This is an optimization exercise on Yosys and OpenROAD, whose aim is small area, not a production implementation. RTL that was checked went through simulation tests only; none was proved equivalent to the original. Not every run is shown, and edits may drop behaviour that the tests do not exercise. For run 16, only the layout was checked, not whether the RTL still works. Power is estimated from default activity; no workload was simulated.

`flow/design.v`:
```
module br_compositor(
	input wire clk,
	input wire [ 3: 0] status,
	input wire video_on,
	input wire [ 9: 0] pixel_x, pixel_y,
	input wire btn_pos, mycar_pos, explode_pos, game_over_pos, score_pos,
	input wire btn_visible, explode_visible,
	input wire obstacle_pos0, obstacle_pos1, obstacle_pos2, obstacle_pos3, obstacle_pos4,
	input wire digit_pos0, digit_pos1, digit_pos2, digit_pos3,
	input wire [31:0] scroll,
	input wire [11:0] back_data, btn_data, side_data, mycar_data, explode_data, game_over_data, score_data,
	input wire [11:0] obstacle_data0, obstacle_data1, obstacle_data2, obstacle_data3, obstacle_data4,
	input wire [11:0] digit_data0, digit_data1, digit_data2, digit_data3,
	output reg [ 3: 0] red, green, blue
	);
	wire [3:0] red_c, green_c, blue_c;
	Renderer render_unit (
		.status(status), .video_on(video_on),
		.pixel_x(pixel_x), .pixel_y(pixel_y),
		.btn_pos(btn_pos), .mycar_pos(mycar_pos), .explode_pos(explode_pos),
		.game_over_pos(game_over_pos), .score_pos(score_pos),
		.btn_visible(btn_visible), .explode_visible(explode_visible),
		.obstacle_pos0(obstacle_pos0), .obstacle_pos1(obstacle_pos1), .obstacle_pos2(obstacle_pos2),
		.obstacle_pos3(obstacle_pos3), .obstacle_pos4(obstacle_pos4),
		.digit_pos0(digit_pos0), .digit_pos1(digit_pos1), .digit_pos2(digit_pos2), .digit_pos3(digit_pos3),
		.scroll(scroll),
		.back_data(back_data), .btn_data(btn_data), .side_data(side_data), .mycar_data(mycar_data),
		.explode_data(explode_data), .game_over_data(game_over_data), .score_data(score_data),
		.obstacle_data0(obstacle_data0), .obstacle_data1(obstacle_data1), .obstacle_data2(obstacle_data2),
		.obstacle_data3(obstacle_data3), .obstacle_data4(obstacle_data4),
		.digit_data0(digit_data0), .digit_data1(digit_data1), .digit_data2(digit_data2), .digit_data3(digit_data3),
		.red(red_c), .green(green_c), .blue(blue_c)
	);
	always @(posedge clk)
	begin
		red   <= red_c;
		green <= green_c;
		blue  <= blue_c;
	end
endmodule

`timescale 1ns / 1ps
module Renderer(
	input wire [ 3: 0] status,
	input wire video_on,
	input wire [ 9: 0] pixel_x, pixel_y,
	input wire btn_pos, mycar_pos, explode_pos, game_over_pos, score_pos,
	input wire btn_visible, explode_visible,
	input wire obstacle_pos0, obstacle_pos1, obstacle_pos2, obstacle_pos3, obstacle_pos4,
	input wire digit_pos0, digit_pos1, digit_pos2, digit_pos3,
	input wire signed [31:0] scroll,
	input wire [11:0] back_data, btn_data, side_data, mycar_data, explode_data, game_over_data, score_data,
	input wire [11:0] obstacle_data0, obstacle_data1, obstacle_data2, obstacle_data3, obstacle_data4,
	input wire [11:0] digit_data0, digit_data1, digit_data2, digit_data3,
	output reg [ 3: 0] red, green, blue
	);
	function is_key;
		input [11:0] d;
		is_key = (d == 12'h0f0) || (d == 12'h1f1) || (d == 12'h2f2) || (d == 12'h0e0);
	endfunction
	function [3:0] div5;
		input [3:0] d;
		div5 = d / 5;
	endfunction
	wire slide  = (pixel_x >= 74 && pixel_x < 85) || (pixel_x >= 554 && pixel_x < 565);
	wire inroad = (pixel_x >= 74 && pixel_x < 565);
	wire lane   = (pixel_x >= 170 && pixel_x < 181) || (pixel_x >= 266 && pixel_x < 277) ||
	              (pixel_x >= 362 && pixel_x < 373) || (pixel_x >= 458 && pixel_x < 469);
	wire [2:0]  lo2 = {1'b0, pixel_y[1:0]} + {1'b0, scroll[1:0]};
	wire        c2  = lo2[2];
	wire [10:0] lo  = {1'b0, pixel_y} + {1'b0, scroll[9:0]};
	wire        c32 = lo[10] & (&scroll[31:10]);
	wire [7:0] nsum = pixel_y[5:2] + pixel_y[9:6]
	                + scroll[5:2] + scroll[9:6] + scroll[13:10] + scroll[17:14]
	                + scroll[21:18] + scroll[25:22] + scroll[29:26] + scroll[31:30]
	                + c2 + (c32 ? 8'd11 : 8'd0);
	wire [3:0] qmod = nsum % 15;
	wire light = qmod < 10;
	wire exp_on  = explode_pos && explode_visible;
	wire exp_key = is_key(explode_data);
	wire any_spr = mycar_pos || obstacle_pos0 || obstacle_pos1 || obstacle_pos2 || obstacle_pos3 || obstacle_pos4;
	wire [11:0] spr = mycar_pos     ? mycar_data     :
	                  obstacle_pos0 ? obstacle_data0 :
	                  obstacle_pos1 ? obstacle_data1 :
	                  obstacle_pos2 ? obstacle_data2 :
	                  obstacle_pos3 ? obstacle_data3 : obstacle_data4;
	wire spr_key = is_key(spr);
	wire layer0    = game_over_pos || score_pos || digit_pos0 || digit_pos1 || digit_pos2 || digit_pos3;
	wire term      = (status == 4'b0001);
	wire stripe_en = !exp_on && !any_spr && !(term && layer0);
	wire use_exp = exp_on && !exp_key;
	wire use_spr = !use_exp && any_spr && !spr_key;
	wire road_light = slide || (lane && stripe_en && light);
	wire [3:0] sr = side_data[3:0], sg = side_data[7:4], sb = side_data[11:8];
	wire [3:0] rr = road_light ? 4'd12 + sr / 5 : inroad ? 4'd4 + sr / 5 : sr;
	wire [3:0] rg = road_light ? 4'd12 + sg / 5 : inroad ? 4'd4 + sg / 5 : sg;
	wire [3:0] rb = road_light ? 4'd12 + sb / 5 : inroad ? (5'd16 + sb) / 5 : sb;
	wire [11:0] scene = use_exp ? explode_data : use_spr ? spr : {rb, rg, rr};
	wire [11:0] dim   = {div5(scene[11:8]), div5(scene[7:4]), div5(scene[3:0])};
	wire blk = !inroad && !exp_on && !any_spr;
	wire v0 = game_over_pos && (game_over_data != 12'h000 || !blk);
	wire v1 = score_pos     && (score_data     != 12'h000 || !blk);
	wire v2 = digit_pos0    && (digit_data0    != 12'h000 || !blk);
	wire v3 = digit_pos1    && (digit_data1    != 12'h000 || !blk);
	wire v4 = digit_pos2    && (digit_data2    != 12'h000 || !blk);
	wire v5 = digit_pos3    && (digit_data3    != 12'h000 || !blk);
	wire [11:0] prm = v5 ? digit_data3 : v4 ? digit_data2 : v3 ? digit_data1 :
	                  v2 ? digit_data0 : v1 ? score_data  : v0 ? game_over_data : 12'h000;
	wire prm_none  = !(v0 || v1 || v2 || v3 || v4 || v5);
	wire prm_black = !prm_none && (prm == 12'h000);
	wire [11:0] term_c = !layer0 ? dim : prm_black ? dim : prm;
	wire [11:0] prep_c = (btn_pos && btn_visible && btn_data != 12'hfff) ? btn_data : back_data;
	reg [11:0] c;
	always @*
	begin
		c = 12'h000;
		if (video_on)
			case (status)
				4'b1000: c = prep_c;
				4'b0100: c = scene;
				4'b0010: c = dim;
				4'b0001: c = term_c;
				default: c = 12'h000;
			endcase
		red   = c[3:0];
		green = c[7:4];
		blue  = c[11:8];
	end
endmodule
```
`flow/run.sh`:
```
#!/bin/bash
# synth_recipe.tcl (not shown) runs the flow's synth.tcl, then flattens the netlist and writes it again
# the make line also repeats each setting of config.mk as NAME=value (left out here)
make -C /OpenROAD-flow-scripts/flow DESIGN_CONFIG=/design/flow/config.mk WORK_HOME=/design/flow/orfs CLKGATE_MAP_FILE= SYNTH_SCRIPT=/design/flow/synth_recipe.tcl finish
```
`flow/config.mk`:
```
export PLATFORM = sky130hd
export DESIGN_NAME = br_compositor
export DESIGN_NICKNAME = br_compositor
export VERILOG_FILES = /design/flow/design.v
export SDC_FILE = /design/flow/constraint.sdc
export NUM_CORES = 4
export LEC_CHECK = 0
export ABC_AREA = 1
export CAP_MARGIN = 20
export CORE_MARGIN = 2
export CORE_UTILIZATION = 40
export SLEW_MARGIN = 20
```
`flow/constraint.sdc`:
```
create_clock -name core_clock -period 40.0 [get_ports {clk}]
set_input_delay 8.0000 -clock core_clock [delete_from_list [all_inputs] [get_ports {clk}]]
set_output_delay 8.0000 -clock core_clock [all_outputs]
set_load 0.01 [all_outputs]
```
==> impl_metrics.csv, run 1 <==
group,metric,value,unit
synth,synth_compound_area_frac,0.2239,
worst_setup_path,crit_top_cell,"inv_1",
synth,synthAdderAreaFrac,0.2053,
synth,synth_top_family_by_area,"simple AND/OR/NAND/NOR gates",
routing,wl_met3,1.705,mm
worst_setup_path,cpPeakStageDelay,0.56,ns
floorplan,dieWidth,122.8,um
min_path,hp-class,"in -> reg",
routing,routed_via_density,5.149,
placement,port_buffers,277,
synth,ys_async_sr_fraction,0,
routing,highest_layer,"met4",
cells_and_area,buf_share,0.3217,
synth,synth_cell_types,57,
clock_tree,post_cts_resized,0,
sta,hold_violations,0,
synth,synth_area_leaders,"nand2_1, fa_1, inv_1",
cells_and_area,final_cell_count_no_fill,1399,
routing,wl_per_cell,15.03,um
power_and_ir_drop,leakagePower,4.033,nW
global_route,antenna_found_initial,0,
synth,ys.flop_type,"dfxtp_1",
cells_and_area,fin_nets,1560,
power_and_ir_drop,power_density,77.97,nW/um2
clock_tree,post-cts-setup-buffer-count,0,
cells_and_area,nMultiInputCombCells,758,
clock_tree,cts_tree,"built",
status,status,"timing/DRC/antenna clean",
cells_and_area,reg.largest.list,"blue: 4 flops, green: 4 flops, red: 4 flops",
global_route,grt.busiest_layer,"met2",
synth,synth_cells,957,
global_route,gr-total-overflow,0,
clock_tree,clkSlewWorstSetupHoldPaths,0.04,ns
global_route,grt_use_met2,0.4776,
worst_setup_path,cp_num_cells,57,
cells_and_area,layout_common_cells,"clkdlybuf4s50_1, nand2_1, inv_1",
sta,fin_crit,16.71,ns
global_route,grt_use_met1,0.3308,
global_route,use_met3,0.04136,
power_and_ir_drop,share_clk_of_total_power,0.030,
cells_and_area,buffers,279,
cells_and_area,nFlopsAndLatches,12,
sta,fmax,59.85,MHz
worst_setup_path,cp.required,40.12,ns
sta,hold_ws,8.393,ns
sta,slew-limit-headroom,0.4614,
power_and_ir_drop,p_clk,0.0205,mW
synth,yosysWarnings,2,
synth,synth_nets,1297,
worst_setup_path,endpoint_kind,"flop",
clock_tree,cts_buffers,3,
cells_and_area,n_fill_cell,1384,
placement,dp_hpwl,18.39,mm
cells_and_area,mostFrequentLayoutCell,"clkdlybuf4s50_1",
synth,synth.avg_cell_area,5.898,um2
cells_and_area,drive_gt1_frac,0.05332,
min_path,holdCritStartpoint,"video_on",
clock_tree,cts.root.buffer_cell,"clkbuf_16",
worst_setup_path,path_buf_inv,10,
clock_tree,cts_max_level,1,
floorplan,rows,43,
sta,rsz0062_at_grt,"no",
min_path,worstHoldPathCells,2,
power_and_ir_drop,combPwrFrac,0.951,
routing,firstDrtPassIters,5,
floorplan,die_h,122.8,um
routing,met1_length,8.706,mm
worst_setup_path,slowest_stage,"fa_1",
cells_and_area,antenna-diode-count,0,
routing,dr_wl_met2,10.16,mm
cells_and_area,seq_area,240.2,um2
power_and_ir_drop,p_int,0.2806,mW
synth,ys_seq_elements,12,
power_and_ir_drop,switching_share,0.5847,
worst_setup_path,start_kind,"input pin",
power_and_ir_drop,top_power_group,"combinational cells",
routing,num_vias,7203,
routing,drtAntennaViolNets,0,
worst_setup_path,startpoint,"pixel_y[1]",
power_and_ir_drop,irDropWorstVdd,94.13,uV
cells_and_area,area_growth,53.51,%
synth,yosysSeqAreaShare,0.04256,
sta,setup_viol,0,
worst_setup_path,crit_arrival,16.83,ns
synth,synthXorXnorAreaFrac,0.01374,
sta,slew_violations,0,
routing,drc,0,
power_and_ir_drop,pg_comb,0.642,mW
clock_tree,hold_buffers,0,
routing,drt-initial-drc-count,415,
floorplan,tap_cells,180,
synth,synth_edf_count,0,
power_and_ir_drop,p_seq,0.0126,mW
placement,placed_cell_area,8576,um2
sta,period_share,0.4177,
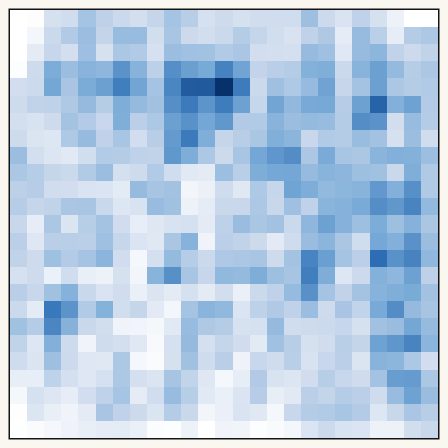
Figure 1: run 1, signal metal coverage by tile.
25 x 25 tiles, from white (low) to dark blue (high), scaled to the fullest tile. Values are wire area over tile area, all layers added.
nearly empty tiles: 1.9%
tiles over half the peak: 11%
fullest tile: 0.74

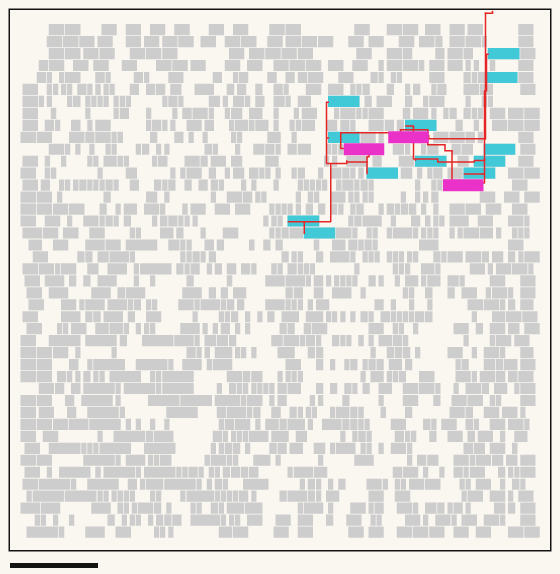
Figure 2: run 1, clock network drawn from the DEF.
Scale bar: 20 um.
[magenta] clock drivers | count: 3
[red] clock wires | length: 217 um
[cyan] flip-flops | count: 12
flops lie: north-east

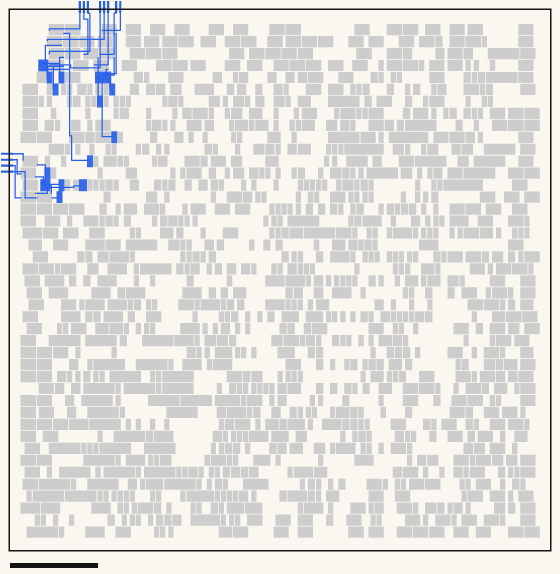
Figure 3: run 1, I/O nets highlighted.
Scale bar: 20 um.
| colour | port | bits | direction | edge | end cells | wire |
|---|---|---|---|---|---|---|
| blue | `score_data` | 12 | input | 8 north, 4 west | 15 | 310 um |

--- run 2 (changed files replaced; the others as in run 1) ---
removed: flow/run.sh
==> flow/design.v <==
module br_compositor(
	input wire clk,
	input wire [ 3: 0] status,
	input wire video_on,
	input wire [ 9: 0] pixel_x, pixel_y,
	input wire btn_pos, mycar_pos, explode_pos, game_over_pos, score_pos,
	input wire btn_visible, explode_visible,
	input wire obstacle_pos0, obstacle_pos1, obstacle_pos2, obstacle_pos3, obstacle_pos4,
	input wire digit_pos0, digit_pos1, digit_pos2, digit_pos3,
	input wire [31:0] scroll,
	input wire [11:0] back_data, btn_data, side_data, mycar_data, explode_data, game_over_data, score_data,
	input wire [11:0] obstacle_data0, obstacle_data1, obstacle_data2, obstacle_data3, obstacle_data4,
	input wire [11:0] digit_data0, digit_data1, digit_data2, digit_data3,
	output reg [ 3: 0] red, green, blue
	);
	wire [3:0] red_c, green_c, blue_c;
	Renderer render_unit (
		.status(status), .video_on(video_on),
		.pixel_x(pixel_x), .pixel_y(pixel_y),
		.btn_pos(btn_pos), .mycar_pos(mycar_pos), .explode_pos(explode_pos),
		.game_over_pos(game_over_pos), .score_pos(score_pos),
		.btn_visible(btn_visible), .explode_visible(explode_visible),
		.obstacle_pos0(obstacle_pos0), .obstacle_pos1(obstacle_pos1), .obstacle_pos2(obstacle_pos2),
		.obstacle_pos3(obstacle_pos3), .obstacle_pos4(obstacle_pos4),
		.digit_pos0(digit_pos0), .digit_pos1(digit_pos1), .digit_pos2(digit_pos2), .digit_pos3(digit_pos3),
		.scroll(scroll),
		.back_data(back_data), .btn_data(btn_data), .side_data(side_data), .mycar_data(mycar_data),
		.explode_data(explode_data), .game_over_data(game_over_data), .score_data(score_data),
		.obstacle_data0(obstacle_data0), .obstacle_data1(obstacle_data1), .obstacle_data2(obstacle_data2),
		.obstacle_data3(obstacle_data3), .obstacle_data4(obstacle_data4),
		.digit_data0(digit_data0), .digit_data1(digit_data1), .digit_data2(digit_data2), .digit_data3(digit_data3),
		.red(red_c), .green(green_c), .blue(blue_c)
	);
	always @(posedge clk)
	begin
		red   <= red_c;
		green <= green_c;
		blue  <= blue_c;
	end
endmodule

`timescale 1ns / 1ps
module Renderer(
	input wire [ 3: 0] status,
	input wire video_on,
	input wire [ 9: 0] pixel_x, pixel_y,
	input wire btn_pos, mycar_pos, explode_pos, game_over_pos, score_pos,
	input wire btn_visible, explode_visible,
	input wire obstacle_pos0, obstacle_pos1, obstacle_pos2, obstacle_pos3, obstacle_pos4,
	input wire digit_pos0, digit_pos1, digit_pos2, digit_pos3,
	input wire signed [31:0] scroll,
	input wire [11:0] back_data, btn_data, side_data, mycar_data, explode_data, game_over_data, score_data,
	input wire [11:0] obstacle_data0, obstacle_data1, obstacle_data2, obstacle_data3, obstacle_data4,
	input wire [11:0] digit_data0, digit_data1, digit_data2, digit_data3,
	output wire [ 3: 0] red, green, blue
	);
	function is_key;
		input [11:0] d;
		is_key = (d == 12'h0f0) || (d == 12'h1f1) || (d == 12'h2f2) || (d == 12'h0e0);
	endfunction
	function [1:0] q5;
		input [3:0] d;
		case (d)
			4'd0, 4'd1, 4'd2, 4'd3, 4'd4:       q5 = 2'd0;
			4'd5, 4'd6, 4'd7, 4'd8, 4'd9:       q5 = 2'd1;
			4'd10, 4'd11, 4'd12, 4'd13, 4'd14:  q5 = 2'd2;
			default:                            q5 = 2'd3;
		endcase
	endfunction
	function [11:0] div5;
		input [11:0] d;
		div5 = {2'b00, q5(d[11:8]), 2'b00, q5(d[7:4]), 2'b00, q5(d[3:0])};
	endfunction
	function [3:0] asb;
		input [3:0] d;
		case (d)
			4'd0, 4'd1, 4'd2, 4'd3:             asb = 4'd3;
			4'd4, 4'd5, 4'd6, 4'd7, 4'd8:       asb = 4'd4;
			4'd9, 4'd10, 4'd11, 4'd12, 4'd13:   asb = 4'd5;
			default:                            asb = 4'd6;
		endcase
	endfunction
	function ge;
		input [9:0] x;
		input [9:0] k;
		integer j;
		begin
			ge = 1'b1;
			for (j = 0; j < 10; j = j + 1)
				ge = k[j] ? (x[j] & ge) : (x[j] | ge);
		end
	endfunction
	wire slide  = (ge(pixel_x, 74) && !ge(pixel_x, 85)) || (ge(pixel_x, 554) && !ge(pixel_x, 565));
	wire inroad = ge(pixel_x, 74) && !ge(pixel_x, 565);
	wire lane   = (ge(pixel_x, 170) && !ge(pixel_x, 181)) || (ge(pixel_x, 266) && !ge(pixel_x, 277)) ||
	              (ge(pixel_x, 362) && !ge(pixel_x, 373)) || (ge(pixel_x, 458) && !ge(pixel_x, 469));
	wire c2 = (pixel_y[1] & scroll[1]) | ((pixel_y[1] | scroll[1]) & pixel_y[0] & scroll[0]);
	reg c10;
	integer b;
	always @*
	begin
		c10 = 1'b0;
		for (b = 0; b < 10; b = b + 1)
			c10 = (pixel_y[b] & scroll[b]) | ((pixel_y[b] | scroll[b]) & c10);
	end
	wire nc32 = !(c10 && (&scroll[31:10]));
	wire fs0 = scroll[2] ^ scroll[6] ^ scroll[10];
	wire fc0 = (scroll[2] & scroll[6]) | (scroll[2] & scroll[10]) | (scroll[6] & scroll[10]);
	wire fs1 = scroll[3] ^ scroll[7] ^ scroll[11];
	wire fc1 = (scroll[3] & scroll[7]) | (scroll[3] & scroll[11]) | (scroll[7] & scroll[11]);
	wire fs2 = scroll[4] ^ scroll[8] ^ scroll[12];
	wire fc2 = (scroll[4] & scroll[8]) | (scroll[4] & scroll[12]) | (scroll[8] & scroll[12]);
	wire fs3 = scroll[5] ^ scroll[9] ^ scroll[13];
	wire fc3 = (scroll[5] & scroll[9]) | (scroll[5] & scroll[13]) | (scroll[9] & scroll[13]);
	wire fs4 = scroll[14] ^ scroll[18] ^ scroll[22];
	wire fc4 = (scroll[14] & scroll[18]) | (scroll[14] & scroll[22]) | (scroll[18] & scroll[22]);
	wire fs5 = scroll[15] ^ scroll[19] ^ scroll[23];
	wire fc5 = (scroll[15] & scroll[19]) | (scroll[15] & scroll[23]) | (scroll[19] & scroll[23]);
	wire fs6 = scroll[16] ^ scroll[20] ^ scroll[24];
	wire fc6 = (scroll[16] & scroll[20]) | (scroll[16] & scroll[24]) | (scroll[20] & scroll[24]);
	wire fs7 = scroll[17] ^ scroll[21] ^ scroll[25];
	wire fc7 = (scroll[17] & scroll[21]) | (scroll[17] & scroll[25]) | (scroll[21] & scroll[25]);
	wire fs8 = scroll[26] ^ scroll[30] ^ pixel_y[2];
	wire fc8 = (scroll[26] & scroll[30]) | (scroll[26] & pixel_y[2]) | (scroll[30] & pixel_y[2]);
	wire fs9 = scroll[27] ^ scroll[31] ^ pixel_y[3];
	wire fc9 = (scroll[27] & scroll[31]) | (scroll[27] & pixel_y[3]) | (scroll[31] & pixel_y[3]);
	wire fs10 = scroll[28] ^ pixel_y[4] ^ pixel_y[8];
	wire fc10 = (scroll[28] & pixel_y[4]) | (scroll[28] & pixel_y[8]) | (pixel_y[4] & pixel_y[8]);
	wire fs11 = scroll[29] ^ pixel_y[5] ^ pixel_y[9];
	wire fc11 = (scroll[29] & pixel_y[5]) | (scroll[29] & pixel_y[9]) | (pixel_y[5] & pixel_y[9]);
	wire fs12 = pixel_y[6] ^ c2 ^ fs0;
	wire fc12 = (pixel_y[6] & c2) | (pixel_y[6] & fs0) | (c2 & fs0);
	wire fs13 = pixel_y[7] ^ fc0 ^ fs1;
	wire fc13 = (pixel_y[7] & fc0) | (pixel_y[7] & fs1) | (fc0 & fs1);
	wire fs14 = nc32 ^ fc1 ^ fs2;
	wire fc14 = (nc32 & fc1) | (nc32 & fs2) | (fc1 & fs2);
	wire fs15 = fc2 ^ fs3 ^ fc6;
	wire fc15 = (fc2 & fs3) | (fc2 & fc6) | (fs3 & fc6);
	wire fs16 = fc3 ^ fs4 ^ fc7;
	wire fc16 = (fc3 & fs4) | (fc3 & fc7) | (fs4 & fc7);
	wire fs17 = fc4 ^ fs5 ^ fc8;
	wire fc17 = (fc4 & fs5) | (fc4 & fc8) | (fs5 & fc8);
	wire fs18 = fc5 ^ fs6 ^ fc9;
	wire fc18 = (fc5 & fs6) | (fc5 & fc9) | (fs6 & fc9);
	wire fs19 = fs7 ^ fc10 ^ fs11;
	wire fc19 = (fs7 & fc10) | (fs7 & fs11) | (fc10 & fs11);
	wire fs20 = fs8 ^ fc11 ^ fs12;
	wire fc20 = (fs8 & fc11) | (fs8 & fs12) | (fc11 & fs12);
	wire fs21 = fs9 ^ fc12 ^ fs13;
	wire fc21 = (fs9 & fc12) | (fs9 & fs13) | (fc12 & fs13);
	wire fs22 = fs10 ^ fc13 ^ fs14;
	wire fc22 = (fs10 & fc13) | (fs10 & fs14) | (fc13 & fs14);
	wire fs23 = fc14 ^ fs15 ^ fc18;
	wire fc23 = (fc14 & fs15) | (fc14 & fc18) | (fs15 & fc18);
	wire fs24 = fc15 ^ fs16 ^ fc19;
	wire fc24 = (fc15 & fs16) | (fc15 & fc19) | (fs16 & fc19);
	wire fs25 = fc16 ^ fs17 ^ fc20;
	wire fc25 = (fc16 & fs17) | (fc16 & fc20) | (fs17 & fc20);
	wire fs26 = fc17 ^ fs18 ^ fc21;
	wire fc26 = (fc17 & fs18) | (fc17 & fc21) | (fs18 & fc21);
	wire fs27 = fs19 ^ fc22 ^ fs23;
	wire fc27 = (fs19 & fc22) | (fs19 & fs23) | (fc22 & fs23);
	wire fs28 = fs20 ^ fc23 ^ fs24;
	wire fc28 = (fs20 & fc23) | (fs20 & fs24) | (fc23 & fs24);
	wire fs29 = fs21 ^ fc24 ^ fs25;
	wire fc29 = (fs21 & fc24) | (fs21 & fs25) | (fc24 & fs25);
	wire fs30 = fs22 ^ fc25 ^ fs26;
	wire fc30 = (fs22 & fc25) | (fs22 & fs26) | (fc25 & fs26);
	wire fs31 = fc26 ^ fs27 ^ fc30;
	wire fc31 = (fc26 & fs27) | (fc26 & fc30) | (fs27 & fc30);
	wire fs32 = fc27 ^ fs28 ^ fc31;
	wire fc32 = (fc27 & fs28) | (fc27 & fc31) | (fs28 & fc31);
	wire fs33 = fc28 ^ fs29 ^ fc32;
	wire fc33 = (fc28 & fs29) | (fc28 & fc32) | (fs29 & fc32);
	wire fs34 = fc29 ^ fs30 ^ fc33;
	wire fc34 = (fc29 & fs30) | (fc29 & fc33) | (fs30 & fc33);
	wire [3:0] qa = {fs31, fs34, fs33, fs32};
	wire [3:0] qb = {fc34, 1'b0, 1'b0, 1'b0};
	localparam [31:0] LIGHT_TAB = 32'hf83f3ff0;
	wire [4:0] lidx = {qb[3], qa};
	wire light = LIGHT_TAB[lidx];
	wire exp_on  = explode_pos && explode_visible;
	wire exp_key = is_key(explode_data);
	wire any_spr = mycar_pos || obstacle_pos0 || obstacle_pos1 || obstacle_pos2 || obstacle_pos3 || obstacle_pos4;
	wire s0 = mycar_pos;
	wire s1 = !mycar_pos && obstacle_pos0;
	wire s2 = !mycar_pos && !obstacle_pos0 && obstacle_pos1;
	wire s3 = !mycar_pos && !obstacle_pos0 && !obstacle_pos1 && obstacle_pos2;
	wire s4 = !mycar_pos && !obstacle_pos0 && !obstacle_pos1 && !obstacle_pos2 && obstacle_pos3;
	wire s5 = !mycar_pos && !obstacle_pos0 && !obstacle_pos1 && !obstacle_pos2 && !obstacle_pos3 && obstacle_pos4;
	wire [11:0] spr = ({12{s0}} & mycar_data) | ({12{s1}} & obstacle_data0) | ({12{s2}} & obstacle_data1) |
	                  ({12{s3}} & obstacle_data2) | ({12{s4}} & obstacle_data3) | ({12{s5}} & obstacle_data4);
	wire spr_key = is_key(spr);
	wire layer0    = game_over_pos || score_pos || digit_pos0 || digit_pos1 || digit_pos2 || digit_pos3;
	wire term      = (status == 4'b0001);
	wire stripe_en = !exp_on && !any_spr && !(term && layer0);
	wire use_exp  = exp_on && !exp_key;
	wire use_spr  = !use_exp && any_spr && !spr_key;
	wire use_road = !use_exp && !(any_spr && !spr_key);
	wire road_light = slide || (lane && stripe_en && light);
	wire [3:0] sr = side_data[3:0], sg = side_data[7:4], sb = side_data[11:8];
	wire [3:0] rr = road_light ? {2'b11, q5(sr)} : inroad ? {2'b01, q5(sr)} : sr;
	wire [3:0] rg = road_light ? {2'b11, q5(sg)} : inroad ? {2'b01, q5(sg)} : sg;
	wire [3:0] rb = road_light ? {2'b11, q5(sb)} : inroad ? asb(sb) : sb;
	wire [11:0] scene = ({12{use_exp}} & explode_data) | ({12{use_spr}} & spr) | ({12{use_road}} & {rb, rg, rr});
	wire [11:0] dim   = div5(scene);
	wire blk = !inroad && !exp_on && !any_spr;
	wire z0 = (game_over_data == 12'h000);
	wire z1 = (score_data     == 12'h000);
	wire z2 = (digit_data0    == 12'h000);
	wire z3 = (digit_data1    == 12'h000);
	wire z4 = (digit_data2    == 12'h000);
	wire z5 = (digit_data3    == 12'h000);
	wire v0 = game_over_pos && !(z0 && blk);
	wire v1 = score_pos     && !(z1 && blk);
	wire v2 = digit_pos0    && !(z2 && blk);
	wire v3 = digit_pos1    && !(z3 && blk);
	wire v4 = digit_pos2    && !(z4 && blk);
	wire v5 = digit_pos3    && !(z5 && blk);
	wire p5 = v5;
	wire p4 = !v5 && v4;
	wire p3 = !v5 && !v4 && v3;
	wire p2 = !v5 && !v4 && !v3 && v2;
	wire p1 = !v5 && !v4 && !v3 && !v2 && v1;
	wire p0 = !v5 && !v4 && !v3 && !v2 && !v1 && v0;
	wire [11:0] prm = ({12{p5}} & digit_data3) | ({12{p4}} & digit_data2) | ({12{p3}} & digit_data1) |
	                  ({12{p2}} & digit_data0) | ({12{p1}} & score_data)  | ({12{p0}} & game_over_data);
	wire prm_black = (p5 && z5) || (p4 && z4) || (p3 && z3) || (p2 && z2) || (p1 && z1) || (p0 && z0);
	wire btn_sel = btn_pos && btn_visible && (btn_data != 12'hfff);
	wire st_prep  = video_on && (status == 4'b1000);
	wire st_act   = video_on && (status == 4'b0100);
	wire st_pause = video_on && (status == 4'b0010);
	wire st_term  = video_on && term;
	wire sel_back = st_prep && !btn_sel;
	wire sel_btn  = st_prep && btn_sel;
	wire sel_dim  = st_pause || (st_term && (!layer0 || prm_black));
	wire sel_prm  = st_term && layer0;
	wire [11:0] c = ({12{sel_back}} & back_data) | ({12{sel_btn}} & btn_data) |
	                ({12{st_act}} & scene) | ({12{sel_dim}} & dim) | ({12{sel_prm}} & prm);
	assign red   = c[3:0];
	assign green = c[7:4];
	assign blue  = c[11:8];
endmodule
==> flow/flow/run.sh <==
#!/bin/bash
set -euo pipefail
bash standard.sh "BUFFER_PORTS_ARGS=-buffer_cell sky130_fd_sc_hd__buf_1" finish > make_finish.log 2>&1
==> flow/standard.sh <==
#!/bin/bash
# synth_recipe.tcl (not shown) runs the flow's synth.tcl, then flattens the netlist and writes it again
# the make line also repeats each setting of config.mk as NAME=value (left out here)
make -C /OpenROAD-flow-scripts/flow DESIGN_CONFIG=/design/flow/config.mk WORK_HOME=/design/flow/orfs CLKGATE_MAP_FILE= SYNTH_SCRIPT=/design/flow/synth_recipe.tcl "${@:-finish}"
==> flow/config.mk <==
export PLATFORM = sky130hd
export DESIGN_NAME = br_compositor
export DESIGN_NICKNAME = br_compositor
export VERILOG_FILES = /design/flow/design.v
export SDC_FILE = /design/flow/constraint.sdc
export NUM_CORES = 4
export LEC_CHECK = 0
export CAP_MARGIN = 20
export CORE_MARGIN = 2
export CORE_UTILIZATION = 40
export SLEW_MARGIN = 20
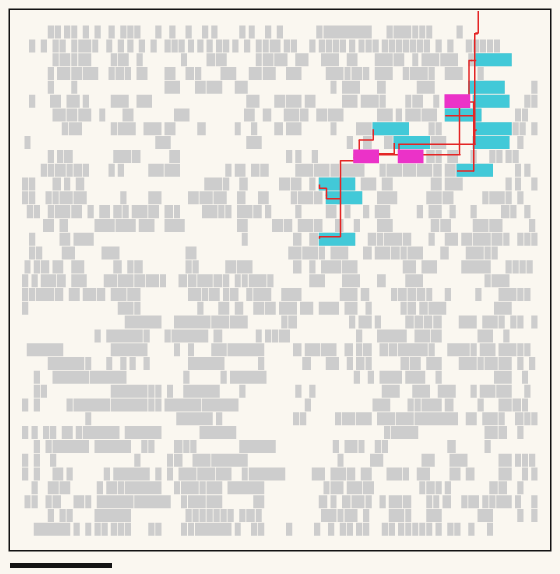
Figure 4: run 2, clock network drawn from the DEF.
Scale bar: 20 um.
[magenta] clock drivers | count: 3
[red] clock wires | length: 162 um
[cyan] flip-flops | count: 12
flops lie: north-east
clock power share: 0.093
clock distribution power: 0.0130 mW

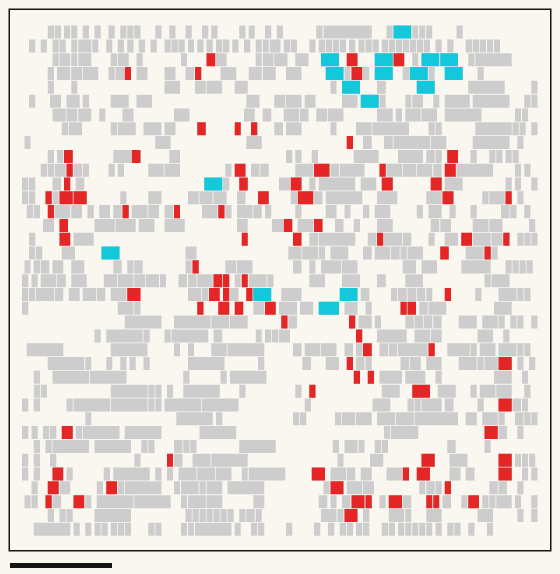
Figure 5: run 2, gate-type map.
Scale bar: 20 um.
| colour | family | cells |
|---|---|---|
| cyan | multiplexers | 17 |
| red | NAND gates | 95 |

==> impl_metrics.csv, run 2 <==
group,metric,value,unit
placement,dp_hpwl,14.74,mm
global_route,antenna_found_initial,0,
floorplan,die_h,106.4,um
job,cap_viol_max_count,0,
sta,period_share,0.3916,
worst_setup_path,path_buf_inv,3,
routing,wl_per_cell,17.85,um
power_and_ir_drop,power_density,26.09,nW/um2
power_and_ir_drop,top_power_group,"combinational cells",
cells_and_area,nMultiInputCombCells,466,
cells_and_area,buf_share,0.1968,
global_route,grt.busiest_layer,"met2",
sta,fmax,63.84,MHz
power_and_ir_drop,switching_share,0.4804,
routing,drt-initial-drc-count,444,
global_route,gr-total-overflow,0,
routing,highest_layer,"met4",
min_path,holdCritStartpoint,"back_data[7]",
cells_and_area,n_fill_cell,1066,
synth,yosysWarnings,2,
clock_tree,hold_buffers,0,
sta,rsz0062_at_grt,"no",
cells_and_area,final_cell_count_no_fill,943,
worst_setup_path,endpoint_kind,"flop",
clock_tree,clkSlewWorstSetupHoldPaths,0.05,ns
worst_setup_path,cp.required,40.12,ns
sta,setup_viol,0,
global_route,grt_use_met1,0.3596,
min_path,worstHoldPathCells,3,
power_and_ir_drop,combPwrFrac,0.816,
synth,synth_nets,854,
cells_and_area,buffers,279,
cells_and_area,seq_area,240.2,um2
routing,wl_met3,1.281,mm
worst_setup_path,crit_top_cell,"fa_1",
cells_and_area,nFlopsAndLatches,12,
floorplan,rows,37,
synth,ys.flop_type,"dfxtp_1",
routing,drtAntennaViolNets,0,
cells_and_area,mostFrequentLayoutCell,"buf_1",
power_and_ir_drop,p_seq,0.0127,mW
power_and_ir_drop,irDropWorstVdd,35.74,uV
clock_tree,cts_tree,"built",
power_and_ir_drop,leakagePower,1.908,nW
global_route,grt_use_met2,0.5069,
sta,slew_violations,0,
worst_setup_path,startpoint,"scroll[0]",
synth,synth_cells,553,
global_route,use_met3,0.03372,
clock_tree,cts_max_level,1,
worst_setup_path,cp_num_cells,30,
clock_tree,post_cts_resized,0,
clock_tree,post-cts-setup-buffer-count,0,
cells_and_area,fin_nets,1109,
min_path,hp-class,"in -> reg",
worst_setup_path,cpPeakStageDelay,0.49,ns
synth,synthXorXnorAreaFrac,0.004180,
status,status,"timing/DRC/antenna clean",
worst_setup_path,slowest_stage,"fa_1",
sta,hold_violations,0,
synth,synth_top_family_by_area,"compound AO/OA/AOI/OAI gates",
synth,ys_seq_elements,12,
worst_setup_path,crit_arrival,15.78,ns
synth,synth.avg_cell_area,7.577,um2
cells_and_area,antenna-diode-count,0,
synth,ys_async_sr_fraction,0,
synth,synth_compound_area_frac,0.3514,
synth,yosysSeqAreaShare,0.05733,
synth,synth_edf_count,0,
synth,synthAdderAreaFrac,0.1842,
synth,synth_area_leaders,"fa_1, dfxtp_1, a21oi_1",
placement,placed_cell_area,5294,um2
synth,synth.most_common_cell,"inv_1",
routing,routed_via_density,5.895,
sta,fin_crit,15.66,ns
cells_and_area,drive_gt1_frac,0.03841,
clock_tree,cts.root.buffer_cell,"clkbuf_8",
sta,slew-limit-headroom,0.3120,
placement,port_buffers,277,
power_and_ir_drop,pg_comb,0.114,mW
cells_and_area,layout_common_cells,"buf_1, inv_1, nand2_1",
routing,num_vias,5559,
cells_and_area,area_growth,27.89,%
cells_and_area,reg.largest.list,"blue: 4 flops, green: 4 flops, red: 4 flops",
clock_tree,cts_buffers,3,
floorplan,dieWidth,106.4,um
sta,hold_ws,8.083,ns
--- run 3 (diff from run 2) ---
==> flow/flow/run.sh (replaced) <==
#!/bin/bash
# The standard layout (standard.sh) with two changes:
#  - synthesis maps with the area-oriented ABC script flow/area.abc (the standard flow's
#    synthesis script otherwise unchanged: same passes, flatten and rename);
#  - the port buffers use the smallest buffer cell.
set -euo pipefail
W=$(pwd)
sed "s|^\(\s*\)log_cmd abc {\*}\$abc_args|\1log_cmd abc -script $W/flow/area.abc {*}[lrange \$abc_args 2 end]|" \
  "$FLOW_HOME/scripts/synth.tcl" > "$W/synth_custom.tcl"
grep -q "flow/area.abc" "$W/synth_custom.tcl"
sed "s|\$::env(SCRIPTS_DIR)/synth.tcl|$W/synth_custom.tcl|" "$W/synth_recipe.tcl" > "$W/synth_recipe_custom.tcl"
grep -q "synth_custom.tcl" "$W/synth_recipe_custom.tcl"
bash standard.sh "SYNTH_SCRIPT=$W/synth_recipe_custom.tcl" \
  "BUFFER_PORTS_ARGS=-buffer_cell sky130_fd_sc_hd__buf_1" finish > "$W/make_finish.log" 2>&1
==> flow/flow/area.abc (new file) <==
strash
&get -n
&st
&dch -f
&nf -R 1000
&put
mfs2
strash
&get -n
&st
&dch -f
&nf -R 1000
&put
topo
--- a/flow/config.mk
+++ b/flow/config.mk
@@ -8,4 +8,5 @@
 export CAP_MARGIN = 20
 export CORE_MARGIN = 2
 export CORE_UTILIZATION = 40
+export CTS_BUF_LIST = sky130_fd_sc_hd__clkbuf_4
 export SLEW_MARGIN = 20
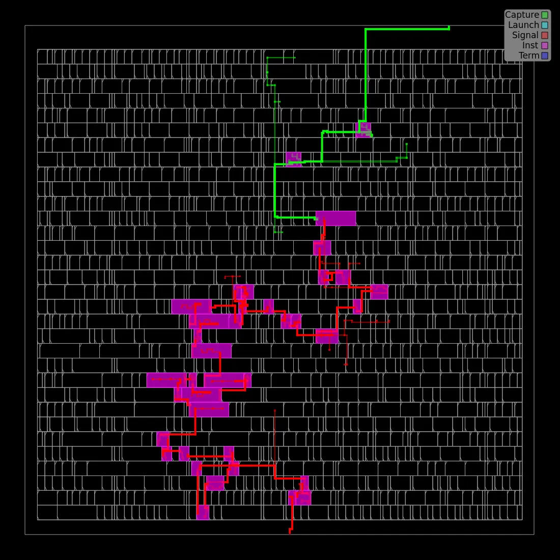
Figure 6: run 3, worst path highlighted.
setup TNS: 0 ns
Tmin final: 14.72 ns
setup ws final: 25.28 ns
final design utilization: 0.5752

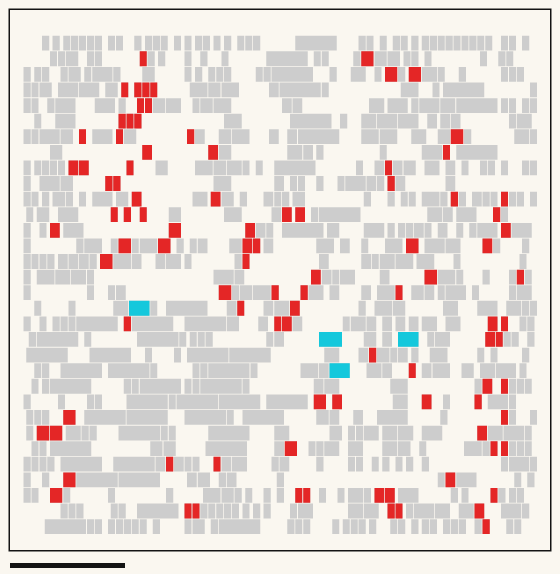
Figure 7: run 3, gate-type map.
Scale bar: 20 um.
| colour | family | cells |
|---|---|---|
| red | NAND gates | 97 |
| cyan | multiplexers | 4 |

==> impl_metrics.csv, run 3 <==
group,metric,value,unit
synth,synth_nets,743,
cells_and_area,mostFrequentLayoutCell,"buf_1",
worst_setup_path,startpoint,"scroll[1]",
min_path,holdCritStartpoint,"back_data[4]",
routing,firstDrtPassIters,7,
routing,num_vias,4940,
worst_setup_path,cpPeakStageDelay,0.54,ns
routing,dr_wl_met2,7.469,mm
power_and_ir_drop,combPwrFrac,0.835,
worst_setup_path,crit_top_cell,"fa_1",
cells_and_area,final_cell_count_no_fill,830,
power_and_ir_drop,p_clk,0.00822,mW
power_and_ir_drop,pg_comb,0.106,mW
status,status,"timing/DRC/antenna clean",
placement,port_buffers,277,
clock_tree,clkSlewWorstSetupHoldPaths,0.08,ns
floorplan,die_h,94.18,um
power_and_ir_drop,p_int,0.06351,mW
power_and_ir_drop,share_clk_of_total_power,0.065,
worst_setup_path,cp.required,40.18,ns
synth,synth.avg_cell_area,7.360,um2
global_route,grt_use_met1,0.3545,
cells_and_area,antenna-diode-count,0,
synth,synth_top_family_by_area,"compound AO/OA/AOI/OAI gates",
synth,ys.flop_type,"dfxtp_1",
sta,setup_viol,0,
cells_and_area,fin_nets,1030,
sta,hold_ws,7.953,ns
clock_tree,post-cts-setup-buffer-count,0,
floorplan,tap_cells,102,
synth,synth_edf_count,0,
cells_and_area,n_fill_cell,773,
sta,fmax,67.93,MHz
min_path,hp-class,"in -> reg",
sta,slew_violations,0,
synth,synth_area_leaders,"fa_1, a222oi_1, dfxtp_1",
worst_setup_path,endpoint_kind,"flop",
synth,yosysWarnings,2,
floorplan,rows,32,
clock_tree,cts.root.buffer_cell,"clkbuf_4",
global_route,use_met3,0.03130,
worst_setup_path,start_kind,"input pin",
synth,synth.most_common_cell,"nand2_1",
worst_setup_path,cp_num_cells,35,
routing,routed_via_density,5.952,
routing,highest_layer,"met4",
worst_setup_path,slowest_stage,"fa_1",
sta,slew-limit-headroom,0.2894,
worst_setup_path,crit_arrival,14.90,ns
synth,ys_async_sr_fraction,0,
routing,drtAntennaViolNets,0,
floorplan,dieWidth,94.18,um
sta,rsz0062_at_grt,"no",
synth,synthXorXnorAreaFrac,0.005385,
cells_and_area,nMultiInputCombCells,379,
power_and_ir_drop,p_seq,0.0126,mW
sta,hold_violations,0,
global_route,gr-total-overflow,0,
power_and_ir_drop,irDropWorstVdd,25.38,uV
cells_and_area,reg.largest.list,"blue: 4 flops, green: 4 flops, red: 4 flops",
clock_tree,hold_buffers,0,
power_and_ir_drop,power_density,28.14,nW/um2
routing,wl_per_cell,17.17,um
--- run 4 (diff from run 3) ---
--- a/flow/config.mk
+++ b/flow/config.mk
@@ -5,8 +5,8 @@
 export SDC_FILE = /design/flow/constraint.sdc
 export NUM_CORES = 4
 export LEC_CHECK = 0
-export CAP_MARGIN = 20
+export CAP_MARGIN = 0
 export CORE_MARGIN = 2
 export CORE_UTILIZATION = 40
 export CTS_BUF_LIST = sky130_fd_sc_hd__clkbuf_4
-export SLEW_MARGIN = 20
+export SLEW_MARGIN = 0
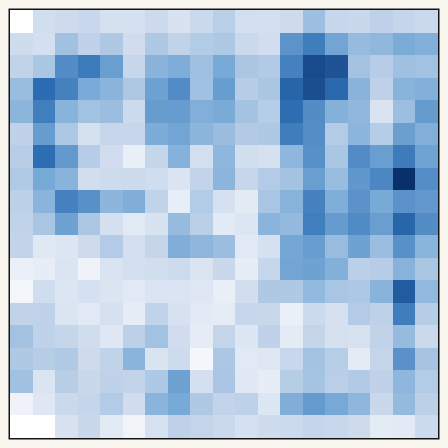
Figure 8: run 4, signal metal coverage by tile.
19 x 19 tiles, from white (low) to dark blue (high), scaled to the fullest tile. Values are wire area over tile area, all layers added.
densest ninth of the die: east
fullest tile: 0.76
tiles over half the peak: 19%
nearly empty tiles: 0.80%
mean over tiles: 0.26

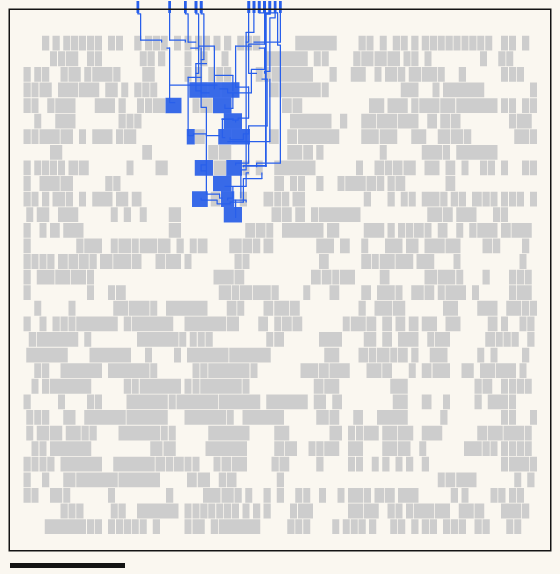
Figure 9: run 4, I/O nets highlighted.
Scale bar: 20 um.
| colour | port | bits | direction | edge | end cells | wire |
|---|---|---|---|---|---|---|
| blue | `score_data` | 12 | input | north | 15 | 413 um |
PortBufs: 277
IO Count: 278

==> impl_metrics.csv, run 4 <==
group,metric,value,unit
status,status,"timing/DRC/antenna clean",
floorplan,die_h,94.18,um
sta,rsz0062_at_grt,"no",
job,cap_viol_max_count,0,
min_path,worstHoldPathCells,3,
cells_and_area,buf_share,0.2386,
sta,hold_violations,0,
synth,synth_cell_types,45,
routing,drc,0,
cells_and_area,antenna-diode-count,0,
clock_tree,post-cts-setup-buffer-count,0,
power_and_ir_drop,pg_comb,0.105,mW
sta,hold_ws,7.959,ns
sta,setup-tns-final,0,ns
power_and_ir_drop,p_clk,0.00811,mW
power_and_ir_drop,top_power_group,"combinational cells",
worst_setup_path,slowest_stage,"fa_1",
routing,wl_met3,1.081,mm
sta,slew_violations,0,
synth,synth_nets,743,
sta,worst_slack,25.27,ns
sta,fin_crit,14.73,ns
synth,synth.avg_cell_area,7.360,um2
cells_and_area,fin_nets,1029,
power_and_ir_drop,irDropWorstVdd,25.31,uV
min_path,hp-class,"in -> reg",
cells_and_area,reg.largest.list,"blue: 4 flops, green: 4 flops, red: 4 flops",
worst_setup_path,cpPeakStageDelay,0.54,ns
floorplan,tap_cells,102,
worst_setup_path,start_kind,"input pin",
clock_tree,clkSlewWorstSetupHoldPaths,0.08,ns
routing,firstDrtPassIters,6,
global_route,grt.busiest_layer,"met2",
synth,yosysSeqAreaShare,0.07385,
routing,highest_layer,"met4",
routing,num_vias,4963,
floorplan,rows,32,
sta,slew-limit-headroom,0.2903,
cells_and_area,mostFrequentLayoutCell,"buf_1",
worst_setup_path,endpoint_kind,"flop",
--- run 5 (diff from run 4) ---
--- a/flow/design.v
+++ b/flow/design.v
@@ -223,8 +223,6 @@
 	wire p2 = !v5 && !v4 && !v3 && v2;
 	wire p1 = !v5 && !v4 && !v3 && !v2 && v1;
 	wire p0 = !v5 && !v4 && !v3 && !v2 && !v1 && v0;
-	wire [11:0] prm = ({12{p5}} & digit_data3) | ({12{p4}} & digit_data2) | ({12{p3}} & digit_data1) |
-	                  ({12{p2}} & digit_data0) | ({12{p1}} & score_data)  | ({12{p0}} & game_over_data);
 	wire prm_black = (p5 && z5) || (p4 && z4) || (p3 && z3) || (p2 && z2) || (p1 && z1) || (p0 && z0);
 	wire btn_sel = btn_pos && btn_visible && (btn_data != 12'hfff);
 	wire st_prep  = video_on && (status == 4'b1000);
@@ -235,8 +233,12 @@
 	wire sel_btn  = st_prep && btn_sel;
 	wire sel_dim  = st_pause || (st_term && (!layer0 || prm_black));
 	wire sel_prm  = st_term && layer0;
+	wire t5 = sel_prm && p5, t4 = sel_prm && p4, t3 = sel_prm && p3;
+	wire t2 = sel_prm && p2, t1 = sel_prm && p1, t0 = sel_prm && p0;
 	wire [11:0] c = ({12{sel_back}} & back_data) | ({12{sel_btn}} & btn_data) |
-	                ({12{st_act}} & scene) | ({12{sel_dim}} & dim) | ({12{sel_prm}} & prm);
+	                ({12{st_act}} & scene) | ({12{sel_dim}} & dim) |
+	                ({12{t5}} & digit_data3) | ({12{t4}} & digit_data2) | ({12{t3}} & digit_data1) |
+	                ({12{t2}} & digit_data0) | ({12{t1}} & score_data)  | ({12{t0}} & game_over_data);
 	assign red   = c[3:0];
 	assign green = c[7:4];
 	assign blue  = c[11:8];
--- a/flow/config.mk
+++ b/flow/config.mk
@@ -9,4 +9,5 @@
 export CORE_MARGIN = 2
 export CORE_UTILIZATION = 40
 export CTS_BUF_LIST = sky130_fd_sc_hd__clkbuf_4
+export GPL_TIMING_DRIVEN = 0
 export SLEW_MARGIN = 0
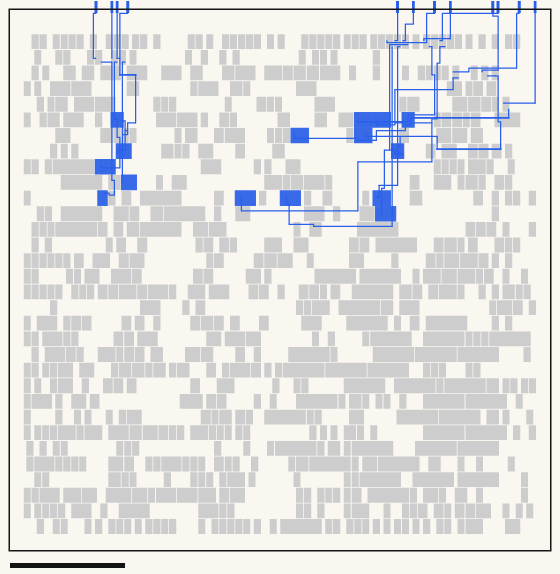
Figure 10: run 5, I/O nets highlighted.
Scale bar: 20 um.
| colour | port | bits | direction | edge | end cells | wire |
|---|---|---|---|---|---|---|
| blue | `score_data` | 12 | input | north | 15 | 574 um |

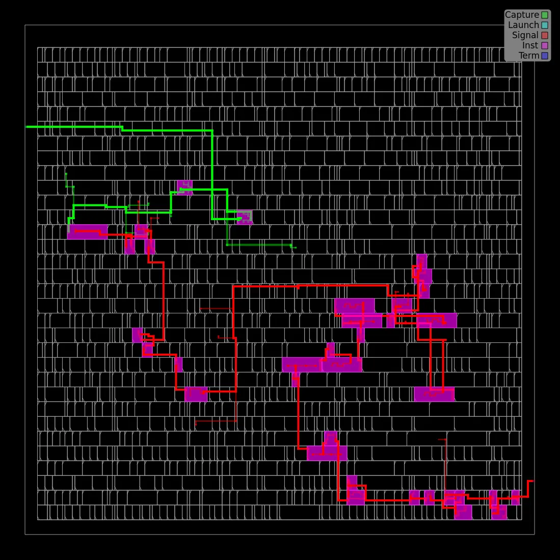
Figure 11: run 5, worst path highlighted.
Tmin final: 14.64 ns
Non-Filler Instances: 819

==> impl_metrics.csv, run 5 <==
group,metric,value,unit
status,status,"timing/DRC/antenna clean",
cells_and_area,drive_gt1_frac,0.009763,
floorplan,rows,32,
sta,rsz0062_at_grt,"no",
cells_and_area,mostFrequentLayoutCell,"buf_1",
global_route,grt.busiest_layer,"met2",
floorplan,tap_cells,102,
global_route,grt_use_met2,0.5375,
min_path,hp-class,"in -> reg",
clock_tree,hold_buffers,0,
power_and_ir_drop,switching_share,0.5047,
cells_and_area,nFlopsAndLatches,12,
worst_setup_path,cp.required,40.16,ns
clock_tree,cts_buffers,3,
synth,synthAdderAreaFrac,0.2229,
global_route,use_met3,0.04494,
synth,synth_edf_count,0,
routing,wl_per_cell,18.57,um
job,cap_viol_max_count,0,
routing,num_vias,5034,
synth,synth_top_family_by_area,"compound AO/OA/AOI/OAI gates",
worst_setup_path,start_kind,"input pin",
sta,hold_ws,7.999,ns
sta,slew_violations,0,
sta,slew-limit-headroom,0.07265,
cells_and_area,area_growth,37.65,%
power_and_ir_drop,top_power_group,"combinational cells",
cells_and_area,final_util,0.5730,
cells_and_area,nMultiInputCombCells,375,
sta,worst_slack,25.36,ns
power_and_ir_drop,p_int,0.06120,mW
sta,period_share,0.3659,
synth,synthXorXnorAreaFrac,0.005418,
cells_and_area,buf_share,0.2353,
synth,synth_nets,736,
floorplan,top_level_ports,278,
routing,routed_via_density,6.147,
routing,wl_met3,1.449,mm
routing,drc,0,
clock_tree,cts.root.buffer_cell,"clkbuf_4",
global_route,gr-total-overflow,0,
clock_tree,post-cts-setup-buffer-count,0,
global_route,antenna_found_initial,0,
worst_setup_path,cp_num_cells,33,
routing,dr_wl_met2,7.295,mm
power_and_ir_drop,leakagePower,1.390,nW
routing,drt-initial-drc-count,510,
power_and_ir_drop,power_density,27.77,nW/um2
worst_setup_path,startpoint,"scroll[1]",
sta,fmax,68.32,MHz
global_route,grt_use_met1,0.4668,
worst_setup_path,slowest_stage,"a21oi_1",
synth,synth.avg_cell_area,7.432,um2
min_path,worstHoldPathCells,3,
power_and_ir_drop,p_seq,0.0126,mW
power_and_ir_drop,share_clk_of_total_power,0.063,
power_and_ir_drop,pg_comb,0.103,mW
synth,synth.most_common_cell,"nand2_1",
synth,ys_async_sr_fraction,0,
synth,ys.flop_type,"dfxtp_1",
worst_setup_path,crit_top_cell,"fa_1",
cells_and_area,buffers,278,
routing,firstDrtPassIters,8,
sta,setup_viol,0,
clock_tree,clkSlewWorstSetupHoldPaths,0.08,ns
clock_tree,cts_tree,"built",
synth,yosysSeqAreaShare,0.07430,
cells_and_area,reg.largest.list,"blue: 4 flops, green: 4 flops, red: 4 flops",
placement,dp_hpwl,13.38,mm
min_path,holdCritStartpoint,"digit_data0[2]",
power_and_ir_drop,combPwrFrac,0.835,
synth,synth_cell_types,41,
sta,hold_violations,0,
power_and_ir_drop,irDropWorstVdd,26.41,uV
worst_setup_path,cpPeakStageDelay,0.58,ns
placement,port_buffers,277,
cells_and_area,seq_area,240.2,um2
cells_and_area,n_fill_cell,794,
floorplan,die_h,93.91,um
placement,placed_cell_area,4419,um2
routing,highest_layer,"met4",
cells_and_area,fin_nets,1019,
synth,synth_compound_area_frac,0.3723,
synth,synth_area_leaders,"fa_1, a222oi_1, dfxtp_1",
synth,yosysWarnings,2,
sta,setup-tns-final,0,ns
worst_setup_path,endpoint_kind,"flop",
--- run 6 (diff from run 5) ---
==> flow/flow/run.sh (replaced) <==
#!/bin/bash
# The standard layout (standard.sh) with three changes:
#  - synthesis skips the quick ABC pre-mapping inside Yosys's "synth -run fine:"
#    (synth -noabc), so extract_fa sees the RTL's adder structure and leaves no
#    inverters around the full adders;
#  - the final ABC mapping uses the area-oriented script flow/area.abc
#    (the standard flow's synthesis script otherwise unchanged: same passes, flatten, rename);
#  - the port buffers use the smallest buffer cell.
set -euo pipefail
W=$(pwd)
sed -e "s|^\(\s*\)log_cmd abc {\*}\$abc_args|\1log_cmd abc -script $W/flow/area.abc {*}[lrange \$abc_args 2 end]|" \
    -e "s|-run fine: {\*}\$synth_full_args|-run fine: -noabc {*}\$synth_full_args|" \
  "$FLOW_HOME/scripts/synth.tcl" > "$W/synth_custom.tcl"
grep -q "flow/area.abc" "$W/synth_custom.tcl"
grep -q "run fine: -noabc" "$W/synth_custom.tcl"
sed "s|\$::env(SCRIPTS_DIR)/synth.tcl|$W/synth_custom.tcl|" "$W/synth_recipe.tcl" > "$W/synth_recipe_custom.tcl"
grep -q "synth_custom.tcl" "$W/synth_recipe_custom.tcl"
bash standard.sh "SYNTH_SCRIPT=$W/synth_recipe_custom.tcl" \
  "BUFFER_PORTS_ARGS=-buffer_cell sky130_fd_sc_hd__buf_1" finish > "$W/make_finish.log" 2>&1
==> flow/flow/area.abc (replaced) <==
strash
&get -n
&st
&dc2
&dch -f
&nf -R 1000
&put
mfs2 -a
strash
&get -n
&st
&dch -f
&nf -R 1000
&put
topo
--- a/flow/config.mk
+++ b/flow/config.mk
@@ -5,9 +5,9 @@
 export SDC_FILE = /design/flow/constraint.sdc
 export NUM_CORES = 4
 export LEC_CHECK = 0
-export CAP_MARGIN = 0
+export CAP_MARGIN = 10
 export CORE_MARGIN = 2
 export CORE_UTILIZATION = 40
 export CTS_BUF_LIST = sky130_fd_sc_hd__clkbuf_4
 export GPL_TIMING_DRIVEN = 0
-export SLEW_MARGIN = 0
+export SLEW_MARGIN = 10
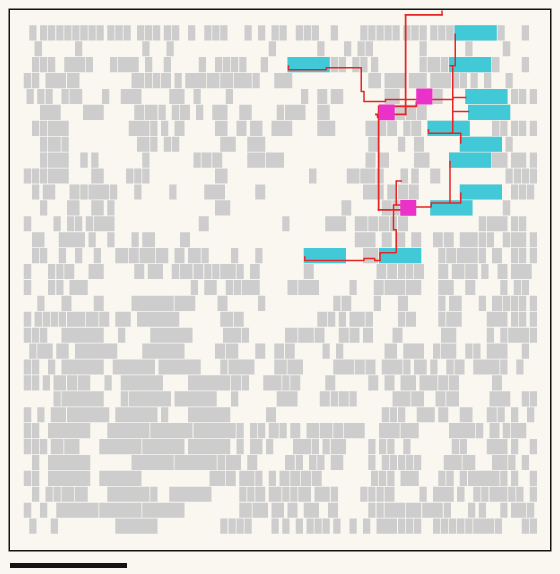
Figure 12: run 6, clock network drawn from the DEF.
Scale bar: 20 um.
[magenta] clock drivers | count: 3
[red] clock wires | length: 184 um
[cyan] flip-flops | count: 12
routed clock nets: 4

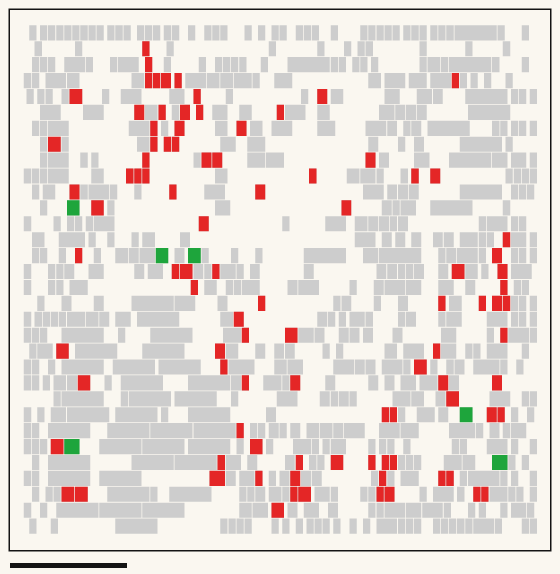
Figure 13: run 6, gate-type map.
Scale bar: 20 um.
| colour | family | cells |
|---|---|---|
| red | NAND gates | 96 |
| green | AND and OR gates | 6 |
commonest non-fill, non-tap cell in the layout: buf_1
fraction of area in multi-input gates: 0.6560
Non-Filler Instances: 797

==> impl_metrics.csv, run 6 <==
group,metric,value,unit
sta,slew-limit-headroom,0.2136,
routing,firstDrtPassIters,8,
synth,synth_top_family_by_area,"compound AO/OA/AOI/OAI gates",
sta,rsz0062_at_grt,"no",
power_and_ir_drop,top_power_group,"combinational cells",
sta,period_share,0.3762,
sta,worst_slack,24.95,ns
synth,synthXorXnorAreaFrac,0.005616,
power_and_ir_drop,p_seq,0.0126,mW
synth,ys_async_sr_fraction,0,
cells_and_area,nFlopsAndLatches,12,
clock_tree,cts_buffers,3,
synth,ys.flop_type,"dfxtp_1",
routing,highest_layer,"met4",
synth,synth_area_leaders,"fa_1, a222oi_1, dfxtp_1",
synth,synth.most_common_cell,"nand2_1",
cells_and_area,area_growth,39.71,%
synth,ys_seq_elements,12,
power_and_ir_drop,share_clk_of_total_power,0.070,
cells_and_area,antenna-diode-count,1,
clock_tree,post-cts-setup-buffer-count,0,
power_and_ir_drop,pg_comb,0.0973,mW
clock_tree,hold_buffers,0,
placement,placed_cell_area,4314,um2
clock_tree,cts.root.buffer_cell,"clkbuf_4",
sta,fin_crit,15.05,ns
synth,synth_nets,712,
synth,synth_cells,411,
status,status,"timing/DRC/antenna clean",
power_and_ir_drop,leakagePower,1.325,nW
clock_tree,post_cts_resized,0,
placement,dp_hpwl,12.97,mm
global_route,grt.busiest_layer,"met2",
worst_setup_path,cpPeakStageDelay,0.58,ns
synth,synth_edf_count,0,
synth,synth.avg_cell_area,7.589,um2
synth,synth_cell_types,38,
worst_setup_path,cp.required,40.21,ns
worst_setup_path,start_kind,"input pin",
sta,fmax,66.46,MHz
--- run 7 (diff from run 6) ---
--- a/flow/config.mk
+++ b/flow/config.mk
@@ -9,5 +9,7 @@
 export CORE_MARGIN = 2
 export CORE_UTILIZATION = 40
 export CTS_BUF_LIST = sky130_fd_sc_hd__clkbuf_4
+export CTS_CLUSTER_DIAMETER = 500
+export CTS_CLUSTER_SIZE = 30
 export GPL_TIMING_DRIVEN = 0
 export SLEW_MARGIN = 10
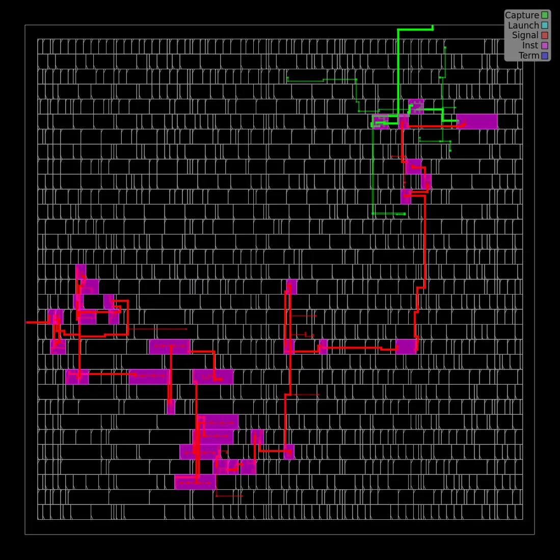
Figure 14: run 7, worst path highlighted.
Tmin final: 15.05 ns
final design utilization: 0.5699
setup ws final: 24.95 ns

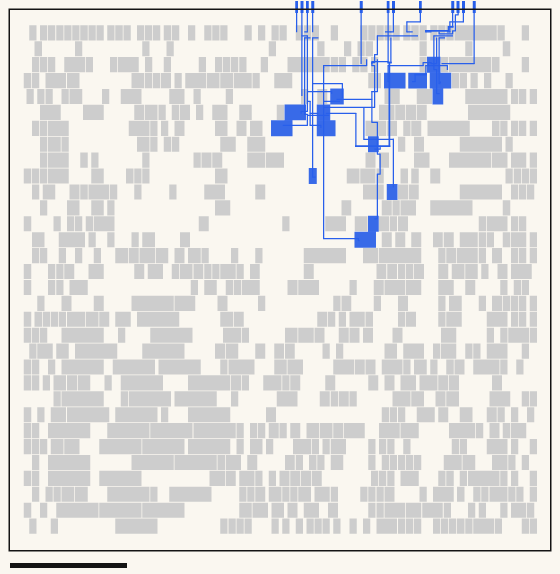
Figure 15: run 7, I/O nets highlighted.
Scale bar: 20 um.
| colour | port | bits | direction | edge | end cells | wire |
|---|---|---|---|---|---|---|
| blue | `score_data` | 12 | input | north | 15 | 397 um |

==> impl_metrics.csv, run 7 <==
group,metric,value,unit
worst_setup_path,cp.required,40.21,ns
placement,placed_cell_area,4314,um2
clock_tree,post-cts-setup-buffer-count,0,
min_path,hp-class,"in -> reg",
synth,synth_cells,411,
worst_setup_path,cpPeakStageDelay,0.58,ns
sta,hold_ws,8.003,ns
sta,period_share,0.3762,
synth,ys.flop_type,"dfxtp_1",
routing,highest_layer,"met4",
sta,setup-tns-final,0,ns
power_and_ir_drop,p_clk,0.00828,mW
worst_setup_path,cp_num_cells,32,
clock_tree,post_cts_resized,0,
job,cap_viol_max_count,0,
cells_and_area,seq_area,240.2,um2
cells_and_area,antenna-diode-count,1,
cells_and_area,clk_share,0.006029,
power_and_ir_drop,pg_comb,0.0973,mW
global_route,grt_use_met2,0.5912,
synth,synth_cell_types,38,
worst_setup_path,path_buf_inv,2,
sta,slew_violations,0,
floorplan,die_h,92.31,um
routing,drtAntennaViolNets,0,
cells_and_area,nFlopsAndLatches,12,
synth,synth.most_common_cell,"nand2_1",
synth,synth_mux_area_frac,0.006418,
power_and_ir_drop,top_power_group,"combinational cells",
routing,wl_met3,1.322,mm
routing,firstDrtPassIters,8,
sta,setup_viol,0,
sta,rsz0062_at_grt,"no",
power_and_ir_drop,irDropWorstVdd,29.76,uV
global_route,grt_pass1_vias,4686,
global_route,grt_use_met1,0.3774,
global_route,use_met3,0.03743,
sta,slew-limit-headroom,0.2136,
routing,num_vias,4975,
floorplan,rows,32,
cells_and_area,area_growth,39.71,%
worst_setup_path,start_kind,"input pin",
cells_and_area,mostFrequentLayoutCell,"buf_1",
synth,synth_edf_count,0,
routing,met1_length,5.559,mm
cells_and_area,fin_nets,996,
routing,drt-initial-drc-count,439,
worst_setup_path,startpoint,"pixel_y[1]",
placement,dp_hpwl,12.97,mm
floorplan,dieWidth,92.31,um
sta,fmax,66.46,MHz
synth,yosysWarnings,2,
floorplan,top_level_ports,278,
synth,ys_async_sr_fraction,0,
synth,synthesis.area,3119,um2
cells_and_area,n_fill_cell,792,
cells_and_area,nMultiInputCombCells,385,
power_and_ir_drop,p_seq,0.0126,mW
synth,synth_area_leaders,"fa_1, a222oi_1, dfxtp_1",
min_path,worstHoldPathCells,3,
synth,synth.avg_cell_area,7.589,um2
routing,wirelength,14.91,mm
cells_and_area,buffers,279,
worst_setup_path,crit_top_cell,"fa_1",
cells_and_area,multi_input_area_share,0.6560,
synth,synth_compound_area_frac,0.3851,
synth,synth_top_family_by_area,"compound AO/OA/AOI/OAI gates",
global_route,grt.busiest_layer,"met2",
synth,synthAdderAreaFrac,0.2278,
cells_and_area,reg.largest.list,"blue: 4 flops, green: 4 flops, red: 4 flops",
power_and_ir_drop,power_density,27.12,nW/um2
worst_setup_path,crit_arrival,15.26,ns
power_and_ir_drop,leakagePower,1.325,nW
clock_tree,cts_buffers,3,
synth,synthXorXnorAreaFrac,0.005616,
routing,routed_via_density,6.242,
sta,hold_violations,0,
power_and_ir_drop,switching_share,0.4810,
routing,drc,0,
routing,dr_wl_met2,7.523,mm
floorplan,tap_cells,102,
clock_tree,cts_max_level,1,
synth,yosysSeqAreaShare,0.07702,
cells_and_area,final_cell_count_no_fill,797,
synth,synth_nets,712,
power_and_ir_drop,combPwrFrac,0.823,
clock_tree,clkSlewWorstSetupHoldPaths,0.09,ns
worst_setup_path,worstPathMaxFanout,7,
worst_setup_path,endpoint_kind,"flop",
cells_and_area,layout_common_cells,"buf_1, nand2_1, o21ai_0",
sta,worstMarginPinSlew,1.177,ns
power_and_ir_drop,share_clk_of_total_power,0.070,
clock_tree,hold_buffers,0,
worst_setup_path,slowest_stage,"fa_1",
cells_and_area,drive_gt1_frac,0.01585,
status,status,"timing/DRC/antenna clean",
clock_tree,cts.root.buffer_cell,"clkbuf_4",
cells_and_area,buf_share,0.2409,
routing,wl_per_cell,18.71,um
placement,port_buffers,277,
min_path,holdCritStartpoint,"digit_data0[11]",
global_route,grt_max_degree,17,
clock_tree,cts_tree,"built",
placement,placedCellCount,792,
global_route,gr-total-overflow,0,
synth,ys_seq_elements,12,
global_route,antenna_found_initial,0,
power_and_ir_drop,p_int,0.06134,mW
==> run 8: a larger rewrite; changed files in full <==
==> flow/design.v <==
module br_compositor(
	input wire clk,
	input wire [ 3: 0] status,
	input wire video_on,
	input wire [ 9: 0] pixel_x, pixel_y,
	input wire btn_pos, mycar_pos, explode_pos, game_over_pos, score_pos,
	input wire btn_visible, explode_visible,
	input wire obstacle_pos0, obstacle_pos1, obstacle_pos2, obstacle_pos3, obstacle_pos4,
	input wire digit_pos0, digit_pos1, digit_pos2, digit_pos3,
	input wire [31:0] scroll,
	input wire [11:0] back_data, btn_data, side_data, mycar_data, explode_data, game_over_data, score_data,
	input wire [11:0] obstacle_data0, obstacle_data1, obstacle_data2, obstacle_data3, obstacle_data4,
	input wire [11:0] digit_data0, digit_data1, digit_data2, digit_data3,
	output reg [ 3: 0] red, green, blue
	);
	wire [3:0] red_c, green_c, blue_c;
	Renderer render_unit (
		.status(status), .video_on(video_on),
		.pixel_x(pixel_x), .pixel_y(pixel_y),
		.btn_pos(btn_pos), .mycar_pos(mycar_pos), .explode_pos(explode_pos),
		.game_over_pos(game_over_pos), .score_pos(score_pos),
		.btn_visible(btn_visible), .explode_visible(explode_visible),
		.obstacle_pos0(obstacle_pos0), .obstacle_pos1(obstacle_pos1), .obstacle_pos2(obstacle_pos2),
		.obstacle_pos3(obstacle_pos3), .obstacle_pos4(obstacle_pos4),
		.digit_pos0(digit_pos0), .digit_pos1(digit_pos1), .digit_pos2(digit_pos2), .digit_pos3(digit_pos3),
		.scroll(scroll),
		.back_data(back_data), .btn_data(btn_data), .side_data(side_data), .mycar_data(mycar_data),
		.explode_data(explode_data), .game_over_data(game_over_data), .score_data(score_data),
		.obstacle_data0(obstacle_data0), .obstacle_data1(obstacle_data1), .obstacle_data2(obstacle_data2),
		.obstacle_data3(obstacle_data3), .obstacle_data4(obstacle_data4),
		.digit_data0(digit_data0), .digit_data1(digit_data1), .digit_data2(digit_data2), .digit_data3(digit_data3),
		.red(red_c), .green(green_c), .blue(blue_c)
	);
	always @(posedge clk)
	begin
		red   <= red_c;
		green <= green_c;
		blue  <= blue_c;
	end
endmodule

`timescale 1ns / 1ps
module Renderer(
	input wire [ 3: 0] status,
	input wire video_on,
	input wire [ 9: 0] pixel_x, pixel_y,
	input wire btn_pos, mycar_pos, explode_pos, game_over_pos, score_pos,
	input wire btn_visible, explode_visible,
	input wire obstacle_pos0, obstacle_pos1, obstacle_pos2, obstacle_pos3, obstacle_pos4,
	input wire digit_pos0, digit_pos1, digit_pos2, digit_pos3,
	input wire signed [31:0] scroll,
	input wire [11:0] back_data, btn_data, side_data, mycar_data, explode_data, game_over_data, score_data,
	input wire [11:0] obstacle_data0, obstacle_data1, obstacle_data2, obstacle_data3, obstacle_data4,
	input wire [11:0] digit_data0, digit_data1, digit_data2, digit_data3,
	output wire [ 3: 0] red, green, blue
	);
	function is_key;
		input [11:0] d;
		is_key = (d == 12'h0f0) || (d == 12'h1f1) || (d == 12'h2f2) || (d == 12'h0e0);
	endfunction
	function [1:0] q5;
		input [3:0] d;
		case (d)
			4'd0, 4'd1, 4'd2, 4'd3, 4'd4:       q5 = 2'd0;
			4'd5, 4'd6, 4'd7, 4'd8, 4'd9:       q5 = 2'd1;
			4'd10, 4'd11, 4'd12, 4'd13, 4'd14:  q5 = 2'd2;
			default:                            q5 = 2'd3;
		endcase
	endfunction
	function [11:0] div5;
		input [11:0] d;
		div5 = {2'b00, q5(d[11:8]), 2'b00, q5(d[7:4]), 2'b00, q5(d[3:0])};
	endfunction
	function [3:0] asb;
		input [3:0] d;
		case (d)
			4'd0, 4'd1, 4'd2, 4'd3:             asb = 4'd3;
			4'd4, 4'd5, 4'd6, 4'd7, 4'd8:       asb = 4'd4;
			4'd9, 4'd10, 4'd11, 4'd12, 4'd13:   asb = 4'd5;
			default:                            asb = 4'd6;
		endcase
	endfunction
	function ge;
		input [9:0] x;
		input [9:0] k;
		integer j;
		begin
			ge = 1'b1;
			for (j = 0; j < 10; j = j + 1)
				ge = k[j] ? (x[j] & ge) : (x[j] | ge);
		end
	endfunction
	wire slide  = (ge(pixel_x, 74) && !ge(pixel_x, 85)) || (ge(pixel_x, 554) && !ge(pixel_x, 565));
	wire inroad = ge(pixel_x, 74) && !ge(pixel_x, 565);
	wire lane   = (ge(pixel_x, 170) && !ge(pixel_x, 181)) || (ge(pixel_x, 266) && !ge(pixel_x, 277)) ||
	              (ge(pixel_x, 362) && !ge(pixel_x, 373)) || (ge(pixel_x, 458) && !ge(pixel_x, 469));
	wire rc2 = (pixel_y[1] & scroll[1]) | ((pixel_y[1] | scroll[1]) & pixel_y[0] & scroll[0]);
	wire rs2 = pixel_y[2] ^ scroll[2] ^ rc2;
	wire rc3 = (pixel_y[2] & scroll[2]) | (pixel_y[2] & rc2) | (scroll[2] & rc2);
	wire rs3 = pixel_y[3] ^ scroll[3] ^ rc3;
	wire rc4 = (pixel_y[3] & scroll[3]) | (pixel_y[3] & rc3) | (scroll[3] & rc3);
	wire rs4 = pixel_y[4] ^ scroll[4] ^ rc4;
	wire rc5 = (pixel_y[4] & scroll[4]) | (pixel_y[4] & rc4) | (scroll[4] & rc4);
	wire rs5 = pixel_y[5] ^ scroll[5] ^ rc5;
	wire rc6 = (pixel_y[5] & scroll[5]) | (pixel_y[5] & rc5) | (scroll[5] & rc5);
	wire rs6 = pixel_y[6] ^ scroll[6] ^ rc6;
	wire rc7 = (pixel_y[6] & scroll[6]) | (pixel_y[6] & rc6) | (scroll[6] & rc6);
	wire rs7 = pixel_y[7] ^ scroll[7] ^ rc7;
	wire rc8 = (pixel_y[7] & scroll[7]) | (pixel_y[7] & rc7) | (scroll[7] & rc7);
	wire rs8 = pixel_y[8] ^ scroll[8] ^ rc8;
	wire rc9 = (pixel_y[8] & scroll[8]) | (pixel_y[8] & rc8) | (scroll[8] & rc8);
	wire rs9 = pixel_y[9] ^ scroll[9] ^ rc9;
	wire rc10 = (pixel_y[9] & scroll[9]) | (pixel_y[9] & rc9) | (scroll[9] & rc9);
	wire nc32 = !(rc10 && (&scroll[31:10]));
	wire fs0 = rs2 ^ rs6 ^ rc10;
	wire fc0 = (rs2 & rs6) | (rs2 & rc10) | (rs6 & rc10);
	wire fs1 = rs3 ^ rs7 ^ scroll[11];
	wire fc1 = (rs3 & rs7) | (rs3 & scroll[11]) | (rs7 & scroll[11]);
	wire fs2 = nc32 ^ rs4 ^ rs8;
	wire fc2 = (nc32 & rs4) | (nc32 & rs8) | (rs4 & rs8);
	wire fs3 = rs5 ^ rs9 ^ scroll[13];
	wire fc3 = (rs5 & rs9) | (rs5 & scroll[13]) | (rs9 & scroll[13]);
	wire fs4 = scroll[10] ^ scroll[14] ^ scroll[18];
	wire fc4 = (scroll[10] & scroll[14]) | (scroll[10] & scroll[18]) | (scroll[14] & scroll[18]);
	wire fs5 = scroll[15] ^ scroll[19] ^ scroll[23];
	wire fc5 = (scroll[15] & scroll[19]) | (scroll[15] & scroll[23]) | (scroll[19] & scroll[23]);
	wire fs6 = scroll[12] ^ scroll[16] ^ scroll[20];
	wire fc6 = (scroll[12] & scroll[16]) | (scroll[12] & scroll[20]) | (scroll[16] & scroll[20]);
	wire fs7 = scroll[17] ^ scroll[21] ^ scroll[25];
	wire fc7 = (scroll[17] & scroll[21]) | (scroll[17] & scroll[25]) | (scroll[21] & scroll[25]);
	wire fs8 = scroll[22] ^ scroll[26] ^ scroll[30];
	wire fc8 = (scroll[22] & scroll[26]) | (scroll[22] & scroll[30]) | (scroll[26] & scroll[30]);
	wire fs9 = scroll[27] ^ scroll[31] ^ fc0;
	wire fc9 = (scroll[27] & scroll[31]) | (scroll[27] & fc0) | (scroll[31] & fc0);
	wire fs10 = scroll[24] ^ scroll[28] ^ fc1;
	wire fc10 = (scroll[24] & scroll[28]) | (scroll[24] & fc1) | (scroll[28] & fc1);
	wire fs11 = scroll[29] ^ fc2 ^ fs3;
	wire fc11 = (scroll[29] & fc2) | (scroll[29] & fs3) | (fc2 & fs3);
	wire fs12 = fs0 ^ fc3 ^ fs4;
	wire fc12 = (fs0 & fc3) | (fs0 & fs4) | (fc3 & fs4);
	wire fs13 = fs1 ^ fc4 ^ fs5;
	wire fc13 = (fs1 & fc4) | (fs1 & fs5) | (fc4 & fs5);
	wire fs14 = fs2 ^ fc5 ^ fs6;
	wire fc14 = (fs2 & fc5) | (fs2 & fs6) | (fc5 & fs6);
	wire fs15 = fc6 ^ fs7 ^ fc10;
	wire fc15 = (fc6 & fs7) | (fc6 & fc10) | (fs7 & fc10);
	wire fs16 = fc7 ^ fs8 ^ fc11;
	wire fc16 = (fc7 & fs8) | (fc7 & fc11) | (fs8 & fc11);
	wire fs17 = fc8 ^ fs9 ^ fc12;
	wire fc17 = (fc8 & fs9) | (fc8 & fc12) | (fs9 & fc12);
	wire fs18 = fc9 ^ fs10 ^ fc13;
	wire fc18 = (fc9 & fs10) | (fc9 & fc13) | (fs10 & fc13);
	wire fs19 = fs11 ^ fc14 ^ fs15;
	wire fc19 = (fs11 & fc14) | (fs11 & fs15) | (fc14 & fs15);
	wire fs20 = fs12 ^ fc15 ^ fs16;
	wire fc20 = (fs12 & fc15) | (fs12 & fs16) | (fc15 & fs16);
	wire fs21 = fs13 ^ fc16 ^ fs17;
	wire fc21 = (fs13 & fc16) | (fs13 & fs17) | (fc16 & fs17);
	wire fs22 = fs14 ^ fc17 ^ fs18;
	wire fc22 = (fs14 & fc17) | (fs14 & fs18) | (fc17 & fs18);
	wire fs23 = fc18 ^ fs19 ^ fc22;
	wire fc23 = (fc18 & fs19) | (fc18 & fc22) | (fs19 & fc22);
	wire fs24 = fc19 ^ fs20 ^ fc23;
	wire fc24 = (fc19 & fs20) | (fc19 & fc23) | (fs20 & fc23);
	wire fs25 = fc20 ^ fs21 ^ fc24;
	wire fc25 = (fc20 & fs21) | (fc20 & fc24) | (fs21 & fc24);
	wire fs26 = fc21 ^ fs22 ^ fc25;
	wire fc26 = (fc21 & fs22) | (fc21 & fc25) | (fs22 & fc25);
	wire [3:0] qa = {fs23, fs26, fs25, fs24};
	wire [3:0] qb = {fc26, 1'b0, 1'b0, 1'b0};
	localparam [31:0] LIGHT_TAB = 32'hf83f3ff0;
	wire [4:0] lidx = {qb[3], qa};
	wire light = LIGHT_TAB[lidx];
	wire exp_on  = explode_pos && explode_visible;
	wire exp_key = is_key(explode_data);
	wire any_spr = mycar_pos || obstacle_pos0 || obstacle_pos1 || obstacle_pos2 || obstacle_pos3 || obstacle_pos4;
	wire s0 = mycar_pos;
	wire s1 = !mycar_pos && obstacle_pos0;
	wire s2 = !mycar_pos && !obstacle_pos0 && obstacle_pos1;
	wire s3 = !mycar_pos && !obstacle_pos0 && !obstacle_pos1 && obstacle_pos2;
	wire s4 = !mycar_pos && !obstacle_pos0 && !obstacle_pos1 && !obstacle_pos2 && obstacle_pos3;
	wire s5 = !mycar_pos && !obstacle_pos0 && !obstacle_pos1 && !obstacle_pos2 && !obstacle_pos3 && obstacle_pos4;
	wire [11:0] spr = ({12{s0}} & mycar_data) | ({12{s1}} & obstacle_data0) | ({12{s2}} & obstacle_data1) |
	                  ({12{s3}} & obstacle_data2) | ({12{s4}} & obstacle_data3) | ({12{s5}} & obstacle_data4);
	wire spr_key = is_key(spr);
	wire layer0    = game_over_pos || score_pos || digit_pos0 || digit_pos1 || digit_pos2 || digit_pos3;
	wire term      = (status == 4'b0001);
	wire stripe_en = !exp_on && !any_spr && !(term && layer0);
	wire use_exp  = exp_on && !exp_key;
	wire use_spr  = !use_exp && any_spr && !spr_key;
	wire use_road = !use_exp && !(any_spr && !spr_key);
	wire road_light = slide || (lane && stripe_en && light);
	wire [3:0] sr = side_data[3:0], sg = side_data[7:4], sb = side_data[11:8];
	wire [3:0] rr = road_light ? {2'b11, q5(sr)} : inroad ? {2'b01, q5(sr)} : sr;
	wire [3:0] rg = road_light ? {2'b11, q5(sg)} : inroad ? {2'b01, q5(sg)} : sg;
	wire [3:0] rb = road_light ? {2'b11, q5(sb)} : inroad ? asb(sb) : sb;
	wire [11:0] scene = ({12{use_exp}} & explode_data) | ({12{use_spr}} & spr) | ({12{use_road}} & {rb, rg, rr});
	wire [11:0] dim   = div5(scene);
	wire blk = !inroad && !exp_on && !any_spr;
	wire z0 = (game_over_data == 12'h000);
	wire z1 = (score_data     == 12'h000);
	wire z2 = (digit_data0    == 12'h000);
	wire z3 = (digit_data1    == 12'h000);
	wire z4 = (digit_data2    == 12'h000);
	wire z5 = (digit_data3    == 12'h000);
	wire v0 = game_over_pos && !(z0 && blk);
	wire v1 = score_pos     && !(z1 && blk);
	wire v2 = digit_pos0    && !(z2 && blk);
	wire v3 = digit_pos1    && !(z3 && blk);
	wire v4 = digit_pos2    && !(z4 && blk);
	wire v5 = digit_pos3    && !(z5 && blk);
	wire p5 = v5;
	wire p4 = !v5 && v4;
	wire p3 = !v5 && !v4 && v3;
	wire p2 = !v5 && !v4 && !v3 && v2;
	wire p1 = !v5 && !v4 && !v3 && !v2 && v1;
	wire p0 = !v5 && !v4 && !v3 && !v2 && !v1 && v0;
	wire prm_black = (p5 && z5) || (p4 && z4) || (p3 && z3) || (p2 && z2) || (p1 && z1) || (p0 && z0);
	wire btn_sel = btn_pos && btn_visible && (btn_data != 12'hfff);
	wire st_prep  = video_on && (status == 4'b1000);
	wire st_act   = video_on && (status == 4'b0100);
	wire st_pause = video_on && (status == 4'b0010);
	wire st_term  = video_on && term;
	wire sel_back = st_prep && !btn_sel;
	wire sel_btn  = st_prep && btn_sel;
	wire sel_dim  = st_pause || (st_term && (!layer0 || prm_black));
	wire sel_prm  = st_term && layer0;
	wire t5 = sel_prm && p5, t4 = sel_prm && p4, t3 = sel_prm && p3;
	wire t2 = sel_prm && p2, t1 = sel_prm && p1, t0 = sel_prm && p0;
	wire [11:0] c = ({12{sel_back}} & back_data) | ({12{sel_btn}} & btn_data) |
	                ({12{st_act}} & scene) | ({12{sel_dim}} & dim) |
	                ({12{t5}} & digit_data3) | ({12{t4}} & digit_data2) | ({12{t3}} & digit_data1) |
	                ({12{t2}} & digit_data0) | ({12{t1}} & score_data)  | ({12{t0}} & game_over_data);
	assign red   = c[3:0];
	assign green = c[7:4];
	assign blue  = c[11:8];
endmodule
==> flow/config.mk <==
export PLATFORM = sky130hd
export DESIGN_NAME = br_compositor
export DESIGN_NICKNAME = br_compositor
export VERILOG_FILES = /design/flow/design.v
export SDC_FILE = /design/flow/constraint.sdc
export NUM_CORES = 4
export LEC_CHECK = 0
export CAP_MARGIN = 10
export CORE_MARGIN = 2
export CORE_UTILIZATION = 40
export CTS_BUF_LIST = sky130_fd_sc_hd__clkbuf_4
export GPL_TIMING_DRIVEN = 0
export SLEW_MARGIN = 10
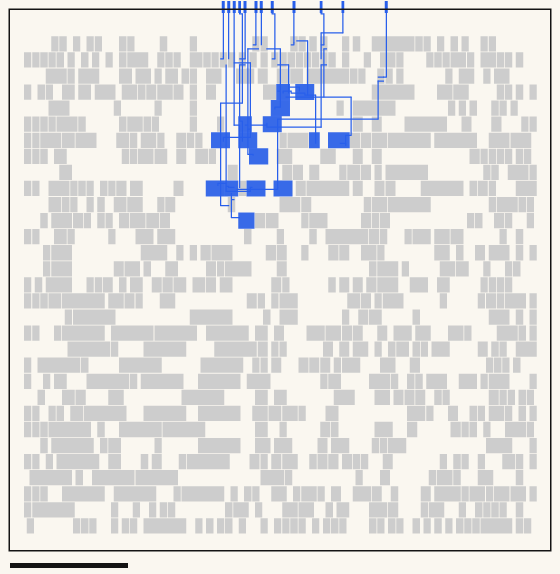
Figure 16: run 8, I/O nets highlighted.
Scale bar: 20 um.
| colour | port | bits | direction | edge | end cells | wire |
|---|---|---|---|---|---|---|
| blue | `score_data` | 12 | input | north | 15 | 390 um |

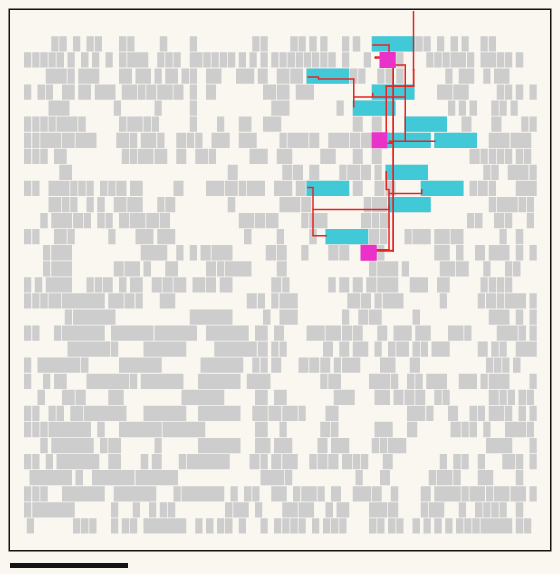
Figure 17: run 8, clock network drawn from the DEF.
Scale bar: 20 um.
[cyan] flip-flops | count: 12
[magenta] clock drivers | count: 3
[red] clock wires | length: 171 um
routed clock nets: 4
clock power share: 0.064
clock distribution power: 0.00791 mW

==> impl_metrics.csv, run 8 <==
group,metric,value,unit
worst_setup_path,slowest_stage,"fa_1",
synth,yosysSeqAreaShare,0.07859,
global_route,use_met3,0.04066,
synth,synth.avg_cell_area,7.738,um2
routing,wirelength,13.37,mm
synth,ys_seq_elements,12,
synth,synthXorXnorAreaFrac,0.01433,
power_and_ir_drop,power_density,28.86,nW/um2
power_and_ir_drop,combPwrFrac,0.835,
cells_and_area,mostFrequentLayoutCell,"buf_1",
global_route,grt_use_met1,0.3368,
worst_setup_path,start_kind,"input pin",
worst_setup_path,cpPeakStageDelay,0.57,ns
job,cap_viol_max_count,0,
clock_tree,cts_max_level,1,
sta,fin_crit,17.32,ns
cells_and_area,clk_share,0.006115,
routing,firstDrtPassIters,7,
synth,ys_async_sr_fraction,0,
sta,period_share,0.4330,
power_and_ir_drop,p_seq,0.0125,mW
worst_setup_path,cp_num_cells,31,
global_route,antenna_found_initial,0,
power_and_ir_drop,top_power_group,"combinational cells",
worst_setup_path,worstPathMaxFanout,7,
status,status,"timing/DRC/antenna clean",
routing,drtAntennaViolNets,0,
worst_setup_path,path_buf_inv,1,
placement,placedCellCount,773,
sta,slew-limit-headroom,0.1765,
cells_and_area,nMultiInputCombCells,372,
floorplan,dieWidth,91.42,um
floorplan,tap_cells,99,
routing,dr_wl_met2,6.796,mm
synth,synth_nets,696,
cells_and_area,layout_common_cells,"buf_1, nand2_1, fa_1",
routing,num_vias,4734,
cells_and_area,n_fill_cell,745,
floorplan,top_level_ports,278,
clock_tree,post_cts_resized,0,
min_path,hp-class,"in -> reg",
--- run 9 (diff from run 8) ---
--- a/flow/config.mk
+++ b/flow/config.mk
@@ -5,9 +5,9 @@
 export SDC_FILE = /design/flow/constraint.sdc
 export NUM_CORES = 4
 export LEC_CHECK = 0
-export CAP_MARGIN = 10
+export CAP_MARGIN = 5
 export CORE_MARGIN = 2
 export CORE_UTILIZATION = 40
 export CTS_BUF_LIST = sky130_fd_sc_hd__clkbuf_4
 export GPL_TIMING_DRIVEN = 0
-export SLEW_MARGIN = 10
+export SLEW_MARGIN = 0
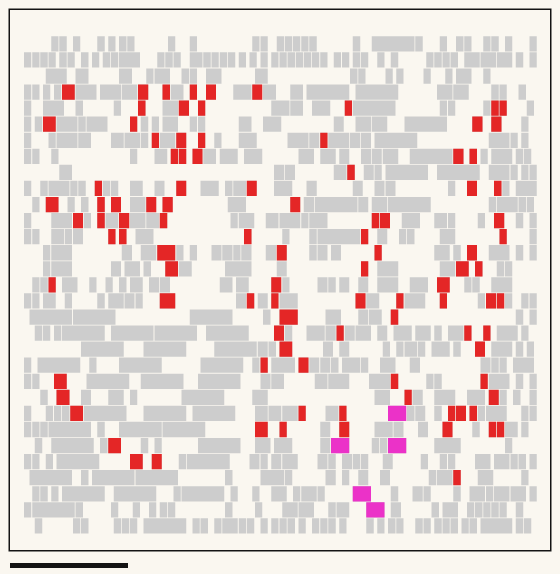
Figure 18: run 9, gate-type map.
Scale bar: 20 um.
| colour | family | cells |
|---|---|---|
| red | NAND gates | 100 |
| magenta | XOR/XNOR gates | 5 |

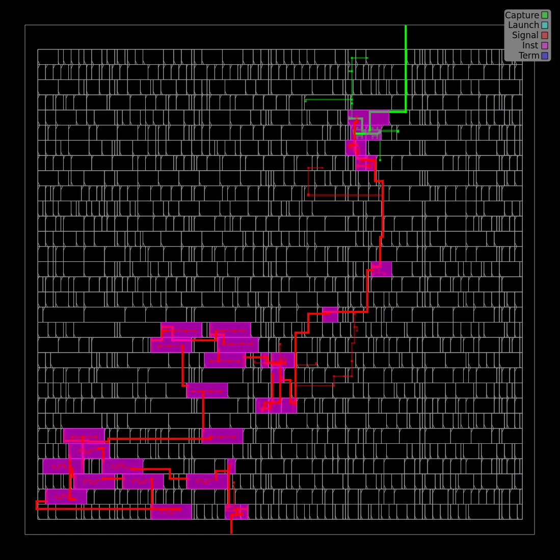
Figure 19: run 9, worst path highlighted.
setup ws final: 22.64 ns
final design utilization: 0.5847
Non-Filler Instances: 779

==> impl_metrics.csv, run 9 <==
group,metric,value,unit
placement,port_buffers,277,
cells_and_area,fin_nets,982,
routing,dr_wl_met2,6.941,mm
sta,hold_violations,0,
power_and_ir_drop,combPwrFrac,0.841,
cells_and_area,layout_common_cells,"buf_1, nand2_1, fa_1",
floorplan,dieWidth,91.42,um
clock_tree,post-cts-setup-buffer-count,0,
power_and_ir_drop,p_clk,0.00723,mW
synth,yosysSeqAreaShare,0.07859,
power_and_ir_drop,switching_share,0.4699,
worst_setup_path,crit_top_cell,"fa_1",
power_and_ir_drop,share_clk_of_total_power,0.058,
clock_tree,cts_buffers,3,
routing,wl_met3,1.076,mm
cells_and_area,seq_area,240.2,um2
sta,rsz0062_at_grt,"no",
synth,synth_cell_types,42,
power_and_ir_drop,irDropWorstVdd,39.50,uV
routing,wirelength,13.39,mm
global_route,antenna_found_initial,0,
routing,num_vias,4701,
min_path,worstHoldPathCells,3,
clock_tree,clkSlewWorstSetupHoldPaths,0.08,ns
job,cap_viol_max_count,0,
worst_setup_path,cp_num_cells,31,
routing,routed_via_density,6.035,
routing,drt-initial-drc-count,319,
global_route,grt_pass1_vias,4499,
sta,setup-tns-final,0,ns
global_route,grt_use_met2,0.5637,
status,status,"timing/DRC/antenna clean",
cells_and_area,n_fill_cell,778,
floorplan,rows,31,
min_path,holdCritStartpoint,"back_data[8]",
routing,highest_layer,"met4",
clock_tree,post_cts_resized,0,
global_route,use_met3,0.02988,
worst_setup_path,path_buf_inv,1,
clock_tree,cts_tree,"built",
--- run 10 (diff from run 9) ---
--- a/flow/flow/run.sh
+++ b/flow/flow/run.sh
@@ -5,7 +5,8 @@
 #    inverters around the full adders;
 #  - the final ABC mapping uses the area-oriented script flow/area.abc
 #    (the standard flow's synthesis script otherwise unchanged: same passes, flatten, rename);
-#  - the port buffers use the smallest buffer cell.
+#  - the port buffers use the smallest buffer cell;
+#  - clock tree synthesis without sink clustering or dummy loads (12 registers).
 set -euo pipefail
 W=$(pwd)
 sed -e "s|^\(\s*\)log_cmd abc {\*}\$abc_args|\1log_cmd abc -script $W/flow/area.abc {*}[lrange \$abc_args 2 end]|" \
@@ -16,4 +17,5 @@
 sed "s|\$::env(SCRIPTS_DIR)/synth.tcl|$W/synth_custom.tcl|" "$W/synth_recipe.tcl" > "$W/synth_recipe_custom.tcl"
 grep -q "synth_custom.tcl" "$W/synth_recipe_custom.tcl"
 bash standard.sh "SYNTH_SCRIPT=$W/synth_recipe_custom.tcl" \
-  "BUFFER_PORTS_ARGS=-buffer_cell sky130_fd_sc_hd__buf_1" finish > "$W/make_finish.log" 2>&1
+  "BUFFER_PORTS_ARGS=-buffer_cell sky130_fd_sc_hd__buf_1" \
+  "CTS_ARGS=-buf_list sky130_fd_sc_hd__clkbuf_4 -root_buf sky130_fd_sc_hd__clkbuf_4 -dont_use_dummy_load -repair_clock_nets" finish > "$W/make_finish.log" 2>&1
--- a/flow/config.mk
+++ b/flow/config.mk
@@ -5,9 +5,9 @@
 export SDC_FILE = /design/flow/constraint.sdc
 export NUM_CORES = 4
 export LEC_CHECK = 0
-export CAP_MARGIN = 5
+export CAP_MARGIN = 10
 export CORE_MARGIN = 2
 export CORE_UTILIZATION = 40
 export CTS_BUF_LIST = sky130_fd_sc_hd__clkbuf_4
 export GPL_TIMING_DRIVEN = 0
-export SLEW_MARGIN = 0
+export SLEW_MARGIN = 10
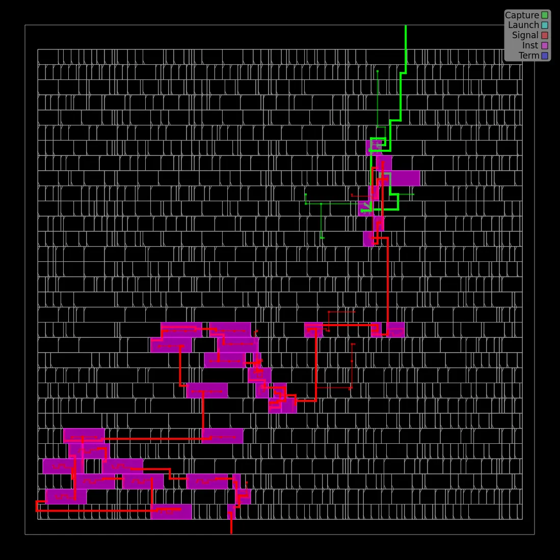
Figure 20: run 10, worst path highlighted.
Non-Filler Instances: 776
setup ws final: 22.67 ns
final design utilization: 0.5856
Tmin final: 17.33 ns

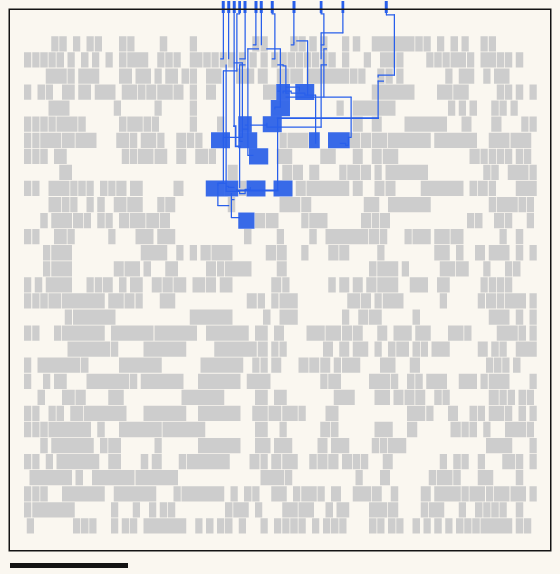
Figure 21: run 10, I/O nets highlighted.
Scale bar: 20 um.
| colour | port | bits | direction | edge | end cells | wire |
|---|---|---|---|---|---|---|
| blue | `score_data` | 12 | input | north | 15 | 392 um |

==> impl_metrics.csv, run 10 <==
group,metric,value,unit
placement,placedCellCount,773,
synth,synth_cell_types,42,
cells_and_area,layout_common_cells,"buf_1, nand2_1, fa_1",
min_path,holdCritStartpoint,"back_data[8]",
cells_and_area,area_growth,40.44,%
global_route,grt_max_degree,20,
clock_tree,post-cts-setup-buffer-count,0,
power_and_ir_drop,leakagePower,1.311,nW
worst_setup_path,endpoint_kind,"flop",
synth,synthXorXnorAreaFrac,0.01433,
cells_and_area,seq_area_frac,0.05596,
power_and_ir_drop,p_seq,0.0126,mW
min_path,hp-class,"in -> reg",
synth,synthesis.area,3057,um2
cells_and_area,drive_gt1_frac,0.01773,
sta,fmax,57.70,MHz
cells_and_area,mostFrequentLayoutCell,"buf_1",
floorplan,top_level_ports,278,
worst_setup_path,worstPathMaxFanout,7,
cells_and_area,buffers,279,
routing,num_vias,4742,
floorplan,rows,31,
worst_setup_path,startpoint,"scroll[1]",
sta,setup_viol,0,
power_and_ir_drop,irDropWorstVdd,32.09,uV
synth,synth_mux_area_frac,0.006959,
cells_and_area,nMultiInputCombCells,372,
worst_setup_path,cp.required,40.14,ns
synth,yosysSeqAreaShare,0.07859,
power_and_ir_drop,p_clk,0.00720,mW
routing,met1_length,4.804,mm
placement,placed_cell_area,4250,um2
sta,worstMarginPinSlew,1.249,ns
power_and_ir_drop,top_power_group,"combinational cells",
synth,ys_async_sr_fraction,0,
synth,synthAdderAreaFrac,0.2292,
global_route,grt_use_met1,0.3357,
global_route,use_met3,0.04066,
worst_setup_path,crit_arrival,17.47,ns
sta,setup-tns-final,0,ns
cells_and_area,n_fill_cell,747,
floorplan,dieWidth,91.42,um
cells_and_area,antenna-diode-count,0,
sta,rsz0062_at_grt,"no",
routing,routed_via_density,6.111,
sta,slew_violations,0,
sta,hold_ws,7.978,ns
min_path,min_to,"blue[0]",
clock_tree,cts_buffers,3,
synth,yosysWarnings,2,
cells_and_area,fin_nets,980,
power_and_ir_drop,power_density,28.77,nW/um2
power_and_ir_drop,pg_comb,0.104,mW
cells_and_area,reg.largest.list,"blue: 4 flops, green: 4 flops, red: 4 flops",
floorplan,tap_cells,99,
routing,drc,0,
cells_and_area,nFlopsAndLatches,12,
cells_and_area,seq_area,240.2,um2
routing,highest_layer,"met4",
sta,hold_violations,0,
worst_setup_path,slowest_stage,"fa_1",
cells_and_area,multi_input_area_share,0.6552,
global_route,grt.busiest_layer,"met2",
routing,wl_met3,1.172,mm
routing,drtAntennaViolNets,0,
clock_tree,cts_max_level,1,
worst_setup_path,start_kind,"input pin",
routing,drt-initial-drc-count,416,
status,status,"timing/DRC/antenna clean",
synth,synth_compound_area_frac,0.3569,
min_path,worstHoldPathCells,3,
clock_tree,hold_buffers,0,
synth,synth_area_leaders,"fa_1, a222oi_1, dfxtp_1",
placement,dp_hpwl,11.89,mm
clock_tree,clkSlewWorstSetupHoldPaths,0.06,ns
synth,ys.flop_type,"dfxtp_1",
routing,wirelength,13.38,mm
sta,slew-limit-headroom,0.1637,
synth,synth.most_common_cell,"nand2_1",
routing,firstDrtPassIters,8,
synth,synth-simple-area-share,0.3005,
placement,port_buffers,277,
synth,synth_top_family_by_area,"compound AO/OA/AOI/OAI gates",
global_route,grt_use_met2,0.5570,
global_route,antenna_found_initial,0,
worst_setup_path,crit_top_cell,"fa_1",
synth,synth.avg_cell_area,7.738,um2
floorplan,die_h,91.42,um
power_and_ir_drop,p_int,0.06561,mW
global_route,grt_pass1_vias,4561,
power_and_ir_drop,combPwrFrac,0.840,
synth,synth_edf_count,0,
routing,dr_wl_met2,6.874,mm
job,cap_viol_max_count,0,
worst_setup_path,cpPeakStageDelay,0.57,ns
cells_and_area,design_area,4293,um2
synth,synth_cells,395,
synth,synth_nets,696,
routing,wl_per_cell,17.25,um
worst_setup_path,cp_num_cells,32,
power_and_ir_drop,switching_share,0.4688,
sta,period_share,0.4332,
cells_and_area,clk_share,0.005246,
clock_tree,post_cts_resized,0,
power_and_ir_drop,share_clk_of_total_power,0.058,
global_route,gr-total-overflow,0,
clock_tree,cts.root.buffer_cell,"clkbuf_4",
clock_tree,cts_tree,"built",
--- run 11 (diff from run 10) ---
--- a/flow/flow/run.sh
+++ b/flow/flow/run.sh
@@ -1,5 +1,5 @@
 #!/bin/bash
-# The standard layout (standard.sh) with three changes:
+# The standard layout (standard.sh) with these changes:
 #  - synthesis skips the quick ABC pre-mapping inside Yosys's "synth -run fine:"
 #    (synth -noabc), so extract_fa sees the RTL's adder structure and leaves no
 #    inverters around the full adders;
==> flow/flow/area.abc (replaced) <==
strash
&get -n
&st
&dc2
&dch -f
&nf -R 1000 -C 32 -F 8
&put
mfs2 -a
strash
&get -n
&st
&dc2
&dch -f
&nf -R 1000 -C 32 -F 8
&put
mfs2 -a
strash
&get -n
&st
&dc2
&dch -f
&nf -R 1000 -C 32 -F 8
&put
mfs2 -a
strash
&get -n
&st
&dch -f
&nf -R 1000 -C 32 -F 8
&put
topo
--- a/flow/config.mk
+++ b/flow/config.mk
@@ -5,9 +5,9 @@
 export SDC_FILE = /design/flow/constraint.sdc
 export NUM_CORES = 4
 export LEC_CHECK = 0
-export CAP_MARGIN = 10
+export CAP_MARGIN = 5
 export CORE_MARGIN = 2
 export CORE_UTILIZATION = 40
 export CTS_BUF_LIST = sky130_fd_sc_hd__clkbuf_4
 export GPL_TIMING_DRIVEN = 0
-export SLEW_MARGIN = 10
+export SLEW_MARGIN = 0
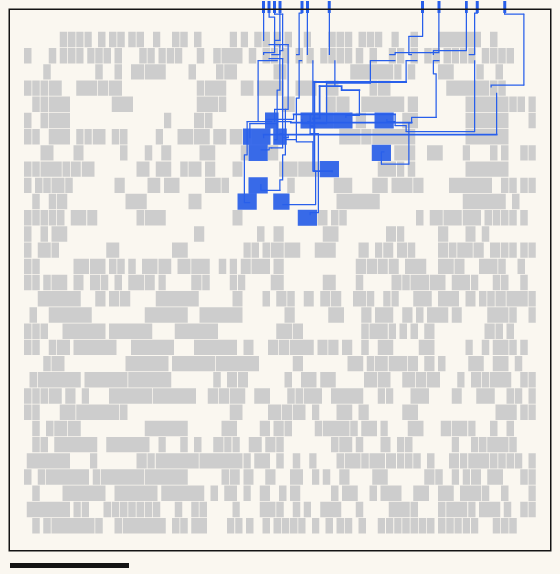
Figure 22: run 11, I/O nets highlighted.
Scale bar: 20 um.
| colour | port | bits | direction | edge | end cells | wire |
|---|---|---|---|---|---|---|
| blue | `score_data` | 12 | input | north | 15 | 548 um |

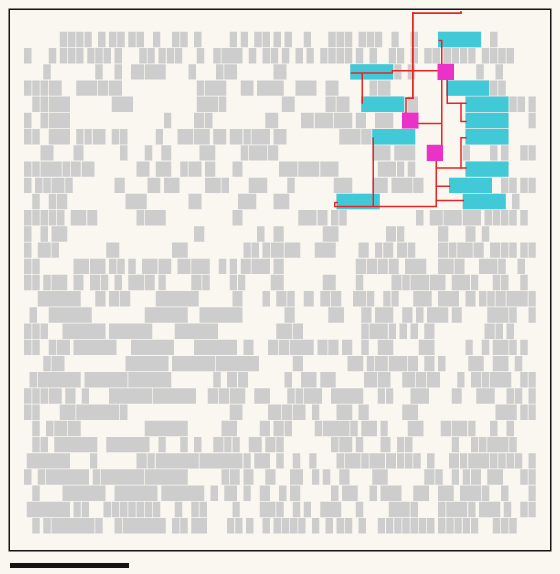
Figure 23: run 11, clock network drawn from the DEF.
Scale bar: 20 um.
[red] clock wires | length: 142 um
[cyan] flip-flops | count: 12
[magenta] clock drivers | count: 3
routed clock nets: 4
flops lie: north-east

==> impl_metrics.csv, run 11 <==
group,metric,value,unit
clock_tree,hold_buffers,0,
global_route,grt_pass1_vias,4446,
synth,synthesis.area,3002,um2
sta,setup_viol,0,
job,cap_viol_max_count,0,
min_path,holdCritStartpoint,"game_over_data[7]",
power_and_ir_drop,switching_share,0.4914,
synth,synth_compound_area_frac,0.3689,
synth,synth-simple-area-share,0.2918,
sta,period_share,0.4403,
cells_and_area,multi_input_area_share,0.6460,
worst_setup_path,path_buf_inv,1,
power_and_ir_drop,p_clk,0.00718,mW
synth,ys_seq_elements,12,
worst_setup_path,crit_top_cell,"fa_1",
sta,slew_violations,0,
worst_setup_path,slowest_stage,"fa_1",
cells_and_area,design_area,4224,um2
cells_and_area,area_growth,40.73,%
worst_setup_path,startpoint,"scroll[1]",
cells_and_area,clk_share,0.005332,
routing,dr_wl_met2,7.079,mm
clock_tree,cts_buffers,3,
worst_setup_path,endpoint_kind,"flop",
clock_tree,post_cts_resized,0,
synth,synth_mux_area_frac,0.003752,
routing,num_vias,4727,
worst_setup_path,cp.required,40.14,ns
power_and_ir_drop,power_density,30.06,nW/um2
global_route,grt_use_met1,0.4021,
sta,worstMarginPinSlew,1.315,ns
placement,placedCellCount,765,
power_and_ir_drop,pg_comb,0.107,mW
cells_and_area,buf_share,0.2509,
worst_setup_path,worstPathMaxFanout,7,
clock_tree,cts.root.buffer_cell,"clkbuf_4",
sta,slew-limit-headroom,0.1189,
power_and_ir_drop,leakagePower,1.266,nW
cells_and_area,nMultiInputCombCells,363,
cells_and_area,buffers,280,
status,status,"timing/DRC/antenna clean",
floorplan,rows,31,
cells_and_area,seq_area_frac,0.05687,
global_route,grt_max_degree,17,
synth,synth.avg_cell_area,7.736,um2
routing,wirelength,14.31,mm
clock_tree,post-cts-setup-buffer-count,0,
routing,drt-initial-drc-count,358,
--- run 12 (diff from run 11) ---
--- a/flow/config.mk
+++ b/flow/config.mk
@@ -7,7 +7,8 @@
 export LEC_CHECK = 0
 export CAP_MARGIN = 5
 export CORE_MARGIN = 2
-export CORE_UTILIZATION = 40
+export CORE_UTILIZATION = 65
 export CTS_BUF_LIST = sky130_fd_sc_hd__clkbuf_4
 export GPL_TIMING_DRIVEN = 0
+export PLACE_DENSITY = 0.75
 export SLEW_MARGIN = 0
==> impl_metrics.csv, run 12 <==
group,metric,value,unit
status,status,"did not finish",
status,lastStage,"3_2_place_iop",
status,error_line,"[ERROR PPL-0024] Number of IO pins (278) exceeds maximum number of available positions (250). Increase the die perimeter from 287.82um to 378.08um.",
synth,synth_nets,689,
floorplan,rows,24,
floorplan,start_util,0.6800,
synth,synth_area_leaders,"fa_1, a222oi_1, dfxtp_1",
floorplan,dieWidth,71.96,um
synth,ys_async_sr_fraction,0,
synth,synth_common_cells,"nand2_1, fa_1, nor2_1",
synth,synth-simple-area-share,0.2918,
synth,synth_compound_area_frac,0.3689,
synth,ys_seq_elements,12,
synth,ys.flop_type,"dfxtp_1",
synth,synthesis.area,3002,um2
floorplan,die_h,71.96,um
synth,synth.avg_cell_area,7.736,um2
synth,synthXorXnorAreaFrac,0.005836,
synth,synth_top_cell_area_share,0.2334,
synth,synthAdderAreaFrac,0.2334,
synth,synth.most_common_cell,"nand2_1",
synth,synth_mux_area_frac,0.003752,
synth,synth_top_area_cell,"fa_1",
synth,yosysWarnings,2,
synth,yosysSeqAreaShare,0.08003,
synth,synth_top_family_by_area,"compound AO/OA/AOI/OAI gates",
synth,synth_cells,388,
synth,synth_edf_count,0,
synth,synth_cell_types,41,
--- run 13 (diff from run 12) ---
--- a/flow/flow/run.sh
+++ b/flow/flow/run.sh
@@ -6,7 +6,7 @@
 #  - the final ABC mapping uses the area-oriented script flow/area.abc
 #    (the standard flow's synthesis script otherwise unchanged: same passes, flatten, rename);
 #  - the port buffers use the smallest buffer cell;
-#  - clock tree synthesis without sink clustering or dummy loads (12 registers).
+#  - clock tree synthesis without dummy loads.
 set -euo pipefail
 W=$(pwd)
 sed -e "s|^\(\s*\)log_cmd abc {\*}\$abc_args|\1log_cmd abc -script $W/flow/area.abc {*}[lrange \$abc_args 2 end]|" \
@@ -18,4 +18,4 @@
 grep -q "synth_custom.tcl" "$W/synth_recipe_custom.tcl"
 bash standard.sh "SYNTH_SCRIPT=$W/synth_recipe_custom.tcl" \
   "BUFFER_PORTS_ARGS=-buffer_cell sky130_fd_sc_hd__buf_1" \
-  "CTS_ARGS=-buf_list sky130_fd_sc_hd__clkbuf_4 -root_buf sky130_fd_sc_hd__clkbuf_4 -dont_use_dummy_load -repair_clock_nets" finish > "$W/make_finish.log" 2>&1
+  "CTS_ARGS=-sink_clustering_enable -repair_clock_nets -buf_list sky130_fd_sc_hd__clkbuf_4 -dont_use_dummy_load" finish > "$W/make_finish.log" 2>&1
--- a/flow/config.mk
+++ b/flow/config.mk
@@ -7,8 +7,7 @@
 export LEC_CHECK = 0
 export CAP_MARGIN = 5
 export CORE_MARGIN = 2
-export CORE_UTILIZATION = 65
+export CORE_UTILIZATION = 40
 export CTS_BUF_LIST = sky130_fd_sc_hd__clkbuf_4
 export GPL_TIMING_DRIVEN = 0
-export PLACE_DENSITY = 0.75
 export SLEW_MARGIN = 0
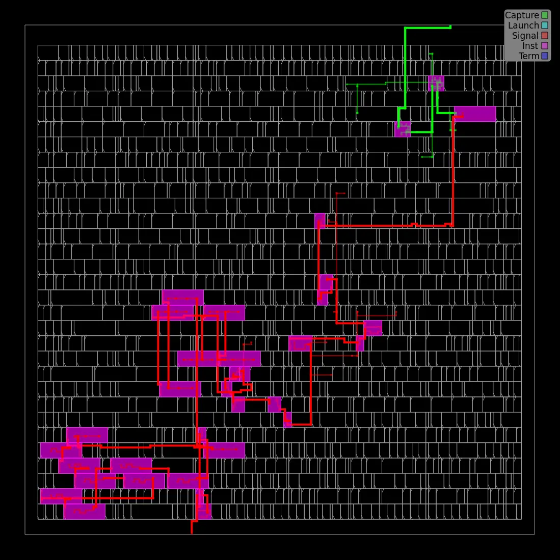
Figure 24: run 13, worst path highlighted.
setup ws final: 22.39 ns
final design utilization: 0.5824
Tmin final: 17.61 ns

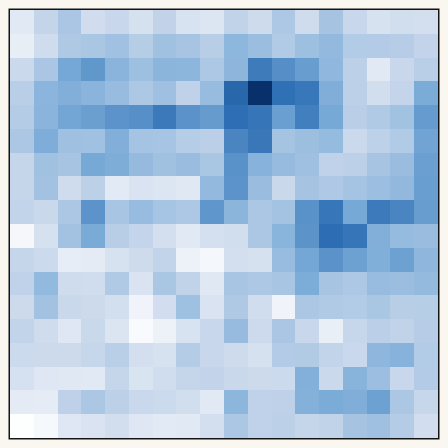
Figure 25: run 13, signal metal coverage by tile.
18 x 18 tiles, from white (low) to dark blue (high), scaled to the fullest tile. Values are wire area over tile area, all layers added.
emptiest ninth of the die: south-west
nearly empty tiles: 0.30%
mean over tiles: 0.29
tiles over half the peak: 14%
fullest tile: 0.86
routed wire length: 14.31 mm
vias: 4727
WL per Instance: 18.58 um
GRT Util Overall: 0.3249

==> impl_metrics.csv, run 13 <==
group,metric,value,unit
status,status,"timing/DRC/antenna clean",
synth,ys.flop_type,"dfxtp_1",
synth,synth_top_area_cell,"fa_1",
cells_and_area,seq_area_frac,0.05687,
routing,routed_via_density,6.139,
power_and_ir_drop,p_int,0.06458,mW
placement,placed_cell_area,4179,um2
min_path,min_to,"green[3]",
power_and_ir_drop,power_density,30.06,nW/um2
routing,drtAntennaViolNets,0,
worst_setup_path,cp_num_cells,31,
worst_setup_path,cp.required,40.14,ns
cells_and_area,buffers,280,
synth,yosysWarnings,2,
power_and_ir_drop,share_clk_of_total_power,0.057,
clock_tree,hold_buffers,0,
placement,port_buffers,277,
placement,dp_hpwl,12.58,mm
cells_and_area,nMultiInputCombCells,363,
synth,synth-simple-area-share,0.2918,
cells_and_area,seq_area,240.2,um2
worst_setup_path,cpPeakStageDelay,0.62,ns
synth,synth_mux_area_frac,0.003752,
synth,synth.avg_cell_area,7.736,um2
power_and_ir_drop,switching_share,0.4914,
power_and_ir_drop,leakagePower,1.266,nW
floorplan,rows,31,
min_path,worstHoldPathCells,3,
worst_setup_path,crit_arrival,17.75,ns
sta,worstMarginPinSlew,1.315,ns
clock_tree,clkSlewWorstSetupHoldPaths,0.08,ns
synth,synthAdderAreaFrac,0.2334,
routing,met1_length,5.523,mm
sta,hold_violations,0,
global_route,grt_pass1_vias,4446,
cells_and_area,final_cell_count_no_fill,770,
clock_tree,cts.root.buffer_cell,"clkbuf_4",
routing,wl_met3,1.299,mm
cells_and_area,drive_gt1_frac,0.01341,
cells_and_area,buf_share,0.2509,
floorplan,tap_cells,99,
synth,synth_cells,388,
power_and_ir_drop,p_seq,0.0127,mW
sta,setup_viol,0,
power_and_ir_drop,irDropWorstVdd,28.52,uV
worst_setup_path,crit_top_cell,"fa_1",
clock_tree,cts_buffers,3,
synth,synth_cell_types,41,
worst_setup_path,slowest_stage,"fa_1",
synth,synth_area_leaders,"fa_1, a222oi_1, dfxtp_1",
cells_and_area,fin_nets,974,
routing,firstDrtPassIters,6,
synth,synth.most_common_cell,"nand2_1",
cells_and_area,design_area,4224,um2
floorplan,die_h,90.63,um
global_route,antenna_found_initial,0,
global_route,grt.busiest_layer,"met2",
synth,synth_common_cells,"nand2_1, fa_1, nor2_1",
floorplan,dieWidth,90.63,um
worst_setup_path,path_buf_inv,1,
synth,ys_seq_elements,12,
synth,yosysSeqAreaShare,0.08003,
clock_tree,cts_tree,"built",
worst_setup_path,start_kind,"input pin",
sta,fmax,56.78,MHz
min_path,holdCritStartpoint,"game_over_data[7]",
--- run 14 (diff from run 13) ---
--- a/flow/flow/area.abc
+++ b/flow/flow/area.abc
@@ -1,11 +1,3 @@
-strash
-&get -n
-&st
-&dc2
-&dch -f
-&nf -R 1000 -C 32 -F 8
-&put
-mfs2 -a
 strash
 &get -n
 &st
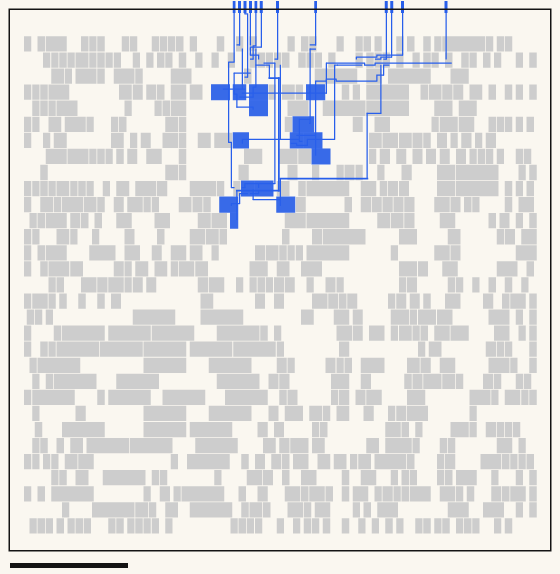
Figure 26: run 14, I/O nets highlighted.
Scale bar: 20 um.
| colour | port | bits | direction | edge | end cells | wire |
|---|---|---|---|---|---|---|
| blue | `score_data` | 12 | input | north | 15 | 430 um |

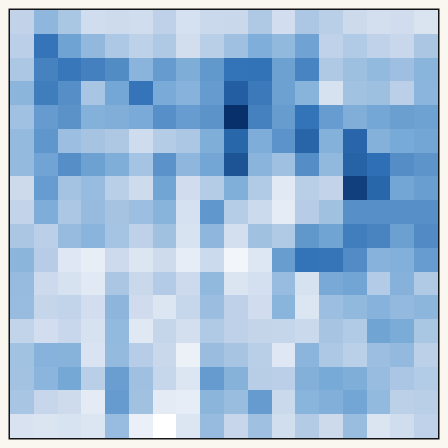
Figure 27: run 14, signal metal coverage by tile.
18 x 18 tiles, from white (low) to dark blue (high), scaled to the fullest tile. Values are wire area over tile area, all layers added.
fullest tile: 0.71
tiles over half the peak: 25%
mean over tiles: 0.28
nearly empty tiles: 0.30%
densest ninth of the die: east
vias: 4701
routed wire length: 14.00 mm
WL per Instance: 17.99 um

==> impl_metrics.csv, run 14 <==
group,metric,value,unit
cells_and_area,reg.largest.list,"blue: 4 flops, green: 4 flops, red: 4 flops",
power_and_ir_drop,p_int,0.06356,mW
cells_and_area,final_util,0.5841,
cells_and_area,buffers,279,
status,status,"timing/DRC/antenna clean",
synth,synthesis.area,3058,um2
worst_setup_path,cp_num_cells,30,
synth,synth_edf_count,0,
clock_tree,cts_max_level,1,
synth,synth_mux_area_frac,0.003682,
power_and_ir_drop,combPwrFrac,0.839,
min_path,worstHoldPathCells,3,
power_and_ir_drop,pg_comb,0.105,mW
sta,setup-tns-final,0,ns
worst_setup_path,slowest_stage,"a311oi_1",
worst_setup_path,crit_top_cell,"fa_1",
cells_and_area,antenna-diode-count,0,
routing,routed_via_density,6.042,
clock_tree,clkSlewWorstSetupHoldPaths,0.07,ns
sta,worst_slack,22.31,ns
synth,synth.most_common_cell,"nand2_1",
routing,drtAntennaViolNets,0,
synth,synth_cell_types,43,
worst_setup_path,start_kind,"input pin",
placement,placed_cell_area,4242,um2
synth,ys_async_sr_fraction,0,
worst_setup_path,worstPathMaxFanout,7,
synth,synthAdderAreaFrac,0.2291,
sta,hold_ws,7.974,ns
synth,synth_top_family_by_area,"compound AO/OA/AOI/OAI gates",
power_and_ir_drop,switching_share,0.4928,
sta,hold_violations,0,
routing,firstDrtPassIters,8,
floorplan,rows,31,
worst_setup_path,path_buf_inv,1,
global_route,antenna_found_initial,0,
min_path,min_to,"red[2]",
worst_setup_path,endpoint_kind,"flop",
cells_and_area,seq_area,240.2,um2
placement,dp_hpwl,12.33,mm
power_and_ir_drop,power_density,29.27,nW/um2
global_route,grt_use_met1,0.3518,
global_route,grt_max_degree,17,
global_route,grt_use_met2,0.5699,
global_route,grt_pass1_vias,4543,
floorplan,dieWidth,91.44,um
global_route,grt_usage,0.3059,
min_path,holdCritStartpoint,"back_data[2]",
routing,wl_met3,1.149,mm
clock_tree,post_cts_resized,0,
synth,synth_cells,397,
cells_and_area,n_fill_cell,775,
clock_tree,hold_buffers,0,
cells_and_area,buf_share,0.2463,
floorplan,top_level_ports,278,
cells_and_area,nFlopsAndLatches,12,
sta,period_share,0.4422,
cells_and_area,clk_share,0.005260,
sta,rsz0062_at_grt,"no",
worst_setup_path,crit_arrival,17.90,ns
cells_and_area,multi_input_area_share,0.6528,
cells_and_area,fin_nets,982,
routing,drt-initial-drc-count,423,
synth,yosysSeqAreaShare,0.07856,
clock_tree,cts_buffers,3,
global_route,use_met3,0.03651,
cells_and_area,seq_area_frac,0.05611,
sta,worstMarginPinSlew,1.261,ns
worst_setup_path,cpPeakStageDelay,0.80,ns
routing,dr_wl_met2,7.085,mm
global_route,grt.busiest_layer,"met2",
synth,synth_nets,698,
placement,placedCellCount,774,
power_and_ir_drop,top_power_group,"combinational cells",
synth,yosysWarnings,2,
sta,fin_crit,17.69,ns
routing,drc,0,
clock_tree,cts.root.buffer_cell,"clkbuf_4",
synth,synthXorXnorAreaFrac,0.008592,
routing,met1_length,5.228,mm
sta,fmax,56.54,MHz
floorplan,tap_cells,99,
routing,highest_layer,"met4",
synth,synth_compound_area_frac,0.3580,
sta,setup_viol,0,
power_and_ir_drop,share_clk_of_total_power,0.060,
power_and_ir_drop,leakagePower,1.298,nW
cells_and_area,layout_common_cells,"buf_1, nand2_1, fa_1",
synth,synth_area_leaders,"fa_1, a222oi_1, dfxtp_1",
floorplan,start_util,0.4171,
synth,ys_seq_elements,12,
placement,port_buffers,277,
placement,dp_slack,22.01,ns
--- run 15 (diff from run 14) ---
--- a/flow/flow/run.sh
+++ b/flow/flow/run.sh
@@ -18,4 +18,4 @@
 grep -q "synth_custom.tcl" "$W/synth_recipe_custom.tcl"
 bash standard.sh "SYNTH_SCRIPT=$W/synth_recipe_custom.tcl" \
   "BUFFER_PORTS_ARGS=-buffer_cell sky130_fd_sc_hd__buf_1" \
-  "CTS_ARGS=-sink_clustering_enable -repair_clock_nets -buf_list sky130_fd_sc_hd__clkbuf_4 -dont_use_dummy_load" finish > "$W/make_finish.log" 2>&1
+  "CTS_ARGS=-sink_clustering_enable -sink_clustering_size 12 -sink_clustering_max_diameter 500 -repair_clock_nets -buf_list sky130_fd_sc_hd__clkbuf_4 -root_buf sky130_fd_sc_hd__clkbuf_4 -dont_use_dummy_load" finish > "$W/make_finish.log" 2>&1
--- a/flow/flow/area.abc
+++ b/flow/flow/area.abc
@@ -1,3 +1,11 @@
+strash
+&get -n
+&st
+&dc2
+&dch -f
+&nf -R 1000 -C 32 -F 8
+&put
+mfs2 -a
 strash
 &get -n
 &st
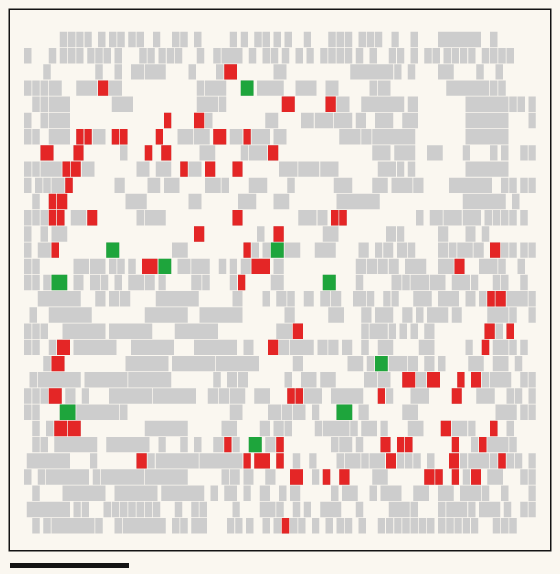
Figure 28: run 15, gate-type map.
Scale bar: 20 um.
| colour | family | cells |
|---|---|---|
| green | AND and OR gates | 10 |
| red | NAND gates | 85 |

==> impl_metrics.csv, run 15 <==
group,metric,value,unit
status,status,"timing/DRC/antenna clean",
worst_setup_path,endpoint_kind,"flop",
placement,port_buffers,277,
synth,synth_nets,689,
worst_setup_path,slowest_stage,"fa_1",
worst_setup_path,start_kind,"input pin",
power_and_ir_drop,switching_share,0.4914,
placement,placedCellCount,765,
synth,yosysSeqAreaShare,0.08003,
synth,synth_cell_types,41,
synth,synth.most_common_cell,"nand2_1",
power_and_ir_drop,p_clk,0.00718,mW
cells_and_area,fin_nets,974,
synth,synth_edf_count,0,
synth,ys_async_sr_fraction,0,
power_and_ir_drop,top_power_group,"combinational cells",
cells_and_area,nMultiInputCombCells,363,
sta,rsz0062_at_grt,"no",
floorplan,rows,31,
synth,synth_compound_area_frac,0.3689,
synth,ys_seq_elements,12,
cells_and_area,final_util,0.5824,
min_path,hp-class,"in -> reg",
global_route,grt_usage,0.3249,
power_and_ir_drop,share_clk_of_total_power,0.057,
power_and_ir_drop,leakagePower,1.266,nW
synth,synth_common_cells,"nand2_1, fa_1, nor2_1",
routing,dr_wl_met2,7.079,mm
job,cap_viol_max_count,0,
cells_and_area,final_cell_count_no_fill,770,
worst_setup_path,crit_arrival,17.75,ns
routing,wirelength,14.31,mm
clock_tree,cts.root.buffer_cell,"clkbuf_4",
global_route,grt_pass1_vias,4446,
floorplan,die_h,90.63,um
sta,period_share,0.4403,
cells_and_area,area_growth,40.73,%
routing,firstDrtPassIters,6,
clock_tree,post-cts-setup-buffer-count,0,
cells_and_area,layout_common_cells,"buf_1, nand2_1, fa_1",
routing,num_vias,4727,
synth,synth.avg_cell_area,7.736,um2
power_and_ir_drop,p_int,0.06458,mW
cells_and_area,clk_share,0.005332,
global_route,grt_max_degree,17,
cells_and_area,n_fill_cell,769,
sta,setup_viol,0,
routing,met1_length,5.523,mm
power_and_ir_drop,pg_comb,0.107,mW
power_and_ir_drop,power_density,30.06,nW/um2
min_path,min_to,"green[3]",
routing,drtAntennaViolNets,0,
synth,synth-simple-area-share,0.2918,
routing,drt-initial-drc-count,358,
sta,hold_violations,0,
sta,slew_violations,0,
sta,fmax,56.78,MHz
cells_and_area,seq_area_frac,0.05687,
worst_setup_path,path_buf_inv,1,
power_and_ir_drop,irDropWorstVdd,28.52,uV
global_route,use_met3,0.05760,
worst_setup_path,cp_num_cells,31,
placement,dp_hpwl,12.58,mm
clock_tree,hold_buffers,0,
sta,hold_ws,8.026,ns
cells_and_area,reg.largest.list,"blue: 4 flops, green: 4 flops, red: 4 flops",
routing,drc,0,
placement,placed_cell_area,4179,um2
synth,synth_top_cell_area_share,0.2334,
worst_setup_path,cpPeakStageDelay,0.62,ns
sta,worst_slack,22.39,ns
cells_and_area,buf_share,0.2509,
synth,yosysWarnings,2,
routing,wl_met3,1.299,mm
synth,synthXorXnorAreaFrac,0.005836,
global_route,grt.busiest_layer,"met2",
clock_tree,cts_buffers,3,
placement,dp_slack,22.06,ns
synth,ys.flop_type,"dfxtp_1",
sta,worstMarginPinSlew,1.315,ns
floorplan,start_util,0.4138,
power_and_ir_drop,combPwrFrac,0.844,
min_path,worstHoldPathCells,3,
routing,wl_per_cell,18.58,um
routing,routed_via_density,6.139,
==> run 16: too many edits to list; what changed since run 15 <==
flow/design.v: 237 -> 3938 lines; modules unchanged: 1
  Renderer: edited, 195 -> 3896 lines
==> flow/run.sh (new file) <==
#!/bin/bash
# synth_recipe.tcl (not shown) runs the flow's synth.tcl, then flattens the netlist and writes it again
# the make line also repeats each setting of config.mk as NAME=value (left out here)
make -C /OpenROAD-flow-scripts/flow DESIGN_CONFIG=/design/flow/config.mk WORK_HOME=/design/flow/orfs CLKGATE_MAP_FILE= SYNTH_SCRIPT=/design/flow/synth_recipe.tcl finish
--- a/flow/config.mk
+++ b/flow/config.mk
@@ -6,8 +6,6 @@
 export NUM_CORES = 4
 export LEC_CHECK = 0
-export CAP_MARGIN = 5
+export CAP_MARGIN = 20
 export CORE_MARGIN = 2
 export CORE_UTILIZATION = 40
-export CTS_BUF_LIST = sky130_fd_sc_hd__clkbuf_4
-export GPL_TIMING_DRIVEN = 0
-export SLEW_MARGIN = 0
+export SLEW_MARGIN = 20
removed: flow/flow/run.sh
removed: flow/flow/area.abc
removed: flow/standard.sh
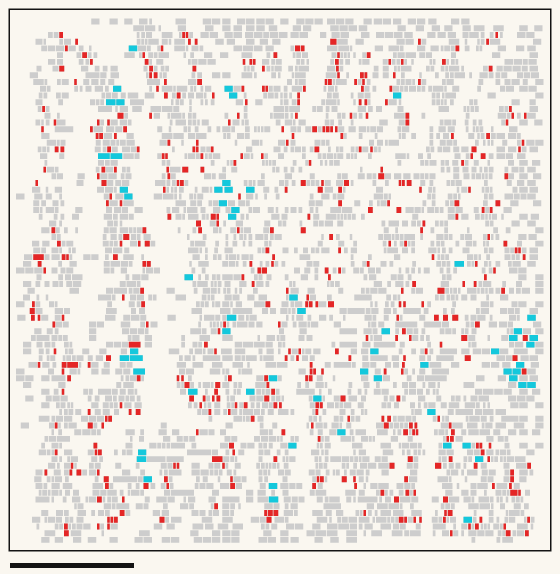
Figure 29: run 16, gate-type map.
Scale bar: 50 um.
| colour | family | cells | where |
|---|---|---|---|
| cyan | multiplexers | 61 | widely spread |
| red | NAND gates | 428 | widely spread |

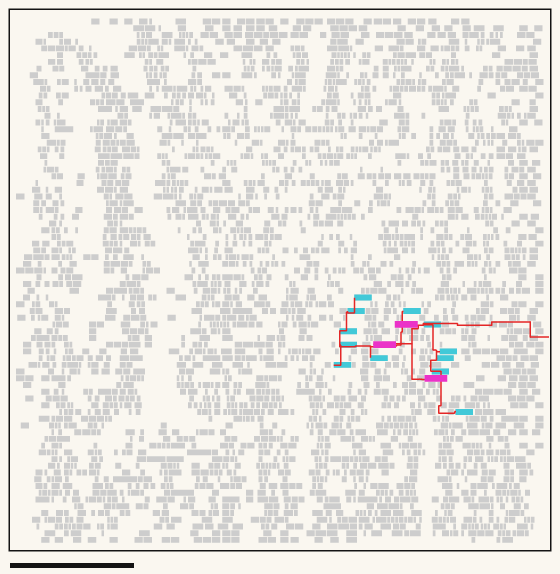
Figure 30: run 16, clock network drawn from the DEF.
Scale bar: 50 um.
[cyan] flip-flops | count: 12
[red] clock wires | length: 257 um
[magenta] clock drivers | count: 3
routed clock nets: 4
clock power share: 0.013
clock distribution power: 0.0212 mW

==> impl_metrics.csv, run 16 <==
group,metric,value,unit
routing,wl_per_cell,23.58,um
placement,placed_cell_area,21790,um2
power_and_ir_drop,switching_share,0.6279,
global_route,antenna_found_initial,3,
clock_tree,cts_tree,"built",
cells_and_area,n_fill_cell,4695,
synth,synth-simple-area-share,0.2847,
min_path,hp-class,"in -> reg",
global_route,gr-total-overflow,0,
power_and_ir_drop,p_seq,0.0124,mW
cells_and_area,buffers,314,
cells_and_area,area_growth,19.34,%
routing,wl_met3,7.903,mm
cells_and_area,buf_share,0.1393,
synth,synth_cell_types,123,
routing,drt-initial-drc-count,3008,
power_and_ir_drop,irDropWorstVdd,181.1,uV
cells_and_area,seq_area,240.2,um2
sta,slew_violations,0,
sta,fin_crit,24.17,ns
cells_and_area,seq_area_frac,0.01097,
sta,worst_slack,15.83,ns
routing,drtAntennaViolNets,0,
synth,ys_seq_elements,12,
sta,hold_ws,8.600,ns
clock_tree,hold_buffers,0,
sta,worstMarginPinSlew,1.242,ns
synth,synth_compound_area_frac,0.4509,
cells_and_area,design_area,21890,um2
global_route,grt_use_met2,0.6005,
sta,fmax,41.38,MHz
sta,setup-tns-final,0,ns
routing,drc,0,
floorplan,rows,78,
placement,dp_hpwl,70.17,mm
global_route,grt_usage,0.3449,
routing,dr_wl_met2,40.58,mm
status,status,"timing/DRC/antenna clean",
floorplan,top_level_ports,278,
synth,synthXorXnorAreaFrac,0.04727,
cells_and_area,fin_nets,3508,
clock_tree,post-cts-setup-buffer-count,0,
sta,hold_violations,0,
synth,synth_common_cells,"nor2_1, o21ai_0, a21oi_1, nand2_1, ha_1",
power_and_ir_drop,pg_comb,1.64,mW
worst_setup_path,worstPathMaxFanout,18,
global_route,grt_use_met1,0.4189,
power_and_ir_drop,p_int,0.6222,mW
clock_tree,cts_max_level,1,
worst_setup_path,cp_num_cells,48,
routing,met1_length,33.81,mm
min_path,min_to,"blue[3]",
cells_and_area,drive_gt1_frac,0.04616,
floorplan,die_h,218.2,um
floorplan,start_util,0.4051,
routing,firstDrtPassIters,7,
synth,synth_nets,3287,
synth,synth.avg_cell_area,6.423,um2
synth,yosysSeqAreaShare,0.01310,
cells_and_area,antenna-diode-count,1,
power_and_ir_drop,combPwrFrac,0.980,
synth,ys_async_sr_fraction,0,
min_path,holdCritStartpoint,"video_on",
sta,slew-limit-headroom,0.1632,
synth,synthesis.area,18350,um2
placement,port_buffers,277,
synth,synth_area_leaders,"ha_1, o21ai_0, a21oi_1",
worst_setup_path,crit_top_cell,"nor2_1",
cells_and_area,nMultiInputCombCells,2597,
synth,yosysWarnings,2,
synth,synth.most_common_cell,"nor2_1",
cells_and_area,clk_share,0.004058,
synth,synth_top_area_cell,"ha_1",
cells_and_area,final_util,0.4835,
placement,placedCellCount,3672,
worst_setup_path,slowest_stage,"a2111oi_0",
cells_and_area,nFlopsAndLatches,12,
sta,setup_viol,0,
worst_setup_path,cp.required,40.09,ns
floorplan,dieWidth,218.2,um
clock_tree,post_cts_resized,0,
global_route,use_met3,0.05261,
power_and_ir_drop,power_density,76.39,nW/um2
job,cap_viol_max_count,0,
synth,synth_edf_count,0,
placement,dp_slack,16.04,ns
routing,highest_layer,"met5",
routing,routed_via_density,6.750,
power_and_ir_drop,top_power_group,"combinational cells",
min_path,worstHoldPathCells,4,
synth,synthAdderAreaFrac,0.1174,
cells_and_area,mostFrequentLayoutCell,"nor2_1",
cells_and_area,multi_input_area_share,0.7857,
cells_and_area,reg.largest.list,"blue: 4 flops, green: 4 flops, red: 4 flops",
synth,synth_cells,2856,
clock_tree,cts.root.buffer_cell,"clkbuf_16",
synth,synth_top_cell_area_share,0.1098,
clock_tree,clkSlewWorstSetupHoldPaths,0.05,ns

re-timing with driven ports:
In the flow no input, the clock included, has a driving cell. The finished layouts below were timed again as built, in two steps.
Step 1 sets driving cells, clkbuf_16 on the clock port and buf_2 on the other inputs (assumed; they add their load-dependent delay and slew).
Step 2 moves the port delays by t, midway between the first and last clock arrival at a register: inputs arrive t later, outputs are due t later. That takes back most of the time a late clock gives input paths.
Three values: no drivers, after step 1, after step 2; two values: the first two.
run	t (ns)	setup slack, ns	slew at the worst register clock pin (ns)
run 1	0.272	23.291 / 23.302 / 23.030	0.04 / 0.04
run 2	0.263	24.335 / 24.340 / 24.078	0.05 / 0.05
run 3	0.303	25.278 / 25.273 / 24.970	0.08 / 0.08
run 4	0.302	25.270 / 25.268 / 24.965	0.08 / 0.08
run 5	0.301	25.363 / 25.365 / 25.064	0.08 / 0.08
run 6	0.302	24.953 / 24.949 / 24.647	0.09 / 0.09
run 7	0.302	24.953 / 24.949 / 24.647	0.09 / 0.09
run 8	0.295	22.680 / 22.678 / 22.382	0.08 / 0.08
run 9	0.273	22.639 / 22.635 / 22.362	0.08 / 0.08
run 10	0.284	22.670 / 22.668 / 22.384	0.07 / 0.07
run 11	0.279	22.390 / 22.387 / 22.108	0.08 / 0.08
run 13	0.279	22.390 / 22.387 / 22.108	0.08 / 0.08
run 14	0.295	22.314 / 22.315 / 22.019	0.07 / 0.07
run 15	0.279	22.390 / 22.387 / 22.108	0.08 / 0.08
run 16	0.281	15.831 / 15.844 / 15.563	0.05 / 0.05
After both steps every run listed still meets setup and hold. For run 3, which loses most, drivers alone change the setup slack by -0.005 ns; drivers and shift together by -0.308 ns.
